Context: an optimization exercise on an open-source flow, tuned for small area. The choices shown serve that exercise and are no tape-out recipe.
The RTL was checked by simulation tests, not by an equivalence proof against the original design.
The series may have gaps, and a smaller design here may also do less where the tests do not look.

**flow/config.mk**
```make
export PLATFORM = sky130hd
export DESIGN_NAME = motor1stab
export DESIGN_NICKNAME = motor1stab
export VERILOG_FILES = /design/flow/design.v
export SDC_FILE = /design/flow/constraint.sdc
export NUM_CORES = 4
export LEC_CHECK = 0
export CAP_MARGIN = 20
export CORE_MARGIN = 2
export CORE_UTILIZATION = 40
export SLEW_MARGIN = 20
```
**flow/constraint.sdc**
```tcl
create_clock -name core_clock -period 40.0 [get_ports {clk}]
set_input_delay 8.0000 -clock core_clock [delete_from_list [all_inputs] [get_ports {clk}]]
set_output_delay 8.0000 -clock core_clock [all_outputs]
set_load 0.01 [all_outputs]
```
**flow/design.v**
```verilog
module motor1stab(clk, rst,
m1in, m2in, m3in, m4in, ch6ratio, ch3ratio,
m1ratio,m2ratio,m3ratio,m4ratio);
input [10:0] m1in, m2in, m3in, m4in,  ch6ratio, ch3ratio;
input clk,rst;
output [10:0] m1ratio,m2ratio,m3ratio,m4ratio;
reg [10:0] m1ratio,m2ratio,m3ratio,m4ratio;
reg [31:0] counter;
reg [31:0] tempcounter;
reg [31:0] seconds;		
reg[3:0]S;	 
reg[3:0]NS;  
reg[31:0]count1;
reg[16:0]count2;
reg[16:0]count3;
reg[16:0]count4;
reg[16:0]count5;
reg[16:0]cnt1;
reg[16:0]cnt2;
reg[16:0]cnt3;
reg[16:0]cnt4;
reg[16:0]cnt5;
reg[16:0]cnt6;
reg[16:0]cnt7;
reg[16:0]cnt8;
reg [16:0] second;
reg [10:0] tempm1;
reg [10:0] tempm2;
reg [10:0] tempm3;
reg [10:0] tempm4;
reg [10:0] m1dif;
reg [10:0] m2dif;
reg [10:0] m3dif;
reg [10:0] m4dif;
reg [10:0] m1dif1;
reg [10:0] m2dif1;
reg [10:0] m3dif1;
reg [10:0] m4dif1;
reg [10:0] m1dif2;
reg [10:0] m2dif2;
reg [10:0] m3dif2;
reg [10:0] m4dif2;
reg [10:0] m1dif3;
reg [10:0] m2dif3;
reg [10:0] m3dif3;
reg [10:0] m4dif3;
reg [10:0] tempch6;
reg [10:0] tempx;
reg [10:0] tempy;
reg [10:0] tempz;
reg [10:0] m1deri;
reg [10:0] m2deri;
reg [10:0] m3deri;		 
reg [10:0] m4deri;
reg [10:0] m1deri2;
reg [10:0] m2deri2;	 
reg [10:0] m3deri2;
reg [10:0] m4deri2;
reg [12:0] m2avg;
reg [12:0] m3avg;
parameter	
			START					= 4'd0,
			GETMOTOR2 			= 4'd2,
			GETMOTOR3 			= 4'd3,
			ADJUSTMOTOR1		= 4'd4,
			ADJUSTMOTOR2		= 4'd5;			
always @(posedge clk or negedge rst)
if (rst == 1'b0)
begin
	NS <= START;
	cnt1 <= 17'd0;
	cnt2 <= 17'd0;
end
else
begin
	case(S)
		START:
			begin
			cnt1<=second;
			cnt2<=second;
				NS <= GETMOTOR2;
		end
		GETMOTOR2:
		begin
		cnt1 <= seconds;
		cnt2 <= 31'd0;
				if (((m1dif3!=m1dif2)||(m2dif3!=m2dif2)||(m2dif3!=m2dif2)||(m2dif3!=m2dif2))||(seconds>(cnt1+1)))
				NS <= ADJUSTMOTOR1;
		end
		GETMOTOR3:
		begin
		cnt2 <= seconds;
		cnt1 <= 31'd0;
				if ((m1dif3!=m1dif2)||(m2dif3!=m2dif2)||(m2dif3!=m2dif2)||(m2dif3!=m2dif2)||(seconds>(cnt2+1)))
				NS <= ADJUSTMOTOR2;	
		end
		ADJUSTMOTOR1:
		begin
			NS <= GETMOTOR3;	
		end
		ADJUSTMOTOR2:
		begin
			NS <= GETMOTOR2;	
		end
		default:
		begin
		NS <= START;
		end
	endcase
end
always @(posedge clk or negedge rst)
begin
	if (rst == 1'b0)
	begin
		S <= START;
		counter <= 32'd0;
		second <= 32'd0;
		tempcounter <= 32'd0;
		seconds <= 32'd0;
	end
	else
	begin
		S <= NS;		
counter <= counter +1;
if (counter == (32'd50000))
begin						
tempcounter <= 32'd0;
seconds <= seconds + 1'b1;
counter <= 32'b0;	
end
end
end
reg [10:0] m1dif2_q;
reg [10:0] m2dif2_q;
reg [10:0] m3dif2_q;
reg [10:0] m4dif2_q;
reg [10:0] m1dif3_q;
reg [10:0] m2dif3_q;
reg [10:0] m3dif3_q;
reg [10:0] m4dif3_q;
reg [10:0] m1deri_q;
reg [10:0] m2deri_q;
reg [10:0] m3deri_q;
reg [10:0] m4deri_q;
reg [10:0] m1deri2_q;
reg [10:0] m2deri2_q;
reg [10:0] m3deri2_q;
reg [10:0] m4deri2_q;
reg [10:0] m1ratio_q;
reg [10:0] m2ratio_q;
reg [10:0] m3ratio_q;
reg [10:0] m4ratio_q;
reg [12:0] m2avg_q;
reg [12:0] m3avg_q;
always @(posedge clk or negedge rst)
if (rst == 1'b0)
begin
	m1dif2_q <= 11'd0;
	m2dif2_q <= 11'd0;
	m3dif2_q <= 11'd0;
	m4dif2_q <= 11'd0;
	m1dif3_q <= 11'd0;
	m2dif3_q <= 11'd0;
	m3dif3_q <= 11'd0;
	m4dif3_q <= 11'd0;
	m1deri_q <= 11'd0;
	m2deri_q <= 11'd0;
	m3deri_q <= 11'd0;
	m4deri_q <= 11'd0;
	m1deri2_q <= 11'd0;
	m2deri2_q <= 11'd0;
	m3deri2_q <= 11'd0;
	m4deri2_q <= 11'd0;
	m1ratio_q <= 11'd0;
	m2ratio_q <= 11'd0;
	m3ratio_q <= 11'd0;
	m4ratio_q <= 11'd0;
	m2avg_q <= 13'd0;
	m3avg_q <= 13'd0;
end
else
begin
	m1dif2_q <= m1dif2;
	m2dif2_q <= m2dif2;
	m3dif2_q <= m3dif2;
	m4dif2_q <= m4dif2;
	m1dif3_q <= m1dif3;
	m2dif3_q <= m2dif3;
	m3dif3_q <= m3dif3;
	m4dif3_q <= m4dif3;
	m1deri_q <= m1deri;
	m2deri_q <= m2deri;
	m3deri_q <= m3deri;
	m4deri_q <= m4deri;
	m1deri2_q <= m1deri2;
	m2deri2_q <= m2deri2;
	m3deri2_q <= m3deri2;
	m4deri2_q <= m4deri2;
	m1ratio_q <= m1ratio;
	m2ratio_q <= m2ratio;
	m3ratio_q <= m3ratio;
	m4ratio_q <= m4ratio;
	m2avg_q <= m2avg;
	m3avg_q <= m3avg;
end
always @(*)
begin
m1dif2 = m1dif2_q;
m2dif2 = m2dif2_q;
m3dif2 = m3dif2_q;
m4dif2 = m4dif2_q;
m1dif3 = m1dif3_q;
m2dif3 = m2dif3_q;
m3dif3 = m3dif3_q;
m4dif3 = m4dif3_q;
m1deri = m1deri_q;
m2deri = m2deri_q;
m3deri = m3deri_q;
m4deri = m4deri_q;
m1deri2 = m1deri2_q;
m2deri2 = m2deri2_q;
m3deri2 = m3deri2_q;
m4deri2 = m4deri2_q;
m1ratio = m1ratio_q;
m2ratio = m2ratio_q;
m3ratio = m3ratio_q;
m4ratio = m4ratio_q;
m2avg = m2avg_q;
m3avg = m3avg_q;
case (S)
	START:
		begin
m1dif3 = m1in;
m2dif3 = m2in;
m3dif3 = m3in;
m4dif3 = m4in;
		end
		GETMOTOR2:
		begin		
m1dif2 = m1in;
m2dif2 = m2in;
m3dif2 = m3in;
m4dif2 = m4in;
m1deri = (m1dif3-m1dif2);
m2deri = (m2dif3-m2dif2);
m3deri = (m3dif3-m3dif2);
m4deri = (m4dif3-m4dif2);				
		end
	GETMOTOR3:
		begin
m1dif3 = m1in;
m2dif3 = m2in;
m3dif3 = m3in;
m4dif3 = m4in;
m1deri2 = (m1dif2-m1dif3);
m2deri2 = (m2dif2-m2dif3);
m3deri2 = (m3dif2-m3dif3);
m4deri2 = (m4dif2-m4dif3);		
		end
	ADJUSTMOTOR1:
		begin
		if (ch3ratio<50)
		begin
		m1ratio = 0;
		m2ratio = 0;
		m3ratio = 0;
		m4ratio = 0;
		end
		else
		begin
		m2avg = ((m1dif2+m2dif2+m3dif2+m4dif2)/4);
		if ((m1dif2>m2avg)&&(m1deri>0))
		m1ratio = (m1in-((m1deri*ch6ratio)/50));
		else
		m1ratio = m1in;
		if ((m2dif2>m2avg)&&(m2deri>0))
		m2ratio = (m2in-((m2deri*ch6ratio)/50));
		else
		m2ratio = m2in;
		if ((m3dif2>m2avg)&&(m3deri>0))
		m3ratio = (m3in-((m3deri*ch6ratio)/50));
		else
		m3ratio = m3in;
		if ((m4dif2>m2avg)&&(m4deri>0))
		m4ratio = (m4in-((m4deri*ch6ratio)/50));
		else
		m4ratio = m4in;
		end
		end
		ADJUSTMOTOR2:
		begin
		if (ch3ratio<50)
		begin
		m1ratio = 0;
		m2ratio = 0;
		m3ratio = 0;
		m4ratio = 0;
		end
		else
		begin
		m3avg = ((m1dif3+m2dif3+m3dif3+m4dif3)/4);
		if ((m1dif3>m3avg)&&(m1deri2>0))
		m1ratio = (m1in-((m1deri2*ch6ratio)/50));
		else
		m1ratio = m1in;
		if ((m2dif3>m3avg)&&(m2deri2>0))
		m2ratio = (m2in-((m2deri2*ch6ratio)/50));
		else
		m2ratio = m2in;
		if ((m3dif3>m3avg)&&(m3deri2>0))
		m3ratio = (m3in-((m3deri2*ch6ratio)/50));
		else
		m3ratio = m3in;
		if ((m4dif3>m3avg)&&(m4deri2>0))
		m4ratio = (m4in-((m4deri2*ch6ratio)/50));
		else
		m4ratio = m4in;
		end
		end
	endcase
end
endmodule
```
**flow/run.sh**
```bash
#!/bin/bash
# synth_recipe.tcl (not shown) runs the flow's synth.tcl, then flattens the netlist and writes it again
# the make line also repeats each setting of config.mk as NAME=value (left out here)
make -C /OpenROAD-flow-scripts/flow DESIGN_CONFIG=/design/flow/config.mk WORK_HOME=/design/flow/orfs CLKGATE_MAP_FILE= SYNTH_SCRIPT=/design/flow/synth_recipe.tcl finish
```
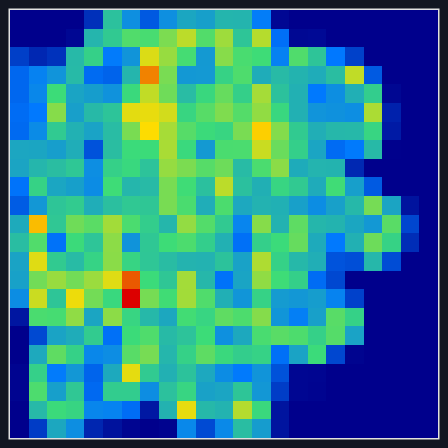
run_1/route_heat.png
23 x 23 tiles, from dark blue (low) to red (high), scaled to the fullest tile. Values are wire area over tile area, all layers added.
- emptiest ninth of the die: south-east
- tiles over half the peak: 22%
- fullest tile: 0.56
- mean over tiles: 0.19
- nearly empty tiles: 22%

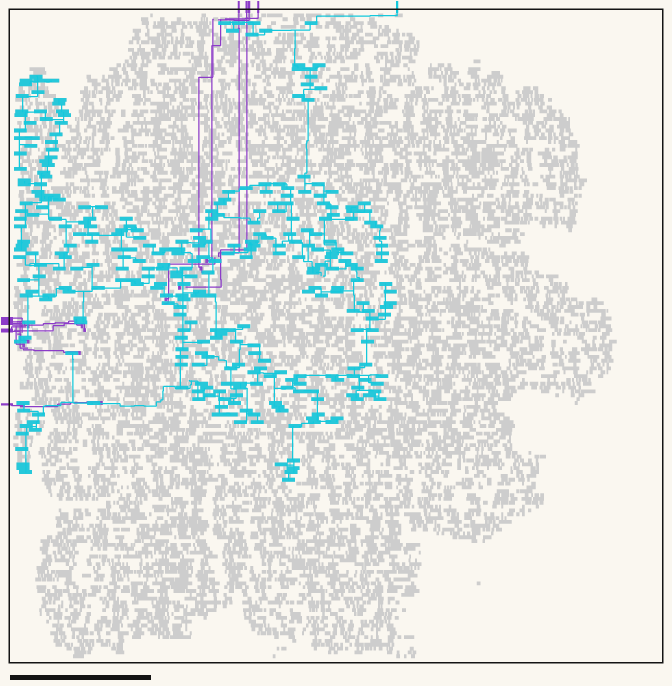
run_1/port_trees.png
Scale bar: 100 µm.
- m3ratio: purple (direction output; edge 7 west, 4 north; end cells 11; buffers 11; wire 1290 µm)
- rst: cyan (direction input; edge north; end cells 324; buffers 4; wire 2860 µm)

==> flow_summary.html, run 1 <==
<table>
<tr><th>Metric</th><th>Value</th></tr>
<tr><th colspan="2">Setup path</th></tr>
<tr><td>Register-to-register path setup slack</td><td>18.80 ns</td></tr>
<tr><td>Kind of cell with the highest combined delay on the critical path</td><td>compound AO/OA/AOI/OAI gates</td></tr>
<tr><td>Largest fanout on the critical path</td><td>43</td></tr>
<tr><td>Crit path kind</td><td>primary input to primary output</td></tr>
<tr><td>Slowest cell delay on critical path</td><td>0.85 ns</td></tr>
<tr><td>Cell repeated most along the worst path</td><td>fa_1</td></tr>
<tr><td>Critical path arrival</td><td>around 30 ns</td></tr>
<tr><td>Worst R2R End</td><td>m4ratio_q[10]$_DFF_PN0_</td></tr>
<tr><td>CP Launch Type</td><td>primary input</td></tr>
<tr><td>Reg2Reg Launch Point</td><td>m4deri_q[9]$_DFFE_PN0P_</td></tr>
<tr><td>Worst path buffer plus inverter count</td><td>6</td></tr>
<tr><td>Critical path endpoint category</td><td>primary output</td></tr>
<tr><td>Required @ worst endpoint</td><td>32.00 ns</td></tr>
<tr><td>Worst path slowest cell</td><td>xnor2_2</td></tr>
<tr><td>Cell count of the worst reg-to-reg path</td><td>64</td></tr>
<tr><th colspan="2">Placed design</th></tr>
<tr><td>Final weighted congestion of routability-driven global placement</td><td>0.910</td></tr>
<tr><td>Input/output buffers</td><td>between 100 and 150</td></tr>
<tr><td>HPWL Detailed</td><td>194000 µm</td></tr>
<tr><th colspan="2">Timing</th></tr>
<tr><td>Total setup violations reported at the end of the flow</td><td>0</td></tr>
<tr><td>Final Hold Viols</td><td>0</td></tr>
<tr><td>Total negative setup slack</td><td>0 ns</td></tr>
<tr><td>Period minus WS final</td><td>37.93 ns</td></tr>
<tr><td>Share of the clock period used by the worst path</td><td>between 90% and 100%</td></tr>
<tr><td>Slew at the pin closest to its max-slew limit</td><td>1.12 ns</td></tr>
<tr><td>Setup repair after global routing missed its margin</td><td>false</td></tr>
<tr><td>Slew Limit Fails</td><td>0</td></tr>
<tr><td>Worst-case clock skew</td><td>0.0385 ns</td></tr>
<tr><td>Final worst hold slack</td><td>0.353 ns</td></tr>
<tr><td>Worst-case headroom to the max-slew limit</td><td>24.6%</td></tr>
<tr><td>Fmax achieved</td><td>0.0264 GHz</td></tr>
<tr><th colspan="2">Min path</th></tr>
<tr><td>Worst hold-check path type</td><td>register to register</td></tr>
<tr><td>Worst Hold Depth</td><td>0</td></tr>
<tr><td>Endpoint, Worst Hold</td><td>S[0]$_DFF_PN0_</td></tr>
<tr><td>Startpoint of the most critical hold path</td><td>NS[0]$_DFFE_PN0P_</td></tr>
<tr><th colspan="2">Clock tree</th></tr>
<tr><td>Number of buffers added by the clock tree synthesis step</td><td>40</td></tr>
<tr><td>Number of H-tree levels</td><td>2</td></tr>
<tr><td>Deepest clock path buffer count</td><td>3</td></tr>
<tr><td>Clock Sinks</td><td>324</td></tr>
<tr><td>Latest clock arrival within the worst-skew pair</td><td>0.61 ns</td></tr>
<tr><td>Hold buffer count at CTS</td><td>0</td></tr>
<tr><td>Clock tree from TritonCTS</td><td>yes</td></tr>
<tr><td>Number of resized instances in the post-cts repair step</td><td>0</td></tr>
<tr><td>Clock-pin slew of the registers on the worst-case setup and hold paths</td><td>about 0.06 ns</td></tr>
<tr><td>Root buffer cell</td><td>clkbuf_16</td></tr>
<tr><td>Buffer count from post-CTS setup fixing</td><td>0</td></tr>
<tr><th colspan="2">Synthesis</th></tr>
<tr><td>List of most frequent post-synthesis cells</td><td>nand2_1 (1094), inv_1 (955), ha_1 (787)</td></tr>
<tr><td>Top FF cell, synth</td><td>dfrtp_1</td></tr>
<tr><td>Number of distinct library cells after synthesis</td><td>136</td></tr>
<tr><td>Share of flip-flops with an asynchronous set or reset after synthesis</td><td>100%</td></tr>
<tr><td>Cell types with the largest area share after synthesis</td><td>fa_1 (17%), ha_1 (12%), dfrtp_1 (9.7%)</td></tr>
<tr><td>Synth top area share</td><td>around 17%</td></tr>
<tr><td>Yosys warns</td><td>1</td></tr>
<tr><td>Number of synthesized register bits</td><td>324</td></tr>
<tr><td>Post-synth EDFFs</td><td>0</td></tr>
<tr><td>Number of cells produced by synthesis</td><td>10.6k</td></tr>
<tr><td>Nets in the synthesized netlist</td><td>12.1k</td></tr>
<tr><td>Average cell area after synthesis</td><td>7.95 µm²</td></tr>
<tr><td>Post-synth top area cell</td><td>fa_1</td></tr>
<tr><td>Synthesized area</td><td>between 0.08 and 0.09 mm²</td></tr>
<tr><td>Sequential area share after synthesis</td><td>9.66%</td></tr>
<tr><td>Most common cell in the netlist</td><td>nand2_1</td></tr>
<tr><th colspan="2">Drt</th></tr>
<tr><td>Post-route DRC violation count</td><td>0</td></tr>
<tr><td>Vias per inst</td><td>just under 6</td></tr>
<tr><td>Routed length per instance</td><td>18.8 µm</td></tr>
<tr><td>Starting DRC count in detailed routing</td><td>5710</td></tr>
<tr><td>Wire length reported by the detailed router</td><td>247000 µm</td></tr>
<tr><td>Number of detailed-route iterations in the first pass</td><td>7</td></tr>
<tr><td>Total via count after detailed routing</td><td>78.0k</td></tr>
<tr><td>ANT nets after route</td><td>0</td></tr>
<tr><th colspan="2">Job</th></tr>
<tr><td>Maxcap violations</td><td>0</td></tr>
<tr><th colspan="2">Die</th></tr>
<tr><td>Floorplan Core Area</td><td>0.209 mm²</td></tr>
<tr><td>Die area</td><td>0.214 mm²</td></tr>
<tr><td>Effective utilization at floorplan</td><td>about 40%</td></tr>
<tr><th colspan="2">GRT</th></tr>
<tr><td>Pin count of the biggest net entering global routing</td><td>111</td></tr>
<tr><td>GRT Residual Overflow</td><td>0</td></tr>
<tr><td>First-pass GRT wire length</td><td>roughly 400000 µm</td></tr>
<tr><td>Via count of the first global-routing pass</td><td>75.8k</td></tr>
<tr><td>Antenna violations before repair</td><td>21</td></tr>
<tr><td>Overall routing resource usage</td><td>22.7%</td></tr>
<tr><th colspan="2">Cells and area</th></tr>
<tr><td>Final #Nets</td><td>11.9k</td></tr>
<tr><td>Area of the multi-input gates</td><td>0.0705 mm²</td></tr>
<tr><td>Filler cells</td><td>around 21k</td></tr>
<tr><td>Synth-to-layout area growth</td><td>5.61%</td></tr>
<tr><td>Register cell area after layout</td><td>0.00811 mm²</td></tr>
<tr><td>Fraction of layout instances using a drive strength above 1</td><td>4.70%</td></tr>
<tr><th colspan="2">Run status</th></tr>
<tr><td>Outcome</td><td>no timing/DRC/antenna violations</td></tr>
</table>
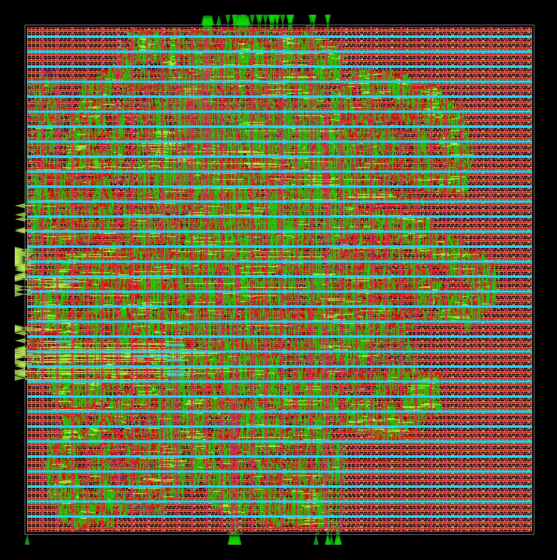
run_1/top_view.png
number of placed I/O pins: 112
number of cells in the finished layout apart from fillers: 13.1k
Layout Cell Area excl Fill: 0.0887 mm²
number of cell rows: 168
floorplan die width: 462 µm

## run 1: layout make-up
| class | instances | share of cell area, % |
|---|---|---|
| clock buffers | 55 | 1.25 |
| diodes | 10 | 0.0282 |
| repair buffers | 177 | 1.79 |
| well taps | 2805 | 3.96 |
| flip-flops and latches | 324 | 9.15 |
| clock inverters | 15 | 0.282 |
| multi-input cells | 8797 | 79.5 |
| inverters | 962 | 4.07 |
## run 1: layer usage
layer | vias to the layer above | GRT usage (%) | part of all wire, % | wire length [µm]
met4 | 16 | 6.83 | 3.3 | 8250
li1 | 37211 | - | - | -
met5 | - | 0 | 0.043 | 105
met2 | 2099 | 37.7 | 46 | 114000
met3 | 339 | 2.46 | 4.9 | 12000
met1 | 38364 | 30.9 | 45 | 112000
## run 1: logic make-up (layout without fill, tap and decap cells)
logic type,after synthesis,after routing,synth area share [%]
compound gates,2975,2975,25.1
xor+xnor,591,591,6.28
fa+ha+maj,1515,1515,28.8
buf+inv,1440,1209,6.54
flops,324,324,9.66
mux,201,201,2.54
other cells,0,10,0
simple gates,3515,3515,21.1
## run 1: flip-flops by register name, indices dropped and copies added, names as in the netlist, 17 cells and up
| register | flops |
|---|---|
| cnt2 | 17 |
| counter | 32 |
| cnt1 | 17 |
| seconds | 32 |
## run 1: metrics by stage
| step | setup slack (ns) | instances | util, % | instance area (µm²) |
|---|---|---|---|---|
| after floorplan | 7.17 | 10561 | - | 84000 |
| after global routing | 0.506 | 13140 | 42.4 | 88600 |
| after detailed placement | 2.46 | 13064 | 41.7 | 87300 |
| final | 2.07 | 13145 | 42.4 | 88700 |
| after global placement | 2.79 | 13064 | 41.7 | 87200 |
| after CTS | 2.38 | 13134 | 42.4 | 88600 |
## run 1: cells in the final DEF (no fill, tap or decap), types with 113 or more instances in the layout
cell and instances:
a211oi_1 129, nor2_1 512, inv_1 955, nor3_1 209, ha_1 787, dfrtp_1 323, o21ai_0 590, nand2_1 1092
xnor2_1 359, and2_1 637, and3_1 121, a31oi_1 113, a21o_1 308, a21oi_1 475, o211ai_1 155, mux2i_1 114
xor2_1 220, nand3_1 265, fa_1 700
## run 1: how the worst max path moves through the flow
| stage | startpoint | endpoint | slack (ns) | cells after the start |
|---|---|---|---|---|
| after CTS | ch6ratio[7] | m4ratio[10] | 2.38 | 67 |
| final | ch6ratio[7] | m4ratio[10] | 2.07 | 67 |
| after floorplan | ch6ratio[4] | m2ratio[10] | 7.17 | 72 |
| after global routing | ch6ratio[7] | m4ratio[10] | 0.51 | 67 |
| after global placement | ch6ratio[7] | m1ratio[10] | 2.79 | 68 |
| after detailed placement | ch6ratio[7] | m4ratio[10] | 2.46 | 67 |
run_1/util_map.png
Scale bar: 100 µm. 23 x 23 tiles, from dark blue (low) to red (high), 0 to 100% covered.
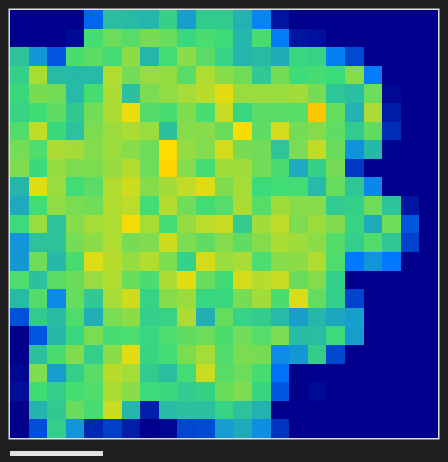

## Run 2: files that changed since run 1, shown whole
==> flow/design.v <==
module motor1stab(clk, rst,
m1in, m2in, m3in, m4in, ch6ratio, ch3ratio,
m1ratio,m2ratio,m3ratio,m4ratio);
input [10:0] m1in, m2in, m3in, m4in,  ch6ratio, ch3ratio;
input clk,rst;
output [10:0] m1ratio,m2ratio,m3ratio,m4ratio;
localparam P0 = 3'b000,   
           P1 = 3'b001,   
           AA = 3'b010,   
           AB = 3'b011,   
           WF = 3'b100,   
           WS = 3'b101,   
           GB = 3'b110;   
localparam [16:0] LFSR_END = 17'h151ae;
reg [2:0] ph;
reg [16:0] lfsr;
reg sec2;
reg [10:0] a1, a2, a3, a4;    
reg [10:0] b1, b2, b3, b4;    
reg [10:0] r1, r2, r3, r4;    
wire neq = (m1in != b1) || (m2in != b2);
always @(posedge clk or negedge rst)
if (!rst) begin
	ph <= P0;
	lfsr <= 17'd0;
	sec2 <= 1'b0;
end else begin
	lfsr <= {lfsr[15:0], ~(lfsr[16] ^ lfsr[13])};
	if (lfsr == LFSR_END) sec2 <= 1'b1;
	case (ph)
	P0: ph <= P1;
	P1: ph <= WF;
	WF: ph <= (neq || sec2) ? GB : WS;
	WS: ph <= neq ? GB : WS;
	GB: ph <= AA;
	AA: ph <= AB;
	AB: ph <= WF;
	default: ph <= P0;
	endcase
end
wire cap_a = ph[2];
wire adj   = ~ph[2] & ph[1];
wire ld_b  = ~ph[2] & (~ph[1] | ph[0]);
always @(posedge clk) begin
	if (cap_a) begin
		a1 <= m1in; a2 <= m2in; a3 <= m3in; a4 <= m4in;
	end
	if (ld_b) begin
		b1 <= ph[1] ? a1 : m1in;
		b2 <= ph[1] ? a2 : m2in;
		b3 <= ph[1] ? a3 : m3in;
		b4 <= ph[1] ? a4 : m4in;
	end
end
wire gt1, gt2, gt3, gt4;
wire [10:0] d1, d2, d3, d4;
wire [11:0] cp, cp3;
wire [4:0] w0, w1, w2, w3, w4;
wire t1 = ch6ratio[3] ^ ch6ratio[0];
wire t2 = ch6ratio[3] & ch6ratio[0];
wire t3 = ch6ratio[4] ^ ch6ratio[1] ^ t2;
wire t4 = (ch6ratio[4] & ch6ratio[1]) | (t2 & (ch6ratio[4] ^ ch6ratio[1]));
wire t5 = ch6ratio[5] ^ ch6ratio[2] ^ ch6ratio[0];
wire t6 = (ch6ratio[5] & ch6ratio[2]) | (ch6ratio[0] & (ch6ratio[5] ^ ch6ratio[2]));
wire t7 = t5 ^ t4;
wire t8 = t5 & t4;
wire t9 = ch6ratio[6] ^ ch6ratio[3] ^ ch6ratio[1];
wire t10 = (ch6ratio[6] & ch6ratio[3]) | (ch6ratio[1] & (ch6ratio[6] ^ ch6ratio[3]));
wire t11 = t6 ^ t9 ^ t8;
wire t12 = (t6 & t9) | (t8 & (t6 ^ t9));
wire t13 = ch6ratio[7] ^ ch6ratio[4] ^ ch6ratio[2];
wire t14 = (ch6ratio[7] & ch6ratio[4]) | (ch6ratio[2] & (ch6ratio[7] ^ ch6ratio[4]));
wire t15 = t10 ^ t13 ^ t12;
wire t16 = (t10 & t13) | (t12 & (t10 ^ t13));
wire t17 = ch6ratio[8] ^ ch6ratio[5] ^ ch6ratio[3];
wire t18 = (ch6ratio[8] & ch6ratio[5]) | (ch6ratio[3] & (ch6ratio[8] ^ ch6ratio[5]));
wire t19 = t14 ^ t17 ^ t16;
wire t20 = (t14 & t17) | (t16 & (t14 ^ t17));
wire t21 = ch6ratio[9] ^ ch6ratio[6] ^ ch6ratio[4];
wire t22 = (ch6ratio[9] & ch6ratio[6]) | (ch6ratio[4] & (ch6ratio[9] ^ ch6ratio[6]));
wire t23 = t18 ^ t21 ^ t20;
wire t24 = (t18 & t21) | (t20 & (t18 ^ t21));
wire t25 = ch6ratio[10] ^ ch6ratio[7] ^ ch6ratio[5];
wire t26 = (ch6ratio[10] & ch6ratio[7]) | (ch6ratio[5] & (ch6ratio[10] ^ ch6ratio[7]));
wire t27 = ch6ratio[0] ^ t22 ^ t25;
wire t28 = (ch6ratio[0] & t22) | (t25 & (ch6ratio[0] ^ t22));
wire t29 = t27 ^ t24;
wire t30 = t27 & t24;
wire t31 = ch6ratio[8] ^ ch6ratio[6] ^ ch6ratio[1];
wire t32 = t26 ^ t31 ^ t28;
wire t33 = t32 ^ t30;
wire t34 = ch6ratio[0] ^ ch6ratio[1];
wire t35 = ch6ratio[0] & ch6ratio[1];
wire t36 = ch6ratio[1] ^ ch6ratio[2] ^ t35;
wire t37 = (ch6ratio[1] & ch6ratio[2]) | (t35 & (ch6ratio[1] ^ ch6ratio[2]));
wire t38 = ch6ratio[2] ^ t1 ^ t37;
wire t39 = (ch6ratio[2] & t1) | (t37 & (ch6ratio[2] ^ t1));
wire t40 = t1 ^ t3 ^ t39;
wire t41 = (t1 & t3) | (t39 & (t1 ^ t3));
wire t42 = t3 ^ t7 ^ t41;
wire t43 = (t3 & t7) | (t41 & (t3 ^ t7));
wire t44 = t7 ^ t11 ^ t43;
wire t45 = (t7 & t11) | (t43 & (t7 ^ t11));
wire t46 = t11 ^ t15 ^ t45;
wire t47 = (t11 & t15) | (t45 & (t11 ^ t15));
wire t48 = t15 ^ t19 ^ t47;
wire t49 = (t15 & t19) | (t47 & (t15 ^ t19));
wire t50 = t19 ^ t23 ^ t49;
wire t51 = (t19 & t23) | (t49 & (t19 ^ t23));
wire t52 = t23 ^ t29 ^ t51;
wire t53 = (t23 & t29) | (t51 & (t23 ^ t29));
wire t54 = t29 ^ t33 ^ t53;
wire t55 = ch6ratio[0] ^ ch6ratio[5] ^ ch6ratio[7];
wire t56 = (ch6ratio[0] & ch6ratio[5]) | (ch6ratio[7] & (ch6ratio[0] ^ ch6ratio[5]));
wire t57 = ch6ratio[1] ^ ch6ratio[5] ^ ch6ratio[6];
wire t58 = (ch6ratio[1] & ch6ratio[5]) | (ch6ratio[6] & (ch6ratio[1] ^ ch6ratio[5]));
wire t59 = ch6ratio[7] ^ ch6ratio[8] ^ t56;
wire t60 = (ch6ratio[7] & ch6ratio[8]) | (t56 & (ch6ratio[7] ^ ch6ratio[8]));
wire t61 = t57 ^ t59;
wire t62 = t57 & t59;
wire t63 = ch6ratio[2] ^ ch6ratio[5] ^ ch6ratio[6];
wire t64 = (ch6ratio[2] & ch6ratio[5]) | (ch6ratio[6] & (ch6ratio[2] ^ ch6ratio[5]));
wire t65 = ch6ratio[8] ^ ch6ratio[9] ^ t58;
wire t66 = (ch6ratio[8] & ch6ratio[9]) | (t58 & (ch6ratio[8] ^ ch6ratio[9]));
wire t67 = t63 ^ t60 ^ t65;
wire t68 = (t63 & t60) | (t65 & (t63 ^ t60));
wire t69 = t62 ^ t67;
wire t70 = t62 & t67;
wire t71 = ch6ratio[3] ^ ch6ratio[6] ^ ch6ratio[9];
wire t72 = (ch6ratio[3] & ch6ratio[6]) | (ch6ratio[9] & (ch6ratio[3] ^ ch6ratio[6]));
wire t73 = ch6ratio[10] ^ t64 ^ t71;
wire t74 = (ch6ratio[10] & t64) | (t71 & (ch6ratio[10] ^ t64));
wire t75 = t66 ^ t73 ^ t68;
wire t76 = (t66 & t73) | (t68 & (t66 ^ t73));
wire t77 = t70 ^ t75;
wire t78 = t70 & t75;
wire t79 = ch6ratio[4] ^ ch6ratio[10] ^ t72;
wire t80 = (ch6ratio[4] & ch6ratio[10]) | (t72 & (ch6ratio[4] ^ ch6ratio[10]));
wire t81 = t74 ^ t79 ^ t76;
wire t82 = (t74 & t79) | (t76 & (t74 ^ t79));
wire t83 = t78 ^ t81;
wire t84 = t78 & t81;
wire t85 = t80 ^ t82 ^ t84;
wire t86 = (t80 & t82) | (t84 & (t80 ^ t82));
wire t87 = t86 | (t85 & t83 & (t77 | t69 | t61));
wire t88 = t87 & ~t61;
wire t89 = t87 & t61;
wire t90 = t69 ^ t88;
wire t91 = t69 & t88;
wire t92 = t77 ^ t88 ^ t91;
wire t93 = (t77 & t88) | (t91 & (t77 ^ t88));
wire t94 = t89 | t93;
wire t95 = t83 ^ t94;
wire t96 = t83 & t94;
wire t97 = t85 ^ t96;
wire t98 = t61 ^ t87;
wire t99 = t97 | (t95 & t92 & (t90 | t98 | t55));
wire t100 = t99 & ~t55;
wire t101 = t99 & t55;
wire t102 = t98 ^ t100;
wire t103 = t98 & t100;
wire t104 = t90 ^ t100 ^ t103;
wire t105 = (t90 & t100) | (t103 & (t90 ^ t100));
wire t106 = t101 | t105;
wire t107 = t92 ^ t106;
wire t108 = t92 & t106;
wire t109 = t95 ^ t108;
wire t110 = t55 ^ t99;
wire t111 = t109 | (t107 & t104 & (t102 | t110 | 1'b0));
wire t112 = t111 & ~1'b0;
wire t113 = t111 & 1'b0;
wire t114 = t110 ^ t112;
wire t115 = t110 & t112;
wire t116 = t102 ^ t112 ^ t115;
wire t117 = (t102 & t112) | (t115 & (t102 ^ t112));
wire t118 = t113 | t117;
wire t119 = t104 ^ t118;
wire t120 = t104 & t118;
wire t121 = t107 ^ t120;
wire t122 = 1'b0 ^ t111;
wire t123 = t121 | (t119 & t116 & (t114 | t122 | 1'b0));
wire t124 = t123 & ~1'b0;
wire t125 = t123 & 1'b0;
wire t126 = t122 ^ t124;
wire t127 = t122 & t124;
wire t128 = t114 ^ t124 ^ t127;
wire t129 = (t114 & t124) | (t127 & (t114 ^ t124));
wire t130 = t125 | t129;
wire t131 = t116 ^ t130;
wire t132 = t116 & t130;
wire t133 = t119 ^ t132;
wire t134 = 1'b0 ^ t123;
wire t135 = t133 | (t131 & t128 & (t126 | t134 | 1'b0));
wire t136 = t135 & ~1'b0;
wire t137 = t135 & 1'b0;
wire t138 = t134 ^ t136;
wire t139 = t134 & t136;
wire t140 = t126 ^ t136 ^ t139;
wire t141 = (t126 & t136) | (t139 & (t126 ^ t136));
wire t142 = t137 | t141;
wire t143 = t128 ^ t142;
wire t144 = t128 & t142;
wire t145 = t131 ^ t144;
wire t146 = 1'b0 ^ t135;
wire t147 = t145 | (t143 & t140 & (t138 | t146 | 1'b0));
wire t148 = t147 & ~1'b0;
wire t149 = t147 & 1'b0;
wire t150 = t146 ^ t148;
wire t151 = t146 & t148;
wire t152 = t138 ^ t148 ^ t151;
wire t153 = (t138 & t148) | (t151 & (t138 ^ t148));
wire t154 = t149 | t153;
wire t155 = t140 ^ t154;
wire t156 = t140 & t154;
wire t157 = t143 ^ t156;
wire t158 = 1'b0 ^ t147;
wire t159 = a1[0] ^ a2[0] ^ a3[0];
wire t160 = (a1[0] & a2[0]) | (a3[0] & (a1[0] ^ a2[0]));
wire t161 = a4[0] ^ t159;
wire t162 = a4[0] & t159;
wire t163 = a1[1] ^ a2[1] ^ a3[1];
wire t164 = (a1[1] & a2[1]) | (a3[1] & (a1[1] ^ a2[1]));
wire t165 = a4[1] ^ t160 ^ t163;
wire t166 = (a4[1] & t160) | (t163 & (a4[1] ^ t160));
wire t167 = t162 ^ t165;
wire t168 = t162 & t165;
wire t169 = a1[2] ^ a2[2] ^ a3[2];
wire t170 = (a1[2] & a2[2]) | (a3[2] & (a1[2] ^ a2[2]));
wire t171 = a4[2] ^ t164 ^ t169;
wire t172 = (a4[2] & t164) | (t169 & (a4[2] ^ t164));
wire t173 = t166 ^ t171 ^ t168;
wire t174 = (t166 & t171) | (t168 & (t166 ^ t171));
wire t175 = a1[3] ^ a2[3] ^ a3[3];
wire t176 = (a1[3] & a2[3]) | (a3[3] & (a1[3] ^ a2[3]));
wire t177 = a4[3] ^ t170 ^ t175;
wire t178 = (a4[3] & t170) | (t175 & (a4[3] ^ t170));
wire t179 = t172 ^ t177 ^ t174;
wire t180 = (t172 & t177) | (t174 & (t172 ^ t177));
wire t181 = a1[4] ^ a2[4] ^ a3[4];
wire t182 = (a1[4] & a2[4]) | (a3[4] & (a1[4] ^ a2[4]));
wire t183 = a4[4] ^ t176 ^ t181;
wire t184 = (a4[4] & t176) | (t181 & (a4[4] ^ t176));
wire t185 = t178 ^ t183 ^ t180;
wire t186 = (t178 & t183) | (t180 & (t178 ^ t183));
wire t187 = a1[5] ^ a2[5] ^ a3[5];
wire t188 = (a1[5] & a2[5]) | (a3[5] & (a1[5] ^ a2[5]));
wire t189 = a4[5] ^ t182 ^ t187;
wire t190 = (a4[5] & t182) | (t187 & (a4[5] ^ t182));
wire t191 = t184 ^ t189 ^ t186;
wire t192 = (t184 & t189) | (t186 & (t184 ^ t189));
wire t193 = a1[6] ^ a2[6] ^ a3[6];
wire t194 = (a1[6] & a2[6]) | (a3[6] & (a1[6] ^ a2[6]));
wire t195 = a4[6] ^ t188 ^ t193;
wire t196 = (a4[6] & t188) | (t193 & (a4[6] ^ t188));
wire t197 = t190 ^ t195 ^ t192;
wire t198 = (t190 & t195) | (t192 & (t190 ^ t195));
wire t199 = a1[7] ^ a2[7] ^ a3[7];
wire t200 = (a1[7] & a2[7]) | (a3[7] & (a1[7] ^ a2[7]));
wire t201 = a4[7] ^ t194 ^ t199;
wire t202 = (a4[7] & t194) | (t199 & (a4[7] ^ t194));
wire t203 = t196 ^ t201 ^ t198;
wire t204 = (t196 & t201) | (t198 & (t196 ^ t201));
wire t205 = a1[8] ^ a2[8] ^ a3[8];
wire t206 = (a1[8] & a2[8]) | (a3[8] & (a1[8] ^ a2[8]));
wire t207 = a4[8] ^ t200 ^ t205;
wire t208 = (a4[8] & t200) | (t205 & (a4[8] ^ t200));
wire t209 = t202 ^ t207 ^ t204;
wire t210 = (t202 & t207) | (t204 & (t202 ^ t207));
wire t211 = a1[9] ^ a2[9] ^ a3[9];
wire t212 = (a1[9] & a2[9]) | (a3[9] & (a1[9] ^ a2[9]));
wire t213 = a4[9] ^ t206 ^ t211;
wire t214 = (a4[9] & t206) | (t211 & (a4[9] ^ t206));
wire t215 = t208 ^ t213 ^ t210;
wire t216 = (t208 & t213) | (t210 & (t208 ^ t213));
wire t217 = a1[10] ^ a2[10] ^ a3[10];
wire t218 = (a1[10] & a2[10]) | (a3[10] & (a1[10] ^ a2[10]));
wire t219 = a4[10] ^ t212 ^ t217;
wire t220 = (a4[10] & t212) | (t217 & (a4[10] ^ t212));
wire t221 = t214 ^ t219 ^ t216;
wire t222 = (t214 & t219) | (t216 & (t214 ^ t219));
wire t223 = t218 ^ t220 ^ t222;
wire t224 = (t218 & t220) | (t222 & (t218 ^ t220));
wire t225 = (~t173 & a1[0]) | (~(t173 ^ a1[0]) & 1'b0);
wire t226 = (~t179 & a1[1]) | (~(t179 ^ a1[1]) & t225);
wire t227 = (~t185 & a1[2]) | (~(t185 ^ a1[2]) & t226);
wire t228 = (~t191 & a1[3]) | (~(t191 ^ a1[3]) & t227);
wire t229 = (~t197 & a1[4]) | (~(t197 ^ a1[4]) & t228);
wire t230 = (~t203 & a1[5]) | (~(t203 ^ a1[5]) & t229);
wire t231 = (~t209 & a1[6]) | (~(t209 ^ a1[6]) & t230);
wire t232 = (~t215 & a1[7]) | (~(t215 ^ a1[7]) & t231);
wire t233 = (~t221 & a1[8]) | (~(t221 ^ a1[8]) & t232);
wire t234 = (~t223 & a1[9]) | (~(t223 ^ a1[9]) & t233);
wire t235 = (~t224 & a1[10]) | (~(t224 ^ a1[10]) & t234);
assign gt1 = t235;
wire t236 = (~t173 & a2[0]) | (~(t173 ^ a2[0]) & 1'b0);
wire t237 = (~t179 & a2[1]) | (~(t179 ^ a2[1]) & t236);
wire t238 = (~t185 & a2[2]) | (~(t185 ^ a2[2]) & t237);
wire t239 = (~t191 & a2[3]) | (~(t191 ^ a2[3]) & t238);
wire t240 = (~t197 & a2[4]) | (~(t197 ^ a2[4]) & t239);
wire t241 = (~t203 & a2[5]) | (~(t203 ^ a2[5]) & t240);
wire t242 = (~t209 & a2[6]) | (~(t209 ^ a2[6]) & t241);
wire t243 = (~t215 & a2[7]) | (~(t215 ^ a2[7]) & t242);
wire t244 = (~t221 & a2[8]) | (~(t221 ^ a2[8]) & t243);
wire t245 = (~t223 & a2[9]) | (~(t223 ^ a2[9]) & t244);
wire t246 = (~t224 & a2[10]) | (~(t224 ^ a2[10]) & t245);
assign gt2 = t246;
wire t247 = (~t173 & a3[0]) | (~(t173 ^ a3[0]) & 1'b0);
wire t248 = (~t179 & a3[1]) | (~(t179 ^ a3[1]) & t247);
wire t249 = (~t185 & a3[2]) | (~(t185 ^ a3[2]) & t248);
wire t250 = (~t191 & a3[3]) | (~(t191 ^ a3[3]) & t249);
wire t251 = (~t197 & a3[4]) | (~(t197 ^ a3[4]) & t250);
wire t252 = (~t203 & a3[5]) | (~(t203 ^ a3[5]) & t251);
wire t253 = (~t209 & a3[6]) | (~(t209 ^ a3[6]) & t252);
wire t254 = (~t215 & a3[7]) | (~(t215 ^ a3[7]) & t253);
wire t255 = (~t221 & a3[8]) | (~(t221 ^ a3[8]) & t254);
wire t256 = (~t223 & a3[9]) | (~(t223 ^ a3[9]) & t255);
wire t257 = (~t224 & a3[10]) | (~(t224 ^ a3[10]) & t256);
assign gt3 = t257;
wire t258 = (~t173 & a4[0]) | (~(t173 ^ a4[0]) & 1'b0);
wire t259 = (~t179 & a4[1]) | (~(t179 ^ a4[1]) & t258);
wire t260 = (~t185 & a4[2]) | (~(t185 ^ a4[2]) & t259);
wire t261 = (~t191 & a4[3]) | (~(t191 ^ a4[3]) & t260);
wire t262 = (~t197 & a4[4]) | (~(t197 ^ a4[4]) & t261);
wire t263 = (~t203 & a4[5]) | (~(t203 ^ a4[5]) & t262);
wire t264 = (~t209 & a4[6]) | (~(t209 ^ a4[6]) & t263);
wire t265 = (~t215 & a4[7]) | (~(t215 ^ a4[7]) & t264);
wire t266 = (~t221 & a4[8]) | (~(t221 ^ a4[8]) & t265);
wire t267 = (~t223 & a4[9]) | (~(t223 ^ a4[9]) & t266);
wire t268 = (~t224 & a4[10]) | (~(t224 ^ a4[10]) & t267);
assign gt4 = t268;
wire t269 = ~a1[0];
wire t270 = ~a1[1];
wire t271 = ~a1[2];
wire t272 = ~a1[3];
wire t273 = ~a1[4];
wire t274 = ~a1[5];
wire t275 = ~a1[6];
wire t276 = ~a1[7];
wire t277 = ~a1[8];
wire t278 = ~a1[9];
wire t279 = ~a1[10];
wire t280 = ~b1[0];
wire t281 = t269 ^ t280;
wire t282 = t269 & t280;
wire t283 = b1[1] ^ t270 ^ b1[0];
wire t284 = (b1[1] & t270) | (b1[0] & (b1[1] ^ t270));
wire t285 = t282 ^ t283;
wire t286 = t282 & t283;
wire t287 = b1[2] ^ t271 ^ t284;
wire t288 = (b1[2] & t271) | (t284 & (b1[2] ^ t271));
wire t289 = t286 ^ t287;
wire t290 = t286 & t287;
wire t291 = b1[3] ^ t272 ^ t288;
wire t292 = (b1[3] & t272) | (t288 & (b1[3] ^ t272));
wire t293 = t290 ^ t291;
wire t294 = t290 & t291;
wire t295 = b1[4] ^ t273 ^ t292;
wire t296 = (b1[4] & t273) | (t292 & (b1[4] ^ t273));
wire t297 = t294 ^ t295;
wire t298 = t294 & t295;
wire t299 = b1[5] ^ t274 ^ t296;
wire t300 = (b1[5] & t274) | (t296 & (b1[5] ^ t274));
wire t301 = t298 ^ t299;
wire t302 = t298 & t299;
wire t303 = b1[6] ^ t275 ^ t300;
wire t304 = (b1[6] & t275) | (t300 & (b1[6] ^ t275));
wire t305 = t302 ^ t303;
wire t306 = t302 & t303;
wire t307 = b1[7] ^ t276 ^ t304;
wire t308 = (b1[7] & t276) | (t304 & (b1[7] ^ t276));
wire t309 = t306 ^ t307;
wire t310 = t306 & t307;
wire t311 = b1[8] ^ t277 ^ t308;
wire t312 = (b1[8] & t277) | (t308 & (b1[8] ^ t277));
wire t313 = t310 ^ t311;
wire t314 = t310 & t311;
wire t315 = b1[9] ^ t278 ^ t312;
wire t316 = (b1[9] & t278) | (t312 & (b1[9] ^ t278));
wire t317 = t314 ^ t315;
wire t318 = t314 & t315;
wire t319 = b1[10] ^ t279 ^ t316;
wire t320 = t318 ^ t319;
assign d1 = {t320, t317, t313, t309, t305, t301, t297, t293, t289, t285, t281};
wire t321 = ~a2[0];
wire t322 = ~a2[1];
wire t323 = ~a2[2];
wire t324 = ~a2[3];
wire t325 = ~a2[4];
wire t326 = ~a2[5];
wire t327 = ~a2[6];
wire t328 = ~a2[7];
wire t329 = ~a2[8];
wire t330 = ~a2[9];
wire t331 = ~a2[10];
wire t332 = ~b2[0];
wire t333 = t321 ^ t332;
wire t334 = t321 & t332;
wire t335 = b2[1] ^ t322 ^ b2[0];
wire t336 = (b2[1] & t322) | (b2[0] & (b2[1] ^ t322));
wire t337 = t334 ^ t335;
wire t338 = t334 & t335;
wire t339 = b2[2] ^ t323 ^ t336;
wire t340 = (b2[2] & t323) | (t336 & (b2[2] ^ t323));
wire t341 = t338 ^ t339;
wire t342 = t338 & t339;
wire t343 = b2[3] ^ t324 ^ t340;
wire t344 = (b2[3] & t324) | (t340 & (b2[3] ^ t324));
wire t345 = t342 ^ t343;
wire t346 = t342 & t343;
wire t347 = b2[4] ^ t325 ^ t344;
wire t348 = (b2[4] & t325) | (t344 & (b2[4] ^ t325));
wire t349 = t346 ^ t347;
wire t350 = t346 & t347;
wire t351 = b2[5] ^ t326 ^ t348;
wire t352 = (b2[5] & t326) | (t348 & (b2[5] ^ t326));
wire t353 = t350 ^ t351;
wire t354 = t350 & t351;
wire t355 = b2[6] ^ t327 ^ t352;
wire t356 = (b2[6] & t327) | (t352 & (b2[6] ^ t327));
wire t357 = t354 ^ t355;
wire t358 = t354 & t355;
wire t359 = b2[7] ^ t328 ^ t356;
wire t360 = (b2[7] & t328) | (t356 & (b2[7] ^ t328));
wire t361 = t358 ^ t359;
wire t362 = t358 & t359;
wire t363 = b2[8] ^ t329 ^ t360;
wire t364 = (b2[8] & t329) | (t360 & (b2[8] ^ t329));
wire t365 = t362 ^ t363;
wire t366 = t362 & t363;
wire t367 = b2[9] ^ t330 ^ t364;
wire t368 = (b2[9] & t330) | (t364 & (b2[9] ^ t330));
wire t369 = t366 ^ t367;
wire t370 = t366 & t367;
wire t371 = b2[10] ^ t331 ^ t368;
wire t372 = t370 ^ t371;
assign d2 = {t372, t369, t365, t361, t357, t353, t349, t345, t341, t337, t333};
wire t373 = ~a3[0];
wire t374 = ~a3[1];
wire t375 = ~a3[2];
wire t376 = ~a3[3];
wire t377 = ~a3[4];
wire t378 = ~a3[5];
wire t379 = ~a3[6];
wire t380 = ~a3[7];
wire t381 = ~a3[8];
wire t382 = ~a3[9];
wire t383 = ~a3[10];
wire t384 = ~b3[0];
wire t385 = t373 ^ t384;
wire t386 = t373 & t384;
wire t387 = b3[1] ^ t374 ^ b3[0];
wire t388 = (b3[1] & t374) | (b3[0] & (b3[1] ^ t374));
wire t389 = t386 ^ t387;
wire t390 = t386 & t387;
wire t391 = b3[2] ^ t375 ^ t388;
wire t392 = (b3[2] & t375) | (t388 & (b3[2] ^ t375));
wire t393 = t390 ^ t391;
wire t394 = t390 & t391;
wire t395 = b3[3] ^ t376 ^ t392;
wire t396 = (b3[3] & t376) | (t392 & (b3[3] ^ t376));
wire t397 = t394 ^ t395;
wire t398 = t394 & t395;
wire t399 = b3[4] ^ t377 ^ t396;
wire t400 = (b3[4] & t377) | (t396 & (b3[4] ^ t377));
wire t401 = t398 ^ t399;
wire t402 = t398 & t399;
wire t403 = b3[5] ^ t378 ^ t400;
wire t404 = (b3[5] & t378) | (t400 & (b3[5] ^ t378));
wire t405 = t402 ^ t403;
wire t406 = t402 & t403;
wire t407 = b3[6] ^ t379 ^ t404;
wire t408 = (b3[6] & t379) | (t404 & (b3[6] ^ t379));
wire t409 = t406 ^ t407;
wire t410 = t406 & t407;
wire t411 = b3[7] ^ t380 ^ t408;
wire t412 = (b3[7] & t380) | (t408 & (b3[7] ^ t380));
wire t413 = t410 ^ t411;
wire t414 = t410 & t411;
wire t415 = b3[8] ^ t381 ^ t412;
wire t416 = (b3[8] & t381) | (t412 & (b3[8] ^ t381));
wire t417 = t414 ^ t415;
wire t418 = t414 & t415;
wire t419 = b3[9] ^ t382 ^ t416;
wire t420 = (b3[9] & t382) | (t416 & (b3[9] ^ t382));
wire t421 = t418 ^ t419;
wire t422 = t418 & t419;
wire t423 = b3[10] ^ t383 ^ t420;
wire t424 = t422 ^ t423;
assign d3 = {t424, t421, t417, t413, t409, t405, t401, t397, t393, t389, t385};
wire t425 = ~a4[0];
wire t426 = ~a4[1];
wire t427 = ~a4[2];
wire t428 = ~a4[3];
wire t429 = ~a4[4];
wire t430 = ~a4[5];
wire t431 = ~a4[6];
wire t432 = ~a4[7];
wire t433 = ~a4[8];
wire t434 = ~a4[9];
wire t435 = ~a4[10];
wire t436 = ~b4[0];
wire t437 = t425 ^ t436;
wire t438 = t425 & t436;
wire t439 = b4[1] ^ t426 ^ b4[0];
wire t440 = (b4[1] & t426) | (b4[0] & (b4[1] ^ t426));
wire t441 = t438 ^ t439;
wire t442 = t438 & t439;
wire t443 = b4[2] ^ t427 ^ t440;
wire t444 = (b4[2] & t427) | (t440 & (b4[2] ^ t427));
wire t445 = t442 ^ t443;
wire t446 = t442 & t443;
wire t447 = b4[3] ^ t428 ^ t444;
wire t448 = (b4[3] & t428) | (t444 & (b4[3] ^ t428));
wire t449 = t446 ^ t447;
wire t450 = t446 & t447;
wire t451 = b4[4] ^ t429 ^ t448;
wire t452 = (b4[4] & t429) | (t448 & (b4[4] ^ t429));
wire t453 = t450 ^ t451;
wire t454 = t450 & t451;
wire t455 = b4[5] ^ t430 ^ t452;
wire t456 = (b4[5] & t430) | (t452 & (b4[5] ^ t430));
wire t457 = t454 ^ t455;
wire t458 = t454 & t455;
wire t459 = b4[6] ^ t431 ^ t456;
wire t460 = (b4[6] & t431) | (t456 & (b4[6] ^ t431));
wire t461 = t458 ^ t459;
wire t462 = t458 & t459;
wire t463 = b4[7] ^ t432 ^ t460;
wire t464 = (b4[7] & t432) | (t460 & (b4[7] ^ t432));
wire t465 = t462 ^ t463;
wire t466 = t462 & t463;
wire t467 = b4[8] ^ t433 ^ t464;
wire t468 = (b4[8] & t433) | (t464 & (b4[8] ^ t433));
wire t469 = t466 ^ t467;
wire t470 = t466 & t467;
wire t471 = b4[9] ^ t434 ^ t468;
wire t472 = (b4[9] & t434) | (t468 & (b4[9] ^ t434));
wire t473 = t470 ^ t471;
wire t474 = t470 & t471;
wire t475 = b4[10] ^ t435 ^ t472;
wire t476 = t474 ^ t475;
assign d4 = {t476, t473, t469, t465, t461, t457, t453, t449, t445, t441, t437};
assign cp = {t33, t29, t23, t19, t15, t11, t7, t3, t1, ch6ratio[2], ch6ratio[1], ch6ratio[0]};
assign cp3 = {t54, t52, t50, t48, t46, t44, t42, t40, t38, t36, t34, ch6ratio[0]};
assign w0 = {t109, t107, t104, t102, t110};
assign w1 = {t121, t119, t116, t114, t122};
assign w2 = {t133, t131, t128, t126, t134};
assign w3 = {t145, t143, t140, t138, t146};
assign w4 = {t157, t155, t152, t150, t158};
wire act1 = gt1 & (|d1);
wire act2 = gt2 & (|d2);
wire act3 = gt3 & (|d3);
wire act4 = gt4 & (|d4);
wire s12 = act1 & act2;
wire [10:0] u1d = act1 ? d1 : d2;
wire [10:0] u2d = s12 ? d2 : d3;
wire [10:0] u3d = act4 ? d4 : d3;
wire [10:0] u1m = act1 ? m1in : m2in;
wire [10:0] u2m = s12 ? m2in : m3in;
wire [10:0] u3m = act4 ? m4in : m3in;
wire [10:0] u1o, u2o, u3o;
dunit u1 (.d(u1d), .m(u1m), .cp(cp), .cp3(cp3), .w0(w0), .w1(w1), .w2(w2), .w3(w3), .w4(w4), .c0(ch6ratio[0]), .o(u1o));
dunit u2 (.d(u2d), .m(u2m), .cp(cp), .cp3(cp3), .w0(w0), .w1(w1), .w2(w2), .w3(w3), .w4(w4), .c0(ch6ratio[0]), .o(u2o));
dunit u3 (.d(u3d), .m(u3m), .cp(cp), .cp3(cp3), .w0(w0), .w1(w1), .w2(w2), .w3(w3), .w4(w4), .c0(ch6ratio[0]), .o(u3o));
wire [10:0] o1 = u1o;
wire [10:0] o2 = act1 ? u2o : u1o;
wire [10:0] o3 = s12 ? u3o : u2o;
wire [10:0] o4 = u3o;
wire off = ch3ratio < 11'd50;
wire [10:0] n1 = off ? 11'd0 : act1 ? o1 : m1in;
wire [10:0] n2 = off ? 11'd0 : act2 ? o2 : m2in;
wire [10:0] n3 = off ? 11'd0 : act3 ? o3 : m3in;
wire [10:0] n4 = off ? 11'd0 : act4 ? o4 : m4in;
assign m1ratio = adj ? n1 : r1;
assign m2ratio = adj ? n2 : r2;
assign m3ratio = adj ? n3 : r3;
assign m4ratio = adj ? n4 : r4;
always @(posedge clk or negedge rst)
if (!rst) begin
	r1 <= 11'd0; r2 <= 11'd0; r3 <= 11'd0; r4 <= 11'd0;
end else begin
	r1 <= m1ratio; r2 <= m2ratio; r3 <= m3ratio; r4 <= m4ratio;
end
endmodule
module dunit(d, m, cp, cp3, w0, w1, w2, w3, w4, c0, o);
input [10:0] d;
input [10:0] m;
input [11:0] cp;
input [11:0] cp3;
input [4:0] w0;
input [4:0] w1;
input [4:0] w2;
input [4:0] w3;
input [4:0] w4;
input [0:0] c0;
output [10:0] o;
wire n1 = d[0] ^ d[5] ^ d[7];
wire n2 = (d[0] & d[5]) | (d[7] & (d[0] ^ d[5]));
wire n3 = d[1] ^ d[5] ^ d[6];
wire n4 = (d[1] & d[5]) | (d[6] & (d[1] ^ d[5]));
wire n5 = d[7] ^ d[8] ^ n2;
wire n6 = (d[7] & d[8]) | (n2 & (d[7] ^ d[8]));
wire n7 = n3 ^ n5;
wire n8 = n3 & n5;
wire n9 = d[2] ^ d[5] ^ d[6];
wire n10 = (d[2] & d[5]) | (d[6] & (d[2] ^ d[5]));
wire n11 = d[8] ^ d[9] ^ n4;
wire n12 = (d[8] & d[9]) | (n4 & (d[8] ^ d[9]));
wire n13 = n9 ^ n6 ^ n11;
wire n14 = (n9 & n6) | (n11 & (n9 ^ n6));
wire n15 = n8 ^ n13;
wire n16 = n8 & n13;
wire n17 = d[3] ^ d[6] ^ d[9];
wire n18 = (d[3] & d[6]) | (d[9] & (d[3] ^ d[6]));
wire n19 = d[10] ^ n10 ^ n17;
wire n20 = (d[10] & n10) | (n17 & (d[10] ^ n10));
wire n21 = n12 ^ n19 ^ n14;
wire n22 = (n12 & n19) | (n14 & (n12 ^ n19));
wire n23 = n16 ^ n21;
wire n24 = n16 & n21;
wire n25 = d[4] ^ d[10] ^ n18;
wire n26 = (d[4] & d[10]) | (n18 & (d[4] ^ d[10]));
wire n27 = n20 ^ n25 ^ n22;
wire n28 = (n20 & n25) | (n22 & (n20 ^ n25));
wire n29 = n24 ^ n27;
wire n30 = n24 & n27;
wire n31 = n26 ^ n28 ^ n30;
wire n32 = (n26 & n28) | (n30 & (n26 ^ n28));
wire n33 = n32 | (n31 & n29 & (n23 | n15 | n7));
wire n34 = n33 & ~n7;
wire n35 = n33 & n7;
wire n36 = n15 ^ n34;
wire n37 = n15 & n34;
wire n38 = n23 ^ n34 ^ n37;
wire n39 = (n23 & n34) | (n37 & (n23 ^ n34));
wire n40 = n35 | n39;
wire n41 = n29 ^ n40;
wire n42 = n29 & n40;
wire n43 = n31 ^ n42;
wire n44 = n7 ^ n33;
wire n45 = n43 | (n41 & n38 & (n36 | n44 | n1));
wire n46 = n45 & ~n1;
wire n47 = n45 & n1;
wire n48 = n44 ^ n46;
wire n49 = n44 & n46;
wire n50 = n36 ^ n46 ^ n49;
wire n51 = (n36 & n46) | (n49 & (n36 ^ n46));
wire n52 = n47 | n51;
wire n53 = n38 ^ n52;
wire n54 = n38 & n52;
wire n55 = n41 ^ n54;
wire n56 = n1 ^ n45;
wire n57 = n56 & w0[0];
wire n58 = n56 & w0[1];
wire n59 = n56 & w0[2];
wire n60 = n56 & w0[3];
wire n61 = n56 & w0[4];
wire n62 = n48 & w1[0];
wire n63 = n48 & w1[1];
wire n64 = n48 & w1[2];
wire n65 = n48 & w1[3];
wire n66 = n48 & w1[4];
wire n67 = n50 & w2[0];
wire n68 = n50 & w2[1];
wire n69 = n50 & w2[2];
wire n70 = n50 & w2[3];
wire n71 = n50 & w2[4];
wire n72 = n53 & w3[0];
wire n73 = n53 & w3[1];
wire n74 = n53 & w3[2];
wire n75 = n53 & w3[3];
wire n76 = n53 & w3[4];
wire n77 = n55 & w4[0];
wire n78 = n55 & w4[1];
wire n79 = n55 & w4[2];
wire n80 = n55 & w4[3];
wire n81 = n55 & w4[4];
wire n82 = n57 ^ n62 ^ n67;
wire n83 = (n57 & n62) | (n67 & (n57 ^ n62));
wire n84 = n72 ^ n77 ^ n82;
wire n85 = (n72 & n77) | (n82 & (n72 ^ n77));
wire n86 = n58 ^ n63 ^ n68;
wire n87 = (n58 & n63) | (n68 & (n58 ^ n63));
wire n88 = n73 ^ n78 ^ n83;
wire n89 = (n73 & n78) | (n83 & (n73 ^ n78));
wire n90 = n86 ^ n85 ^ n88;
wire n91 = (n86 & n85) | (n88 & (n86 ^ n85));
wire n92 = n59 ^ n64 ^ n69;
wire n93 = (n59 & n64) | (n69 & (n59 ^ n64));
wire n94 = n74 ^ n79 ^ n87;
wire n95 = (n74 & n79) | (n87 & (n74 ^ n79));
wire n96 = n92 ^ n89 ^ n94;
wire n97 = (n92 & n89) | (n94 & (n92 ^ n89));
wire n98 = n91 ^ n96;
wire n99 = n91 & n96;
wire n100 = n60 ^ n65 ^ n70;
wire n101 = (n60 & n65) | (n70 & (n60 ^ n65));
wire n102 = n75 ^ n80 ^ n93;
wire n103 = (n75 & n80) | (n93 & (n75 ^ n80));
wire n104 = n100 ^ n95 ^ n102;
wire n105 = (n100 & n95) | (n102 & (n100 ^ n95));
wire n106 = n97 ^ n104 ^ n99;
wire n107 = (n97 & n104) | (n99 & (n97 ^ n104));
wire n108 = n61 ^ n66 ^ n71;
wire n109 = (n61 & n66) | (n71 & (n61 ^ n66));
wire n110 = n76 ^ n81 ^ n101;
wire n111 = (n76 & n81) | (n101 & (n76 ^ n81));
wire n112 = n108 ^ n103 ^ n110;
wire n113 = (n108 & n103) | (n110 & (n108 ^ n103));
wire n114 = n105 ^ n112 ^ n107;
wire n115 = (n105 & n112) | (n107 & (n105 ^ n112));
wire n116 = n109 ^ n111 ^ n113;
wire n117 = (n109 & n111) | (n113 & (n109 ^ n111));
wire n118 = n116 ^ n115;
wire n119 = n116 & n115;
wire n120 = n117 ^ n119;
wire n121 = n120 | (n118 & n114 & (n106 | n98 | n90));
wire n122 = n121 & ~n90;
wire n123 = n121 & n90;
wire n124 = n98 ^ n122;
wire n125 = n98 & n122;
wire n126 = n106 ^ n122 ^ n125;
wire n127 = (n106 & n122) | (n125 & (n106 ^ n122));
wire n128 = n123 | n127;
wire n129 = n114 ^ n128;
wire n130 = n114 & n128;
wire n131 = n118 ^ n130;
wire n132 = n90 ^ n121;
wire n133 = n131 | (n129 & n126 & (n124 | n132 | n84));
wire n134 = n133 & ~n84;
wire n135 = n133 & n84;
wire n136 = n132 ^ n134;
wire n137 = n132 & n134;
wire n138 = n124 ^ n134 ^ n137;
wire n139 = (n124 & n134) | (n137 & (n124 ^ n134));
wire n140 = n135 | n139;
wire n141 = n126 ^ n140;
wire n142 = n126 & n140;
wire n143 = n129 ^ n142;
wire n144 = n84 ^ n133;
wire n145 = (d[0] & c0) ^ n144;
wire n146 = (1'b0 & ~d[0] & ~d[1] & ~d[2]) | (~1'b0 & d[0] & ~d[1] & ~d[2]) | (1'b0 & ~d[0] & d[1] & d[2]) | (~1'b0 & d[0] & d[1] & d[2]);
wire n147 = (1'b0 & d[0] & ~d[1] & ~d[2]) | (~1'b0 & ~d[0] & d[1] & ~d[2]) | (1'b0 & d[0] & ~d[1] & d[2]) | (~1'b0 & ~d[0] & d[1] & d[2]);
wire n148 = (1'b0 & ~d[0] & d[1] & ~d[2]) | (~1'b0 & d[0] & d[1] & ~d[2]) | (1'b0 & ~d[0] & ~d[1] & d[2]) | (~1'b0 & d[0] & ~d[1] & d[2]);
wire n149 = (1'b0 & d[0] & d[1] & ~d[2]) | (~1'b0 & ~d[0] & ~d[1] & d[2]);
wire n150 = (1'b0 & ~d[0] & ~d[1] & ~d[2]) | (~1'b0 & d[0] & ~d[1] & ~d[2]) | (1'b0 & d[0] & ~d[1] & ~d[2]) | (~1'b0 & ~d[0] & d[1] & ~d[2]) | (1'b0 & ~d[0] & d[1] & ~d[2]) | (~1'b0 & d[0] & d[1] & ~d[2]) | (1'b0 & d[0] & d[1] & ~d[2]);
wire n151 = (d[2] & ~d[3] & ~d[4] & ~d[5]) | (~d[2] & d[3] & ~d[4] & ~d[5]) | (d[2] & ~d[3] & d[4] & d[5]) | (~d[2] & d[3] & d[4] & d[5]);
wire n152 = (d[2] & d[3] & ~d[4] & ~d[5]) | (~d[2] & ~d[3] & d[4] & ~d[5]) | (d[2] & d[3] & ~d[4] & d[5]) | (~d[2] & ~d[3] & d[4] & d[5]);
wire n153 = (d[2] & ~d[3] & d[4] & ~d[5]) | (~d[2] & d[3] & d[4] & ~d[5]) | (d[2] & ~d[3] & ~d[4] & d[5]) | (~d[2] & d[3] & ~d[4] & d[5]);
wire n154 = (d[2] & d[3] & d[4] & ~d[5]) | (~d[2] & ~d[3] & ~d[4] & d[5]);
wire n155 = (d[2] & ~d[3] & ~d[4] & ~d[5]) | (~d[2] & d[3] & ~d[4] & ~d[5]) | (d[2] & d[3] & ~d[4] & ~d[5]) | (~d[2] & ~d[3] & d[4] & ~d[5]) | (d[2] & ~d[3] & d[4] & ~d[5]) | (~d[2] & d[3] & d[4] & ~d[5]) | (d[2] & d[3] & d[4] & ~d[5]);
wire n156 = (d[5] & ~d[6] & ~d[7] & ~d[8]) | (~d[5] & d[6] & ~d[7] & ~d[8]) | (d[5] & ~d[6] & d[7] & d[8]) | (~d[5] & d[6] & d[7] & d[8]);
wire n157 = (d[5] & d[6] & ~d[7] & ~d[8]) | (~d[5] & ~d[6] & d[7] & ~d[8]) | (d[5] & d[6] & ~d[7] & d[8]) | (~d[5] & ~d[6] & d[7] & d[8]);
wire n158 = (d[5] & ~d[6] & d[7] & ~d[8]) | (~d[5] & d[6] & d[7] & ~d[8]) | (d[5] & ~d[6] & ~d[7] & d[8]) | (~d[5] & d[6] & ~d[7] & d[8]);
wire n159 = (d[5] & d[6] & d[7] & ~d[8]) | (~d[5] & ~d[6] & ~d[7] & d[8]);
wire n160 = (d[5] & ~d[6] & ~d[7] & ~d[8]) | (~d[5] & d[6] & ~d[7] & ~d[8]) | (d[5] & d[6] & ~d[7] & ~d[8]) | (~d[5] & ~d[6] & d[7] & ~d[8]) | (d[5] & ~d[6] & d[7] & ~d[8]) | (~d[5] & d[6] & d[7] & ~d[8]) | (d[5] & d[6] & d[7] & ~d[8]);
wire n161 = (d[8] & ~d[9] & ~d[10] & ~1'b0) | (~d[8] & d[9] & ~d[10] & ~1'b0) | (d[8] & ~d[9] & d[10] & 1'b0) | (~d[8] & d[9] & d[10] & 1'b0);
wire n162 = (d[8] & d[9] & ~d[10] & ~1'b0) | (~d[8] & ~d[9] & d[10] & ~1'b0) | (d[8] & d[9] & ~d[10] & 1'b0) | (~d[8] & ~d[9] & d[10] & 1'b0);
wire n163 = (d[8] & ~d[9] & d[10] & ~1'b0) | (~d[8] & d[9] & d[10] & ~1'b0) | (d[8] & ~d[9] & ~d[10] & 1'b0) | (~d[8] & d[9] & ~d[10] & 1'b0);
wire n164 = (d[8] & d[9] & d[10] & ~1'b0) | (~d[8] & ~d[9] & ~d[10] & 1'b0);
wire n165 = (d[8] & ~d[9] & ~d[10] & ~1'b0) | (~d[8] & d[9] & ~d[10] & ~1'b0) | (d[8] & d[9] & ~d[10] & ~1'b0) | (~d[8] & ~d[9] & d[10] & ~1'b0) | (d[8] & ~d[9] & d[10] & ~1'b0) | (~d[8] & d[9] & d[10] & ~1'b0) | (d[8] & d[9] & d[10] & ~1'b0);
wire n166 = ((n146 & cp[0]) | (n148 & cp3[0])) ^ n150;
wire n167 = ((n146 & cp[1]) | (n147 & cp[0]) | (n148 & cp3[1])) ^ n150;
wire n168 = ((n146 & cp[2]) | (n147 & cp[1]) | (n148 & cp3[2]) | (n149 & cp[0])) ^ n150;
wire n169 = ((n146 & cp[3]) | (n147 & cp[2]) | (n148 & cp3[3]) | (n149 & cp[1])) ^ n150;
wire n170 = ((n146 & cp[4]) | (n147 & cp[3]) | (n148 & cp3[4]) | (n149 & cp[2])) ^ n150;
wire n171 = ((n146 & cp[5]) | (n147 & cp[4]) | (n148 & cp3[5]) | (n149 & cp[3])) ^ n150;
wire n172 = ((n146 & cp[6]) | (n147 & cp[5]) | (n148 & cp3[6]) | (n149 & cp[4])) ^ n150;
wire n173 = ((n146 & cp[7]) | (n147 & cp[6]) | (n148 & cp3[7]) | (n149 & cp[5])) ^ n150;
wire n174 = ((n146 & cp[8]) | (n147 & cp[7]) | (n148 & cp3[8]) | (n149 & cp[6])) ^ n150;
wire n175 = ((n146 & cp[9]) | (n147 & cp[8]) | (n148 & cp3[9]) | (n149 & cp[7])) ^ n150;
wire n176 = ((n146 & cp[10]) | (n147 & cp[9]) | (n148 & cp3[10]) | (n149 & cp[8])) ^ n150;
wire n177 = ((n146 & cp[11]) | (n147 & cp[10]) | (n148 & cp3[11]) | (n149 & cp[9])) ^ n150;
wire n178 = ((n151 & cp[0]) | (n153 & cp3[0])) ^ n155;
wire n179 = ((n151 & cp[1]) | (n152 & cp[0]) | (n153 & cp3[1])) ^ n155;
wire n180 = ((n151 & cp[2]) | (n152 & cp[1]) | (n153 & cp3[2]) | (n154 & cp[0])) ^ n155;
wire n181 = ((n151 & cp[3]) | (n152 & cp[2]) | (n153 & cp3[3]) | (n154 & cp[1])) ^ n155;
wire n182 = ((n151 & cp[4]) | (n152 & cp[3]) | (n153 & cp3[4]) | (n154 & cp[2])) ^ n155;
wire n183 = ((n151 & cp[5]) | (n152 & cp[4]) | (n153 & cp3[5]) | (n154 & cp[3])) ^ n155;
wire n184 = ((n151 & cp[6]) | (n152 & cp[5]) | (n153 & cp3[6]) | (n154 & cp[4])) ^ n155;
wire n185 = ((n151 & cp[7]) | (n152 & cp[6]) | (n153 & cp3[7]) | (n154 & cp[5])) ^ n155;
wire n186 = ((n151 & cp[8]) | (n152 & cp[7]) | (n153 & cp3[8]) | (n154 & cp[6])) ^ n155;
wire n187 = ((n156 & cp[0]) | (n158 & cp3[0])) ^ n160;
wire n188 = ((n156 & cp[1]) | (n157 & cp[0]) | (n158 & cp3[1])) ^ n160;
wire n189 = ((n156 & cp[2]) | (n157 & cp[1]) | (n158 & cp3[2]) | (n159 & cp[0])) ^ n160;
wire n190 = ((n156 & cp[3]) | (n157 & cp[2]) | (n158 & cp3[3]) | (n159 & cp[1])) ^ n160;
wire n191 = ((n156 & cp[4]) | (n157 & cp[3]) | (n158 & cp3[4]) | (n159 & cp[2])) ^ n160;
wire n192 = ((n156 & cp[5]) | (n157 & cp[4]) | (n158 & cp3[5]) | (n159 & cp[3])) ^ n160;
wire n193 = ((n161 & cp[0]) | (n163 & cp3[0])) ^ n165;
wire n194 = ((n161 & cp[1]) | (n162 & cp[0]) | (n163 & cp3[1])) ^ n165;
wire n195 = ((n161 & cp[2]) | (n162 & cp[1]) | (n163 & cp3[2]) | (n164 & cp[0])) ^ n165;
wire n196 = n144 ^ n145 ^ n166;
wire n197 = (n144 & n145) | (n166 & (n144 ^ n145));
wire n198 = n150 ^ n196;
wire n199 = n150 & n196;
wire n200 = m[0] ^ n136 ^ n167;
wire n201 = (m[0] & n136) | (n167 & (m[0] ^ n136));
wire n202 = n197 ^ n200 ^ n199;
wire n203 = (n197 & n200) | (n199 & (n197 ^ n200));
wire n204 = m[1] ^ n138 ^ n168;
wire n205 = (m[1] & n138) | (n168 & (m[1] ^ n138));
wire n206 = n201 ^ n204 ^ n203;
wire n207 = (n201 & n204) | (n203 & (n201 ^ n204));
wire n208 = m[2] ^ n141 ^ n144;
wire n209 = (m[2] & n141) | (n144 & (m[2] ^ n141));
wire n210 = n169 ^ n178 ^ n155;
wire n211 = (n169 & n178) | (n155 & (n169 ^ n178));
wire n212 = n205 ^ n208 ^ n210;
wire n213 = (n205 & n208) | (n210 & (n205 ^ n208));
wire n214 = n212 ^ n207;
wire n215 = n212 & n207;
wire n216 = m[3] ^ n143 ^ n136;
wire n217 = (m[3] & n143) | (n136 & (m[3] ^ n143));
wire n218 = n170 ^ n179 ^ n209;
wire n219 = (n170 & n179) | (n209 & (n170 ^ n179));
wire n220 = n211 ^ n216 ^ n213;
wire n221 = (n211 & n216) | (n213 & (n211 ^ n216));
wire n222 = n218 ^ n220 ^ n215;
wire n223 = (n218 & n220) | (n215 & (n218 ^ n220));
wire n224 = m[4] ^ n138 ^ n144;
wire n225 = (m[4] & n138) | (n144 & (m[4] ^ n138));
wire n226 = n171 ^ n180 ^ n217;
wire n227 = (n171 & n180) | (n217 & (n171 ^ n180));
wire n228 = n224 ^ n219 ^ n226;
wire n229 = (n224 & n219) | (n226 & (n224 ^ n219));
wire n230 = n221 ^ n228 ^ n223;
wire n231 = (n221 & n228) | (n223 & (n221 ^ n228));
wire n232 = m[5] ^ n141 ^ n136;
wire n233 = (m[5] & n141) | (n136 & (m[5] ^ n141));
wire n234 = n172 ^ n181 ^ n187;
wire n235 = (n172 & n181) | (n187 & (n172 ^ n181));
wire n236 = n160 ^ n225 ^ n232;
wire n237 = (n160 & n225) | (n232 & (n160 ^ n225));
wire n238 = n234 ^ n227 ^ n236;
wire n239 = (n234 & n227) | (n236 & (n234 ^ n227));
wire n240 = n229 ^ n238 ^ n231;
wire n241 = (n229 & n238) | (n231 & (n229 ^ n238));
wire n242 = m[6] ^ n143 ^ n138;
wire n243 = (m[6] & n143) | (n138 & (m[6] ^ n143));
wire n244 = n173 ^ n182 ^ n188;
wire n245 = (n173 & n182) | (n188 & (n173 ^ n182));
wire n246 = n233 ^ n235 ^ n242;
wire n247 = (n233 & n235) | (n242 & (n233 ^ n235));
wire n248 = n244 ^ n237 ^ n246;
wire n249 = (n244 & n237) | (n246 & (n244 ^ n237));
wire n250 = n239 ^ n248 ^ n241;
wire n251 = (n239 & n248) | (n241 & (n239 ^ n248));
wire n252 = m[7] ^ n141 ^ n174;
wire n253 = (m[7] & n141) | (n174 & (m[7] ^ n141));
wire n254 = n183 ^ n189 ^ n243;
wire n255 = (n183 & n189) | (n243 & (n183 ^ n189));
wire n256 = n245 ^ n252 ^ n247;
wire n257 = (n245 & n252) | (n247 & (n245 ^ n252));
wire n258 = n254 ^ n249 ^ n256;
wire n259 = (n254 & n249) | (n256 & (n254 ^ n249));
wire n260 = n258 ^ n251;
wire n261 = n258 & n251;
wire n262 = m[8] ^ n143 ^ n175;
wire n263 = (m[8] & n143) | (n175 & (m[8] ^ n143));
wire n264 = n184 ^ n190 ^ n193;
wire n265 = (n184 & n190) | (n193 & (n184 ^ n190));
wire n266 = n165 ^ n253 ^ n262;
wire n267 = (n165 & n253) | (n262 & (n165 ^ n253));
wire n268 = n264 ^ n255 ^ n266;
wire n269 = (n264 & n255) | (n266 & (n264 ^ n255));
wire n270 = n257 ^ n268 ^ n259;
wire n271 = (n257 & n268) | (n259 & (n257 ^ n268));
wire n272 = n270 ^ n261;
wire n273 = n270 & n261;
wire n274 = m[9] ^ n144 ^ n176;
wire n275 = (m[9] & n144) | (n176 & (m[9] ^ n144));
wire n276 = n185 ^ n191 ^ n194;
wire n277 = (n185 & n191) | (n194 & (n185 ^ n191));
wire n278 = n263 ^ n265 ^ n274;
wire n279 = (n263 & n265) | (n274 & (n263 ^ n265));
wire n280 = n276 ^ n267 ^ n278;
wire n281 = (n276 & n267) | (n278 & (n276 ^ n267));
wire n282 = n269 ^ n280 ^ n271;
wire n283 = (n269 & n280) | (n271 & (n269 ^ n280));
wire n284 = n282 ^ n273;
wire n285 = n282 & n273;
wire n286 = m[10] ^ n136 ^ n145;
wire n287 = n177 ^ n186 ^ n192;
wire n288 = n195 ^ n275 ^ n277;
wire n289 = n286 ^ n287 ^ n279;
wire n290 = n288 ^ n281 ^ n289;
wire n291 = n290 ^ n283 ^ n285;
assign o = {n291, n284, n272, n260, n250, n240, n230, n222, n214, n206, n202};
endmodule
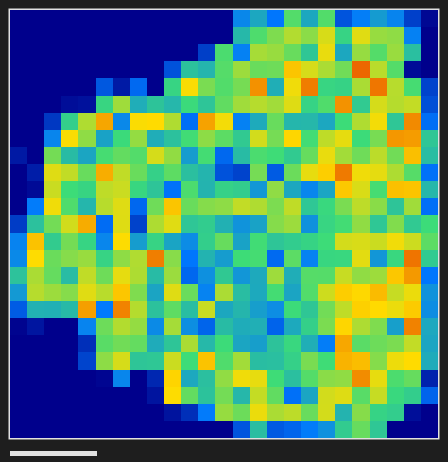
run_2/util_map.png
Scale bar: 50 µm. 25 x 25 tiles, from dark blue (low) to red (high), 0 to 100% covered.
- fullest tile: 88%
- nearly empty tiles: 19%
- emptiest ninth of the die: north-west
- tiles over 75% full: 7.2%
- mean over tiles: 41%

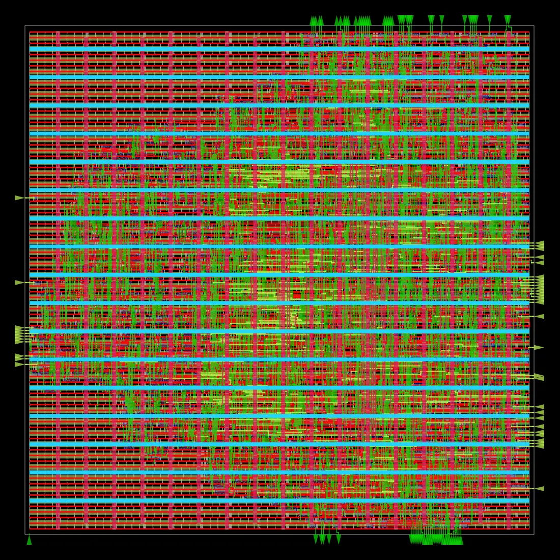
run_2/top_view.png
number of cell rows: 88
die area: 0.0601 mm²
number of cells in the finished layout apart from fillers: 3220
wire length reported by the detailed router: 73000 µm
Final Core Density: 44.8%

==> flow_summary.html, run 2 <==
<table>
<tr><th>Metric</th><th>Value</th></tr>
<tr><th colspan="2">Timing</th></tr>
<tr><td>Fmax achieved</td><td>0.0257 GHz (-2.4%)</td></tr>
<tr><td>Min setup slack post-route</td><td>1.14 ns (-0.929 ns)</td></tr>
<tr><td>Final Hold Viols</td><td>0 (unchanged)</td></tr>
<tr><td>Setup repair after global routing missed its margin</td><td>false</td></tr>
<tr><td>Final worst hold slack</td><td>0.368 ns (+0.0153 ns)</td></tr>
<tr><td>Total negative setup slack</td><td>0 ns (unchanged)</td></tr>
<tr><td>Slew at the pin closest to its max-slew limit</td><td>1.05 ns (-0.0646 ns)</td></tr>
<tr><td>Slew Limit Fails</td><td>0 (unchanged)</td></tr>
<tr><td>Period minus WS final</td><td>38.86 ns (+0.929 ns)</td></tr>
<tr><td>Worst-case headroom to the max-slew limit</td><td>29.7% (+5.1 points)</td></tr>
<tr><td>Worst-case clock skew</td><td>0.00807 ns (-0.0305 ns)</td></tr>
<tr><td>Total setup violations reported at the end of the flow</td><td>0 (unchanged)</td></tr>
<tr><td>Share of the clock period used by the worst path</td><td>97.2% (+2.3 points)</td></tr>
<tr><th colspan="2">Min path</th></tr>
<tr><td>Endpoint, Worst Hold</td><td>lfsr[9]$_DFF_PN0_</td></tr>
<tr><td>Worst Hold Depth</td><td>0 (unchanged)</td></tr>
<tr><td>Worst hold-check path type</td><td>register to register</td></tr>
<tr><td>Startpoint of the most critical hold path</td><td>lfsr[8]$_DFF_PN0_</td></tr>
<tr><th colspan="2">Run status</th></tr>
<tr><td>Outcome</td><td>no timing/DRC/antenna violations</td></tr>
<tr><th colspan="2">GRT</th></tr>
<tr><td>GRT Residual Overflow</td><td>0 (unchanged)</td></tr>
<tr><td>Antenna violations before repair</td><td>0 (-100%)</td></tr>
<tr><td>First-pass GRT wire length</td><td>112000 µm (-72%)</td></tr>
<tr><td>Via count of the first global-routing pass</td><td>18.6k (-75%)</td></tr>
<tr><td>Pin count of the biggest net entering global routing</td><td>66 (-41%)</td></tr>
<tr><td>Overall routing resource usage</td><td>24.8% (+2.2 points)</td></tr>
<tr><th colspan="2">Setup path</th></tr>
<tr><td>Register-to-register path setup slack</td><td>14.27 ns (-4.53 ns)</td></tr>
<tr><td>Crit path kind</td><td>primary input to primary output</td></tr>
<tr><td>Reg2Reg Launch Point</td><td>a1[1]$_DFFE_PP_</td></tr>
<tr><td>Worst path slowest cell</td><td>clkdlybuf4s50_1</td></tr>
<tr><td>Critical path endpoint category</td><td>primary output</td></tr>
<tr><td>Slowest cell delay on critical path</td><td>0.59 ns (-0.26 ns)</td></tr>
<tr><td>Worst R2R End</td><td>r2[10]$_DFF_PN0_</td></tr>
<tr><td>Cell count of the worst reg-to-reg path</td><td>98 (+53%)</td></tr>
<tr><td>Required @ worst endpoint</td><td>32.00 ns (about the same)</td></tr>
<tr><td>CP Launch Type</td><td>primary input</td></tr>
<tr><td>Cell repeated most along the worst path</td><td>ha_1</td></tr>
<tr><td>Largest fanout on the critical path</td><td>7 (-84%)</td></tr>
<tr><td>Critical path arrival</td><td>30.86 ns (+0.93 ns)</td></tr>
<tr><th colspan="2">Clock tree</th></tr>
<tr><td>Clock-pin slew of the registers on the worst-case setup and hold paths</td><td>0.07 ns (about the same)</td></tr>
<tr><td>Deepest clock path buffer count</td><td>2 (-1)</td></tr>
<tr><td>Number of H-tree levels</td><td>4 (+2)</td></tr>
<tr><td>Root buffer cell</td><td>clkbuf_16</td></tr>
<tr><td>Latest clock arrival within the worst-skew pair</td><td>0.45 ns (-0.16 ns)</td></tr>
<tr><td>Number of buffers added by the clock tree synthesis step</td><td>17 (-57%)</td></tr>
<tr><td>Clock tree from TritonCTS</td><td>yes</td></tr>
<tr><td>Clock Sinks</td><td>153 (-53%)</td></tr>
<tr><th colspan="2">Synthesis</th></tr>
<tr><td>Share of flip-flops with an asynchronous set or reset after synthesis</td><td>42.5% (-58 points)</td></tr>
<tr><td>Synth top area share</td><td>27.3% (+11 points)</td></tr>
<tr><td>Post-synth EDFFs</td><td>88 (+88)</td></tr>
<tr><td>Number of distinct library cells after synthesis</td><td>88 (-35%)</td></tr>
<tr><td>Post-synth top area cell</td><td>fa_1</td></tr>
<tr><td>Nets in the synthesized netlist</td><td>2960 (-76%)</td></tr>
<tr><td>Cell types with the largest area share after synthesis</td><td>fa_1 (27%), edfxtp_1 (11%), ha_1 (11%)</td></tr>
<tr><td>Top FF cell, synth</td><td>edfxtp_1</td></tr>
<tr><td>Number of synthesized register bits</td><td>153 (-53%)</td></tr>
<tr><td>Number of cells produced by synthesis</td><td>2376 (-78%)</td></tr>
<tr><td>Sequential area share after synthesis</td><td>18.3% (+8.7 points)</td></tr>
<tr><td>Synthesized area</td><td>0.0233 mm² (-72%)</td></tr>
<tr><td>Most common cell in the netlist</td><td>inv_1</td></tr>
<tr><td>Average cell area after synthesis</td><td>9.80 µm² (+23%)</td></tr>
<tr><td>Yosys warns</td><td>1 (unchanged)</td></tr>
<tr><td>List of most frequent post-synthesis cells</td><td>inv_1 (364), fa_1 (317), nand2_1 (223)</td></tr>
<tr><th colspan="2">Job</th></tr>
<tr><td>Maxcap violations</td><td>0 (unchanged)</td></tr>
<tr><th colspan="2">Drt</th></tr>
<tr><td>Post-route DRC violation count</td><td>0 (unchanged)</td></tr>
<tr><td>Routed length per instance</td><td>22.7 µm (+21%)</td></tr>
<tr><td>Vias per inst</td><td>5.55 (-6.6%)</td></tr>
<tr><td>ANT nets after route</td><td>0 (unchanged)</td></tr>
<tr><td>Number of detailed-route iterations in the first pass</td><td>8 (+1)</td></tr>
<tr><td>Total via count after detailed routing</td><td>17.9k (-77%)</td></tr>
<tr><td>Starting DRC count in detailed routing</td><td>1768 (-69%)</td></tr>
<tr><th colspan="2">Cells and area</th></tr>
<tr><td>Flip-flop count of the largest register, all copies and words added</td><td>17</td></tr>
<tr><td>Register with the most flip-flops</td><td>lfsr</td></tr>
<tr><td>Most used cells in the layout excluding fill and tap cells</td><td>inv_1 (364), fa_1 (317), nand2_1 (223)</td></tr>
<tr><td>Filler cells</td><td>5459 (-74%)</td></tr>
<tr><td>Final #Nets</td><td>3026 (-74%)</td></tr>
<tr><td>Register cell area after layout</td><td>0.00427 mm² (-47%)</td></tr>
<tr><td>Fraction of layout instances using a drive strength above 1</td><td>7.13% (+2.4 points)</td></tr>
<tr><td>Antenna cells</td><td>0 (-10)</td></tr>
<tr><td>Leading cell type in the layout, fill and taps excluded</td><td>inv_1</td></tr>
<tr><td>Area of the multi-input gates</td><td>0.0173 mm² (-75%)</td></tr>
<tr><th colspan="2">Die</th></tr>
<tr><td>Effective utilization at floorplan</td><td>40.4% (+0.28 points)</td></tr>
<tr><td>Floorplan Core Area</td><td>0.0576 mm² (-72%)</td></tr>
<tr><td>Number of placed I/O pins</td><td>112 (unchanged)</td></tr>
<tr><td>Floorplan die width</td><td>245 µm (-47%)</td></tr>
<tr><td>Die height</td><td>245 µm</td></tr>
<tr><th colspan="2">Placed design</th></tr>
<tr><td>Placed cell count</td><td>3186 (-76%)</td></tr>
<tr><td>Post-Place Setup Slack</td><td>0.113 ns (-2.34 ns)</td></tr>
<tr><td>Final weighted congestion of routability-driven global placement</td><td>0.952 (+4.6%)</td></tr>
<tr><td>HPWL Detailed</td><td>60300 µm (-69%)</td></tr>
<tr><td>Input/output buffers</td><td>110 (unchanged)</td></tr>
</table>
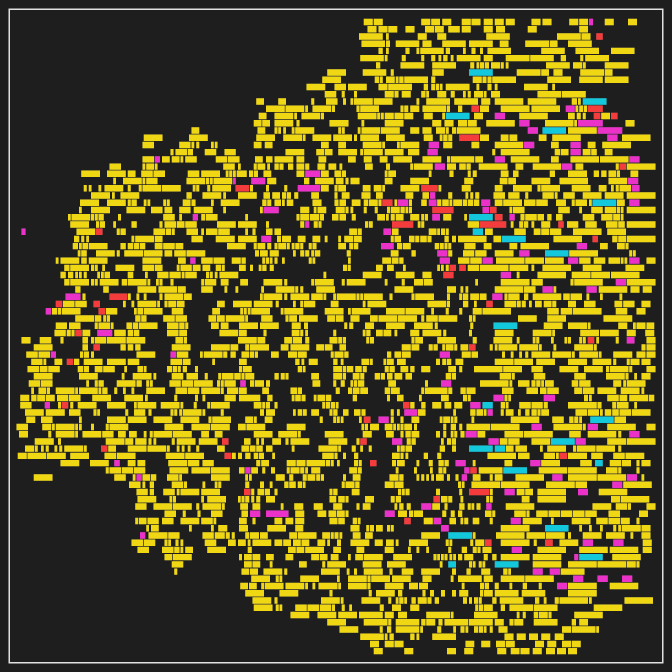
run_2/sizing.png
- x3 and x4: red (cells 47; share 1.9%; most used buf_4)
- x6 and larger: cyan (cells 22; share 0.90%; most used clkbuf_16)
- x1 and smaller: yellow (cells 2280; share 93%; most used inv_1)
- x2: magenta (cells 106; share 4.3%; most used mux2_2)
Layout Cell Area excl Fill: 0.0258 mm²
count of plain and timing-repair buffers in the layout: 139
synth-to-layout area growth: 10.8%

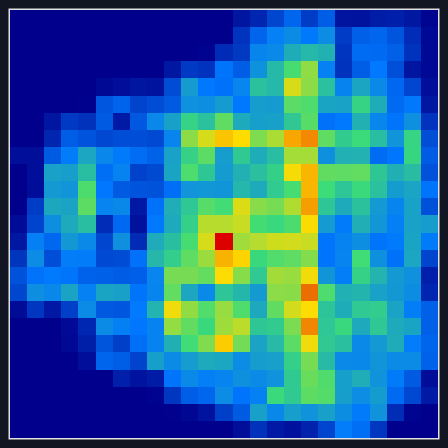
run_2/route_heat.png
25 x 25 tiles, from dark blue (low) to red (high), scaled to the fullest tile. Values are wire area over tile area, all layers added.
- densest ninth of the die: center
- mean over tiles: 0.20
- fullest tile: 0.72
- emptiest ninth of the die: north-west
- nearly empty tiles: 20%
- tiles over half the peak: 16%

## run 2: changes by cell type in the layout (fill, tap and decap cells not counted), moves of 248 or more
cell and delta:
nand2_1 -869, and2_1 -593, inv_1 -591, ha_1 -588
o21ai_0 -481, nor2_1 -402, fa_1 -383, a21oi_1 -380
a21o_1 -301, dfrtp_1 -260, xnor2_1 -248
## run 2: what timing repair did
item                                    in CTS  in global routing
setup buffers                                0                  2
endpoints found under the setup margin       0                  6
gates resized for setup                      0                 13
hold buffers                                 0                  0
## run 2: worst max-delay path by stage
stage	start	to	slack, ns	depth (start not counted)
after global routing	ch6ratio[9]	m3ratio[10]	0.05	91
after CTS	ch6ratio[6]	m4ratio[10]	0.05	90
after global placement	ch6ratio[6]	m4ratio[10]	0.50	90
after floorplan	ch6ratio[3]	m4ratio[10]	3.21	85
final	ch6ratio[9]	m3ratio[10]	1.14	91
after detailed placement	ch6ratio[6]	m4ratio[10]	0.11	91
## run 2: worst max-delay path, delay by kind of cell
kind / cells / cell delay [ns]
XOR/XNOR: 8 / 1.58
adder cells (fa/ha/maj): 49 / 15.49
AND/OR/NAND/NOR: 10 / 1.83
multiplexers: 1 / 0.39
buffers and inverters: 14 / 2.17
AO/OA/AOI/OAI: 9 / 1.37
## run 2: layer usage
metal	up-vias	global-route usage, %	part of all wire [%]
met1	9063	32.6	41
met3	115	2.59	5.6
met5	-	0	0
li1	8051	-	-
met4	0	9.83	4.1
met2	626	42.1	49
## run 2: kinds of logic (layout without fill, tap and decap cells)
| kind of cell | count (synthesis) | after routing | share of synthesized area (%) |
|---|---|---|---|
| AO/OA/AOI/OAI | 384 | 384 | 11.0 |
| XOR/XNOR | 197 | 197 | 7.72 |
| adder cells (fa/ha/maj) | 516 | 516 | 38.0 |
| buffers and inverters | 459 | 538 | 7.59 |
| flip-flops | 153 | 153 | 18.3 |
| multiplexers | 160 | 160 | 7.36 |
| AND/OR/NAND/NOR | 507 | 507 | 10.0 |
## run 2: per-stage QoR
stage / area (µm²) / util, %
final: 25800 / 44.8
after global routing: 25800 / 44.8
after CTS: 25700 / 44.6
after detailed placement: 25200 / 43.7
after global placement: 25200 / 43.7
after floorplan: 23300 / -
## run 2: cell type report
type	count	area share, %
Clock buffer	18	1.66
Clock inverter	14	0.446
Inverter	367	5.35
Multi-Input combinational cell	1764	67.2
Sequential cell	153	16.6
Tap cell	765	3.71
Timing Repair Buffer	139	5.11
run_2/port_trees.png
Scale bar: 50 µm.
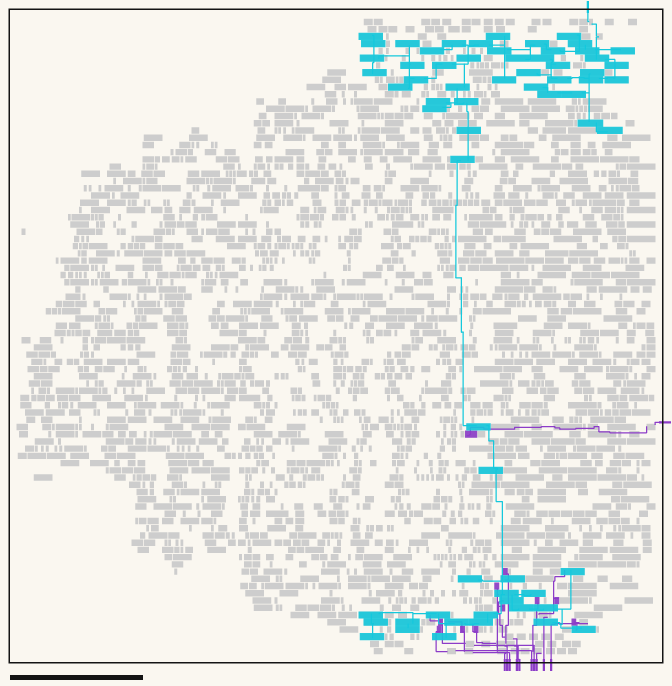

==> run 3: too many edits to list; what changed since run 2 <==
flow/design.v: 889 -> 808 lines; modules unchanged: 1
  motor1stab: edited, 584 -> 503 lines
==> flow/flow/run.sh (new file) <==
#!/bin/bash
# Own layout flow: the standard layout (standard.sh) with three changes:
#  - synthesis runs synth_recipe.tcl with its synth wrapper replaced by
#    flow/synth_proc.tcl: the full/half adders are extracted before synth's
#    abc -fast instead of after it (same passes otherwise, same registers);
#  - the logic is mapped with an area-oriented ABC script (flow/abc_area.script,
#    used as ORFS's abc_area.script with ABC_AREA=1);
#  - the port buffers are sky130_fd_sc_hd__buf_1 cells.
# Each step's output goes to its own log file in this folder.
set -euo pipefail
here=$(pwd)
rm -rf "$here/scripts_local"
cp -r "$FLOW_HOME/scripts" "$here/scripts_local"
cp "$here/flow/abc_area.script" "$here/scripts_local/abc_area.script"
first='proc synth {args} { yosys synth -nofsm -noshare {*}$args }'
if [[ "$(head -1 synth_recipe.tcl)" != "$first" ]]; then
  echo "synth_recipe.tcl does not start with the expected synth wrapper" >&2
  exit 1
fi
{ cat "$here/flow/synth_proc.tcl"; tail -n +2 synth_recipe.tcl; } > "$here/own_synth.tcl"
bash standard.sh SCRIPTS_DIR="$here/scripts_local" ABC_AREA=1 SYNTH_SCRIPT="$here/own_synth.tcl" synth > "$here/flow_synth.log" 2>&1
export BUFFER_PORTS_ARGS="-buffer_cell sky130_fd_sc_hd__buf_1"
bash standard.sh finish > "$here/flow_finish.log" 2>&1
==> flow/flow/abc_area.script (new file) <==
strash
dch -f
map -a
topo
==> flow/flow/synth_proc.tcl (new file) <==
# Replaces the first line of synth_recipe.tcl (its synth wrapper). Same synth -nofsm
# -noshare, except that the fine stage extracts the full and half adders (as ORFS's
# synth.tcl does later) before synth's own abc -fast, so that the adder structure of
# the RTL reaches the adder cells. Registers are not touched by this step.
proc synth {args} {
  set i [lsearch -exact $args "fine:"]
  if { $i > 0 && [lindex $args [expr {$i - 1}]] == "-run" } {
    # the fine stage of synth, with the full adders extracted before abc -fast
    set rest [lreplace $args [expr {$i - 1}] $i]
    set top [lindex $rest [expr {[lsearch -exact $rest "-top"] + 1}]]
    set extra {}
    set j [lsearch -exact $rest "-extra-map"]
    if { $j >= 0 } { set extra [list -map [lindex $rest [expr {$j + 1}]]] }
    yosys opt -fast -full
    yosys memory_map
    yosys opt -full
    yosys techmap -map +/techmap.v {*}$extra
    yosys opt -fast
    yosys extract_fa
    yosys techmap -map $::env(ADDER_MAP_FILE)
    yosys techmap
    yosys opt -fast
    yosys abc -fast
    yosys opt -fast
    yosys synth -nofsm -noshare -run check: {*}$rest
  } else {
    yosys synth -nofsm -noshare {*}$args
  }
}
==> flow/standard.sh (new file) <==
#!/bin/bash
# synth_recipe.tcl (not shown) runs the flow's synth.tcl, then flattens the netlist and writes it again
# the make line also repeats each setting of config.mk as NAME=value (left out here)
make -C /OpenROAD-flow-scripts/flow DESIGN_CONFIG=/design/flow/config.mk WORK_HOME=/design/flow/orfs CLKGATE_MAP_FILE= SYNTH_SCRIPT=/design/flow/synth_recipe.tcl "${@:-finish}"
removed: flow/run.sh
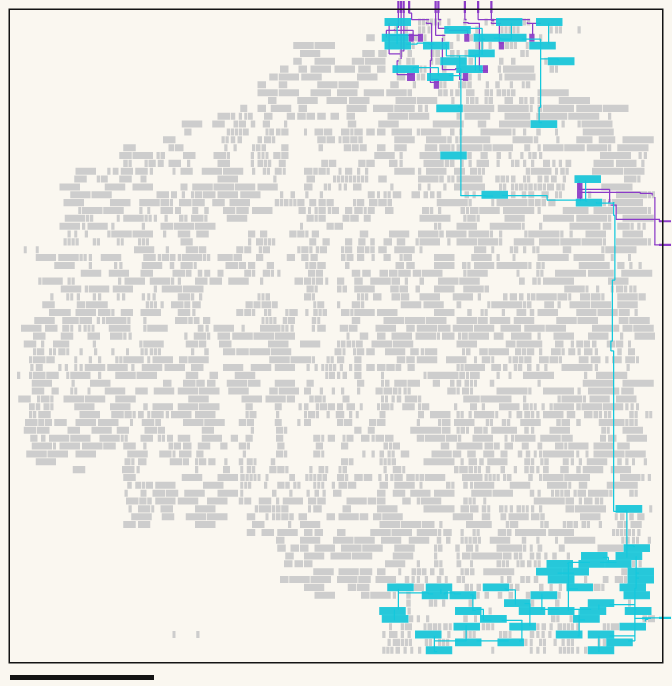
run_3/port_trees.png
Scale bar: 50 µm.
- m3ratio: purple (direction output; edge 9 north, 2 east; end cells 11; buffers 11; wire 342 µm)
- rst: cyan (direction input; edge east; end cells 65; buffers 2; wire 635 µm)

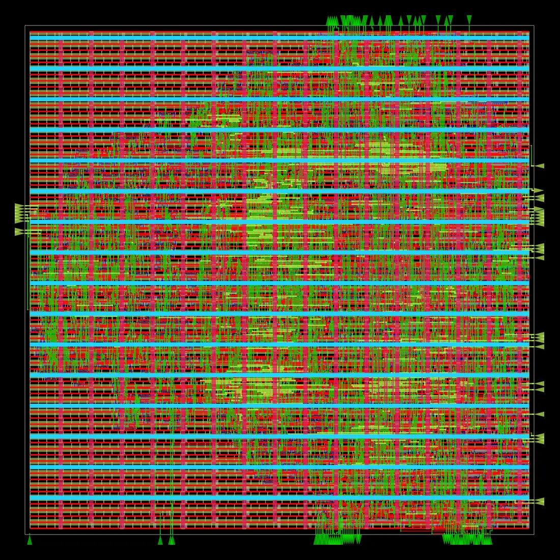
run_3/top_view.png
die height: 226 µm
die area: 0.0510 mm²
number of cell rows: 81
wire length reported by the detailed router: 60700 µm
Layout Cell Area excl Fill: 0.0218 mm²

==> flow_summary.html, run 3 <==
<table>
<tr><th>Metric</th><th>Value</th></tr>
<tr><th colspan="2">Setup path</th></tr>
<tr><td>Worst path buffer plus inverter count</td><td>7 (-7)</td></tr>
<tr><td>Crit path kind</td><td>primary input to primary output</td></tr>
<tr><td>Required @ worst endpoint</td><td>32.00 ns (about the same)</td></tr>
<tr><td>Slowest cell delay on critical path</td><td>0.53 ns (-0.06 ns)</td></tr>
<tr><td>CP Launch Type</td><td>primary input</td></tr>
<tr><td>Largest fanout on the critical path</td><td>6 (-1)</td></tr>
<tr><td>Critical path endpoint category</td><td>primary output</td></tr>
<tr><td>Cell repeated most along the worst path</td><td>fa_1</td></tr>
<tr><td>Kind of cell with the highest combined delay on the critical path</td><td>adder cells</td></tr>
<tr><td>Critical path arrival</td><td>30.72 ns (-0.14 ns)</td></tr>
<tr><td>Worst path slowest cell</td><td>fa_1</td></tr>
<tr><th colspan="2">Clock tree</th></tr>
<tr><td>Buffer count from post-CTS setup fixing</td><td>0 (unchanged)</td></tr>
<tr><td>Root buffer cell</td><td>clkbuf_16</td></tr>
<tr><td>Number of H-tree levels</td><td>4 (unchanged)</td></tr>
<tr><td>Number of resized instances in the post-cts repair step</td><td>0 (unchanged)</td></tr>
<tr><td>Latest clock arrival within the worst-skew pair</td><td>0.44 ns (about the same)</td></tr>
<tr><td>Deepest clock path buffer count</td><td>2 (unchanged)</td></tr>
<tr><td>Hold buffer count at CTS</td><td>0 (unchanged)</td></tr>
<tr><td>Clock Sinks</td><td>153 (unchanged)</td></tr>
<tr><td>Number of buffers added by the clock tree synthesis step</td><td>17 (unchanged)</td></tr>
<tr><td>Clock-pin slew of the registers on the worst-case setup and hold paths</td><td>0.07 ns (about the same)</td></tr>
<tr><td>Clock tree from TritonCTS</td><td>yes</td></tr>
<tr><th colspan="2">Timing</th></tr>
<tr><td>Total negative setup slack</td><td>0 ns (unchanged)</td></tr>
<tr><td>Min setup slack post-route</td><td>1.28 ns (+0.137 ns)</td></tr>
<tr><td>Worst-case headroom to the max-slew limit</td><td>22.2% (-7.5 points)</td></tr>
<tr><td>Slew at the pin closest to its max-slew limit</td><td>1.15 ns (+0.100 ns)</td></tr>
<tr><td>Fmax achieved</td><td>0.0258 GHz (+0.36%)</td></tr>
<tr><td>Slew Limit Fails</td><td>0 (unchanged)</td></tr>
<tr><td>Final Hold Viols</td><td>0 (unchanged)</td></tr>
<tr><td>Total setup violations reported at the end of the flow</td><td>0 (unchanged)</td></tr>
<tr><td>Share of the clock period used by the worst path</td><td>96.8% (-0.34 points)</td></tr>
<tr><td>Worst-case clock skew</td><td>0.0119 ns (+0.00384 ns)</td></tr>
<tr><td>Final worst hold slack</td><td>0.379 ns (+0.0113 ns)</td></tr>
<tr><td>Setup repair after global routing missed its margin</td><td>false</td></tr>
<tr><td>Period minus WS final</td><td>38.72 ns (-0.137 ns)</td></tr>
<tr><th colspan="2">Synthesis</th></tr>
<tr><td>Average cell area after synthesis</td><td>9.64 µm² (-1.5%)</td></tr>
<tr><td>Synth top area share</td><td>33.1% (+5.8 points)</td></tr>
<tr><td>Share of flip-flops with an asynchronous set or reset after synthesis</td><td>42.5% (unchanged)</td></tr>
<tr><td>List of most frequent post-synthesis cells</td><td>fa_1 (325), nand2_1 (284), clkinv_1 (258)</td></tr>
<tr><td>Number of synthesized register bits</td><td>153 (unchanged)</td></tr>
<tr><td>Post-synth EDFFs</td><td>66 (-25%)</td></tr>
<tr><td>Nets in the synthesized netlist</td><td>2558 (-14%)</td></tr>
<tr><td>Number of distinct library cells after synthesis</td><td>42 (-52%)</td></tr>
<tr><td>Cell types with the largest area share after synthesis</td><td>fa_1 (33%), edfxtp_1 (10%), dfrtp_1 (8.3%)</td></tr>
<tr><td>Sequential area share after synthesis</td><td>20.6% (+2.2 points)</td></tr>
<tr><td>Number of cells produced by synthesis</td><td>2041 (-14%)</td></tr>
<tr><td>Synthesized area</td><td>0.0197 mm² (-15%)</td></tr>
<tr><td>Yosys warns</td><td>1 (unchanged)</td></tr>
<tr><td>Most common cell in the netlist</td><td>fa_1</td></tr>
<tr><td>Top FF cell, synth</td><td>edfxtp_1</td></tr>
<tr><td>Post-synth top area cell</td><td>fa_1</td></tr>
<tr><th colspan="2">Cells and area</th></tr>
<tr><td>Register with the most flip-flops</td><td>lfsr</td></tr>
<tr><td>Most used cells in the layout excluding fill and tap cells</td><td>fa_1 (325), nand2_1 (284), clkinv_1 (257)</td></tr>
<tr><td>Synth-to-layout area growth</td><td>10.9%</td></tr>
<tr><td>Leading cell type in the layout, fill and taps excluded</td><td>fa_1</td></tr>
<tr><td>Antenna cells</td><td>0 (unchanged)</td></tr>
<tr><td>Fraction of layout instances using a drive strength above 1</td><td>5.19% (-1.9 points)</td></tr>
<tr><td>Filler cells</td><td>4751 (-13%)</td></tr>
<tr><td>Final #Nets</td><td>2720 (-10%)</td></tr>
<tr><td>Flip-flop count of the largest register, all copies and words added</td><td>17 (unchanged)</td></tr>
<tr><th colspan="2">Die</th></tr>
<tr><td>Floorplan die width</td><td>226 µm (-7.9%)</td></tr>
<tr><td>Effective utilization at floorplan</td><td>40.4% (about the same)</td></tr>
<tr><td>Floorplan Core Area</td><td>0.0487 mm² (-15%)</td></tr>
<tr><td>Number of placed I/O pins</td><td>112 (unchanged)</td></tr>
<tr><th colspan="2">Drt</th></tr>
<tr><td>Post-route DRC violation count</td><td>0 (unchanged)</td></tr>
<tr><td>Total via count after detailed routing</td><td>15.7k (-12%)</td></tr>
<tr><td>Vias per inst</td><td>5.46 (-1.6%)</td></tr>
<tr><td>ANT nets after route</td><td>0 (unchanged)</td></tr>
<tr><td>Routed length per instance</td><td>21.1 µm (-7.0%)</td></tr>
<tr><td>Starting DRC count in detailed routing</td><td>1146 (-35%)</td></tr>
<tr><td>Number of detailed-route iterations in the first pass</td><td>7 (-1)</td></tr>
<tr><th colspan="2">Job</th></tr>
<tr><td>Maxcap violations</td><td>0 (unchanged)</td></tr>
<tr><th colspan="2">Placed design</th></tr>
<tr><td>Placed standard-cell area</td><td>0.0212 mm² (-16%)</td></tr>
<tr><td>Input/output buffers</td><td>110 (unchanged)</td></tr>
<tr><td>HPWL Detailed</td><td>50000 µm (-17%)</td></tr>
<tr><td>Final weighted congestion of routability-driven global placement</td><td>0.968 (+1.7%)</td></tr>
<tr><td>Post-Place Setup Slack</td><td>0.608 ns (+0.495 ns)</td></tr>
<tr><th colspan="2">Run status</th></tr>
<tr><td>Outcome</td><td>no timing/DRC/antenna violations</td></tr>
<tr><th colspan="2">Min path</th></tr>
<tr><td>Worst hold-check path type</td><td>register to register</td></tr>
<tr><th colspan="2">GRT</th></tr>
<tr><td>Antenna violations before repair</td><td>0 (unchanged)</td></tr>
<tr><td>GRT Residual Overflow</td><td>0 (unchanged)</td></tr>
<tr><td>Via count of the first global-routing pass</td><td>16.3k (-12%)</td></tr>
<tr><td>First-pass GRT wire length</td><td>95100 µm (-15%)</td></tr>
<tr><td>Overall routing resource usage</td><td>24.8% (-0.080 points)</td></tr>
<tr><td>Pin count of the biggest net entering global routing</td><td>66 (unchanged)</td></tr>
</table>
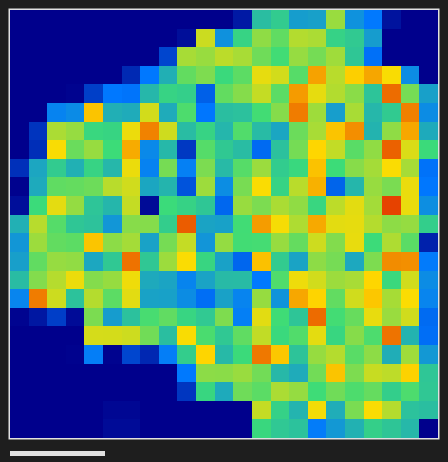
run_3/util_map.png
Scale bar: 50 µm. 23 x 23 tiles, from dark blue (low) to red (high), 0 to 100% covered.
- fullest tile: 93%
- tiles over 75% full: 7.2%
- densest ninth of the die: east

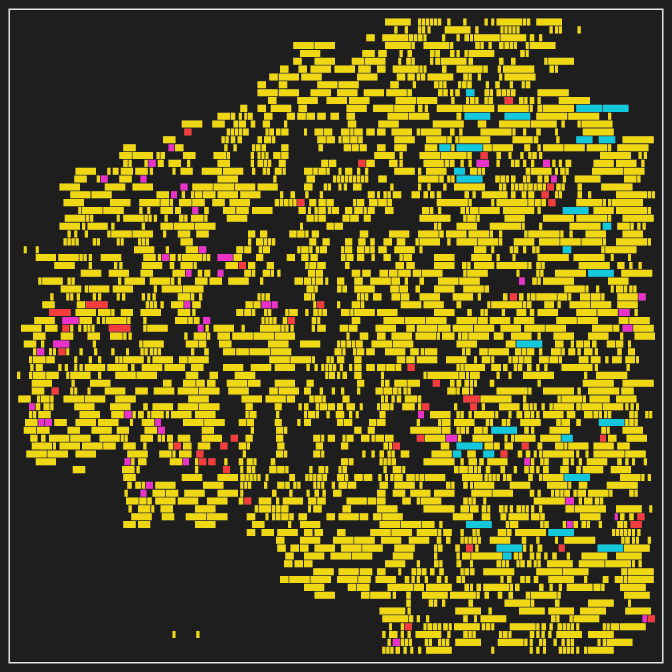
run_3/sizing.png
- x1 and smaller: yellow (cells 2101; share 95%; most used fa_1)
- x2: magenta (cells 45; share 2.0%; most used or2_2)
- x3 and x4: red (cells 42; share 1.9%; most used buf_4)
- x6 and larger: cyan (cells 28; share 1.3%; most used clkbuf_16)

-- run 3: cell count changes after synthesis, sizes merged, moves of 27 or more --
cell and change:
inv -365, clkinv +256, mux2i -99, nor2 +81
a22oi +80, ha -75, o21ai +70, clkbuf -65
mux2 -60, nand2 +59, xnor2 -48, a21oi -38
and2 -33, buf -27
-- run 3: path summary, 6_finish.rpt --
path                                     from                  to  slack, ns  cells past startpoint
max in group asynchronous                 rst     r4[4]$_DFF_PN0_      31.63                      2
max                               ch6ratio[5]         m3ratio[10]       1.28                     83
min                        lfsr[15]$_DFF_PN0_  lfsr[16]$_DFF_PN0_       0.38                      0
max reg2reg                   a1[1]$_DFFE_PP_    r3[10]$_DFF_PN0_      12.34                     82
min reg2reg                lfsr[15]$_DFF_PN0_  lfsr[16]$_DFF_PN0_       0.38                      0
min in group asynchronous                 rst  lfsr[16]$_DFF_PN0_       7.77                      2
-- run 3: logic make-up after synthesis --
| kind of cell | synth area share [%] |
|---|---|
| simple gates | 11.5 |
| fa+ha+maj | 41.8 |
| compound gates | 13.7 |
| buf+inv | 4.92 |
| xor+xnor | 7.39 |
| flops | 20.6 |
| mux | 0.0572 |
-- run 3: metrics by stage --
step	util, %	cells
2_1_floorplan	-	2041
3_3_place_gp	43.5	2848
3_5_place_dp	43.5	2848
4_1_cts	44.7	2880
5_1_grt	44.8	2880
6_report	44.8	2880
-- run 3: layout make-up --
type	count	area [µm²]	share of cell area, %
Multi-Input combinational cell	1630	14800	67.6
Sequential cell	153	4050	18.5
Inverter	258	968	4.43
Tap cell	664	831	3.80
Timing Repair Buffer	143	662	3.03
Clock buffer	17	425	1.95
Clock inverter	15	150	0.687
-- run 3: metal layers --
layer  wire length [µm]  track usage [%]  up-vias  part of all wire, %
met4               2390             9.59        0                  3.9
met2              29500             41.3      558                   49
met5                  0                0        -                    0
li1                   -                -     7170                    -
met3               3750             3.75      111                  6.2
met1              25100             32.4     7882                   41
-- run 3: worst reg2reg max path: cells and delay by family, from the launching register on --
kind / cells / cell delay [ns]
xor+xnor: 4 / 0.93
compound gates: 10 / 2.27
fa+ha+maj: 52 / 19.88
flops: 1 / 0.51
buf+inv: 5 / 1.99
simple gates: 11 / 2.00
run_3/route_heat.png
23 x 23 tiles, from dark blue (low) to red (high), scaled to the fullest tile. Values are wire area over tile area, all layers added.
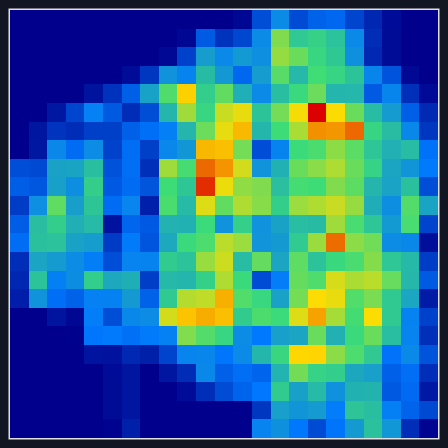

--- run 4 (diff from run 3) ---
--- a/flow/config.mk
+++ b/flow/config.mk
@@ -9,3 +9,5 @@
 export CORE_MARGIN = 2
-export CORE_UTILIZATION = 40
+export CORE_UTILIZATION = 70
+export CTS_BUF_LIST = sky130_fd_sc_hd__clkbuf_8
+export CTS_CLUSTER_SIZE = 30
 export SLEW_MARGIN = 20
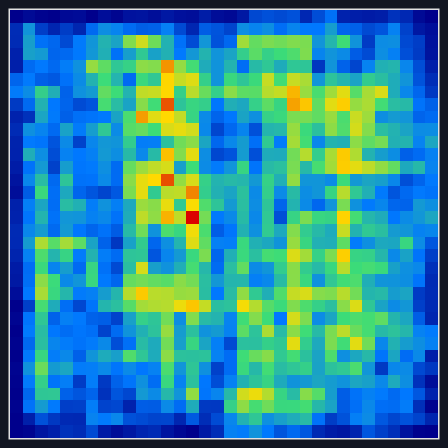
run_4/route_heat.png
34 x 34 tiles, from dark blue (low) to red (high), scaled to the fullest tile. Values are wire area over tile area, all layers added.
- densest ninth of the die: center
- tiles over half the peak: 22%
- fullest tile: 0.96
- nearly empty tiles: 2.2%
- emptiest ninth of the die: south-west
- mean over tiles: 0.34

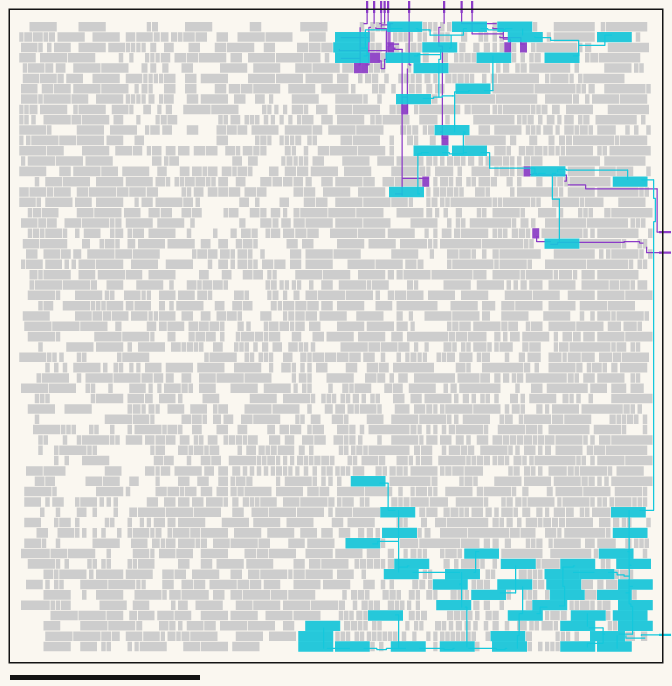
run_4/port_trees.png
Scale bar: 50 µm.
- m3ratio: purple (direction output; edge 9 north, 2 east; end cells 11; buffers 11; wire 349 µm)
- rst: cyan (direction input; edge east; end cells 65; buffers 2; wire 590 µm)

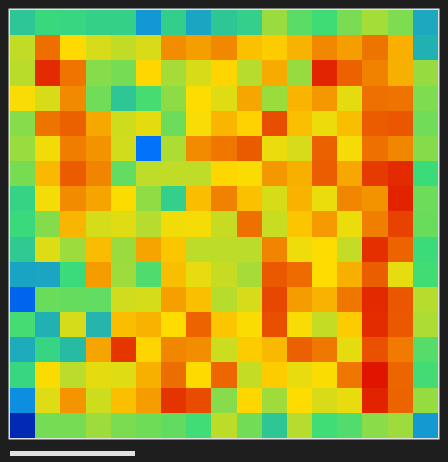
run_4/util_map.png
Scale bar: 50 µm. 17 x 17 tiles, from dark blue (low) to red (high), 0 to 100% covered.
- tiles over 75% full: 44%
- mean over tiles: 71%
- fullest tile: 98%
effective utilization at floorplan: 71.1%
Floorplan Core Area: 0.0277 mm²

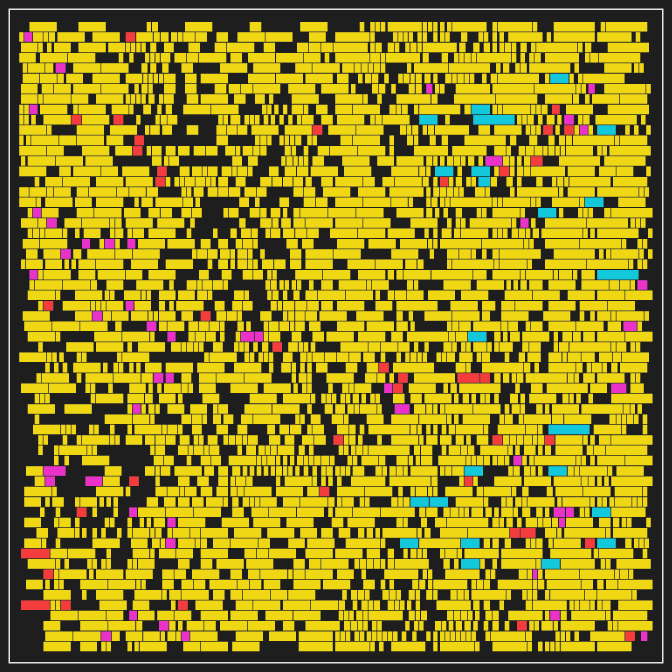
run_4/sizing.png
- x6 and larger: cyan (cells 23; share 1.0%; most used clkbuf_8)
- x3 and x4: red (cells 39; share 1.8%; most used buf_4)
- x2: magenta (cells 47; share 2.1%; most used or2_2)
- x1 and smaller: yellow (cells 2105; share 95%; most used fa_1)
Layout Cell Area excl Fill: 0.0213 mm²
synth-to-layout area growth: 8.12%

==> flow_summary.html, run 4 <==
<table>
<tr><th>Metric</th><th>Value</th></tr>
<tr><th colspan="2">Cells and area</th></tr>
<tr><td>Leading cell type in the layout, fill and taps excluded</td><td>fa_1</td></tr>
<tr><td>Most used cells in the layout excluding fill and tap cells</td><td>fa_1 (325), nand2_1 (284), clkinv_1 (257)</td></tr>
<tr><td>Flip-flop count of the largest register, all copies and words added</td><td>17 (unchanged)</td></tr>
<tr><td>Final Core Density</td><td>76.8% (+32 points)</td></tr>
<tr><td>Antenna cells</td><td>0 (unchanged)</td></tr>
<tr><td>Register with the most flip-flops</td><td>lfsr</td></tr>
<tr><td>Fraction of layout instances using a drive strength above 1</td><td>4.92% (-0.27 points)</td></tr>
<tr><td>Final #Nets</td><td>2718 (-0.074%)</td></tr>
<tr><th colspan="2">Drt</th></tr>
<tr><td>Sum of met3 wire segment lengths after detailed routing</td><td>5360 µm (+43%)</td></tr>
<tr><td>Post-route DRC violation count</td><td>0 (unchanged)</td></tr>
<tr><td>Routed length per instance</td><td>22.6 µm (+6.9%)</td></tr>
<tr><td>Starting DRC count in detailed routing</td><td>1795 (+57%)</td></tr>
<tr><td>Vias per inst</td><td>6.34 (+16%)</td></tr>
<tr><td>Top routing layer used</td><td>met5</td></tr>
<tr><td>ANT nets after route</td><td>0 (unchanged)</td></tr>
<tr><td>Met1 wire length</td><td>21300 µm (-15%)</td></tr>
<tr><td>Total via count after detailed routing</td><td>16.4k (+4.5%)</td></tr>
<tr><td>Wire length reported by the detailed router</td><td>58500 µm (-3.8%)</td></tr>
<tr><td>Number of detailed-route iterations in the first pass</td><td>8 (+1)</td></tr>
<tr><td>Sum of met2 wire segment lengths after detailed routing</td><td>28000 µm (-5.1%)</td></tr>
<tr><th colspan="2">Synthesis</th></tr>
<tr><td>Number of cells produced by synthesis</td><td>2041 (unchanged)</td></tr>
<tr><td>Top FF cell, synth</td><td>edfxtp_1</td></tr>
<tr><td>Area share of xor/xnor cells in the synthesized design</td><td>7.39% (unchanged)</td></tr>
<tr><td>Cell types with the largest area share after synthesis</td><td>fa_1 (33%), edfxtp_1 (10%), dfrtp_1 (8.3%)</td></tr>
<tr><td>Post-synthesis share of cell area spent on and, or, nand and nor gates</td><td>11.5% (unchanged)</td></tr>
<tr><td>Synthesized area</td><td>0.0197 mm² (unchanged)</td></tr>
<tr><td>Sequential area share after synthesis</td><td>20.6% (unchanged)</td></tr>
<tr><td>Post-synthesis share of cell area spent on full adders, half adders and majority gates</td><td>41.8% (unchanged)</td></tr>
<tr><td>Share of flip-flops with an asynchronous set or reset after synthesis</td><td>42.5% (unchanged)</td></tr>
<tr><td>Fraction of synthesized area in multiplexers</td><td>0.0572% (unchanged)</td></tr>
<tr><td>Combinational family with the most area after synthesis</td><td>adder cells</td></tr>
<tr><td>Number of synthesized register bits</td><td>153 (unchanged)</td></tr>
<tr><td>List of most frequent post-synthesis cells</td><td>fa_1 (325), nand2_1 (284), clkinv_1 (258)</td></tr>
<tr><td>Post-synth EDFFs</td><td>66 (unchanged)</td></tr>
<tr><td>Average cell area after synthesis</td><td>9.64 µm² (unchanged)</td></tr>
<tr><td>Compound-gate portion of the synthesized area</td><td>13.7% (unchanged)</td></tr>
<tr><td>Nets in the synthesized netlist</td><td>2558 (unchanged)</td></tr>
<tr><td>Number of distinct library cells after synthesis</td><td>42 (unchanged)</td></tr>
<tr><td>Yosys warns</td><td>1 (unchanged)</td></tr>
<tr><td>Synth top area share</td><td>33.1% (unchanged)</td></tr>
<tr><td>Post-synth top area cell</td><td>fa_1</td></tr>
<tr><td>Most common cell in the netlist</td><td>fa_1</td></tr>
<tr><th colspan="2">Setup path</th></tr>
<tr><td>Critical path arrival</td><td>30.91 ns (+0.19 ns)</td></tr>
<tr><td>Crit path kind</td><td>primary input to primary output</td></tr>
<tr><td>CP Launch Type</td><td>primary input</td></tr>
<tr><td>Required @ worst endpoint</td><td>32.00 ns (about the same)</td></tr>
<tr><td>Cell repeated most along the worst path</td><td>fa_1</td></tr>
<tr><td>Worst path slowest cell</td><td>fa_1</td></tr>
<tr><td>Slowest cell delay on critical path</td><td>0.52 ns (about the same)</td></tr>
<tr><td>Critical path endpoint category</td><td>primary output</td></tr>
<tr><td>Largest fanout on the critical path</td><td>6 (unchanged)</td></tr>
<tr><td>Register-to-register path setup slack</td><td>12.41 ns (+0.07 ns)</td></tr>
<tr><th colspan="2">Min path</th></tr>
<tr><td>Worst hold-check path type</td><td>register to register</td></tr>
<tr><th colspan="2">Die</th></tr>
<tr><td>Die height</td><td>172 µm (-24%)</td></tr>
<tr><td>Number of cell rows</td><td>61 (-25%)</td></tr>
<tr><td>Floorplan die width</td><td>172 µm (-24%)</td></tr>
<tr><td>Die area</td><td>0.0295 mm² (-42%)</td></tr>
<tr><td>Number of placed I/O pins</td><td>112 (unchanged)</td></tr>
<tr><th colspan="2">Placed design</th></tr>
<tr><td>Input/output buffers</td><td>110 (unchanged)</td></tr>
<tr><td>HPWL Detailed</td><td>47200 µm (-5.7%)</td></tr>
<tr><td>Placed standard-cell area</td><td>0.0208 mm² (-1.8%)</td></tr>
<tr><td>Final weighted congestion of routability-driven global placement</td><td>0.951 (-1.8%)</td></tr>
<tr><th colspan="2">Timing</th></tr>
<tr><td>Slew at the pin closest to its max-slew limit</td><td>1.18 ns (+0.0231 ns)</td></tr>
<tr><td>Fmax achieved</td><td>0.0257 GHz (-0.49%)</td></tr>
<tr><td>Slew Limit Fails</td><td>0 (unchanged)</td></tr>
<tr><td>Worst-case headroom to the max-slew limit</td><td>20.7% (-1.6 points)</td></tr>
<tr><td>Setup repair after global routing missed its margin</td><td>false</td></tr>
<tr><td>Final worst hold slack</td><td>0.378 ns (-0.00106 ns)</td></tr>
<tr><td>Share of the clock period used by the worst path</td><td>97.3% (+0.48 points)</td></tr>
<tr><td>Total setup violations reported at the end of the flow</td><td>0 (unchanged)</td></tr>
<tr><td>Final Hold Viols</td><td>0 (unchanged)</td></tr>
<tr><td>Worst-case clock skew</td><td>0.0146 ns (+0.00267 ns)</td></tr>
<tr><td>Period minus WS final</td><td>38.91 ns (+0.191 ns)</td></tr>
<tr><td>Total negative setup slack</td><td>0 ns (unchanged)</td></tr>
<tr><th colspan="2">Job</th></tr>
<tr><td>Maxcap violations</td><td>0 (unchanged)</td></tr>
<tr><th colspan="2">GRT</th></tr>
<tr><td>Antenna violations before repair</td><td>1 (+1)</td></tr>
<tr><td>First-pass GRT wire length</td><td>91100 µm (-4.3%)</td></tr>
<tr><td>Overall routing resource usage</td><td>41.5% (+17 points)</td></tr>
<tr><td>Via count of the first global-routing pass</td><td>17.2k (+5.3%)</td></tr>
<tr><td>Pin count of the biggest net entering global routing</td><td>66 (unchanged)</td></tr>
<tr><td>GRT Residual Overflow</td><td>0 (unchanged)</td></tr>
<tr><th colspan="2">Clock tree</th></tr>
<tr><td>Buffer count from post-CTS setup fixing</td><td>0 (unchanged)</td></tr>
<tr><td>Number of H-tree levels</td><td>4 (unchanged)</td></tr>
<tr><td>Root buffer cell</td><td>clkbuf_8</td></tr>
<tr><td>Number of buffers added by the clock tree synthesis step</td><td>17 (unchanged)</td></tr>
<tr><td>Clock-pin slew of the registers on the worst-case setup and hold paths</td><td>0.08 ns (about the same)</td></tr>
<tr><td>Clock Sinks</td><td>153 (unchanged)</td></tr>
<tr><td>Clock tree from TritonCTS</td><td>yes</td></tr>
<tr><td>Latest clock arrival within the worst-skew pair</td><td>0.48 ns (+0.04 ns)</td></tr>
<tr><td>Deepest clock path buffer count</td><td>2 (unchanged)</td></tr>
<tr><th colspan="2">Run status</th></tr>
<tr><td>Outcome</td><td>no timing/DRC/antenna violations</td></tr>
</table>
## run 4: cells by family (layout without fill, tap and decap cells)
| group | Yosys count | in the layout |
|---|---|---|
| adders and majority gates | 466 | 466 |
| DFF | 153 | 153 |
| and+or+nand+nor | 557 | 557 |
| xor gates and xnor gates | 166 | 166 |
| buffers and inverters | 258 | 431 |
| muxes | 1 | 1 |
| AOI/OAI and AO/OA | 440 | 440 |
## run 4: worst max-delay path, delay by kind of cell
family / cells / cell delay [ns]
adder cells (fa/ha/maj): 49 / 16.84
AO/OA/AOI/OAI: 10 / 1.96
AND/OR/NAND/NOR: 10 / 1.88
buffers and inverters: 8 / 1.42
XOR/XNOR: 4 / 0.75
## run 4: repair_timing
| item | CTS | global route |
|---|---|---|
| gates resized for setup | 0 | 6 |
| hold buffers | 0 | 0 |
| endpoints found under the setup margin | 0 | 9 |
## run 4: worst paths after layout
path	cells past startpoint	end	start
worst max-delay path	81	m3ratio[10]	ch6ratio[5]
worst min-delay path	0	lfsr[15]$_DFF_PN0_	lfsr[14]$_DFF_PN0_
worst max register to register	81	r3[10]$_DFF_PN0_	a1[1]$_DFFE_PP_
worst min register to register	0	lfsr[15]$_DFF_PN0_	lfsr[14]$_DFF_PN0_
max in group asynchronous	2	r4[6]$_DFF_PN0_	rst
min in group asynchronous	2	lfsr[14]$_DFF_PN0_	rst
## run 4: area by class of cell
class                      instances  area [µm²]
clock buffer                      19         262
clock inverter                    13         149
fill                            1985        6420
inverter                         258         968
multi-input combinational       1630       14700
sequential                       153        4050
tap                              378         473
timing repair buffer             141         647
## run 4: metrics by stage
stage	setup slack [ns]	cells
final	1.09	2592
after global routing	0.0203	2592
after CTS	0.549	2592
after detailed placement	0.563	2560
after global placement	0.994	2560
after floorplan	2.70	2041
## run 4: layer usage
metal	up-vias	GRT usage, %
li1	7155	-
met1	8089	52.4
met2	942	68.2
met3	235	6.53
met4	2	24.6
met5	-	0

port drivers added, routing unchanged:
The flow's constraints put no driver on any port. The routed layouts listed below were extracted and timed again, unchanged, in two steps. Step 1: set_driving_cell puts a clkbuf_16 on clk and a buf_2 on each other input, an assumption about the parent block. Step 2 also shifts input and output timing later by t, the mid clock arrival at the registers, as if the neighbouring blocks saw the same clock. Three values: ideal, step 1, step 2; two values: the first two.
run	shift t [ns]	setup slack, ns	worst hold slack (ns)
run 1	0.679	2.067 / 2.041 / 2.041	0.353 / 0.353 / 0.353
run 2	0.498	1.139 / 1.113 / 1.113	0.368 / 0.368 / 0.368
run 3	0.486	1.276 / 1.231 / 1.231	0.379 / 0.379 / 0.379
run 4	0.514	1.085 / 1.066 / 1.066	0.378 / 0.378 / 0.378
After both steps setup and hold are still met in every run listed. For run 3, which loses most, drivers alone change the setup slack by -0.045 ns; drivers and shift together by -0.045 ns.
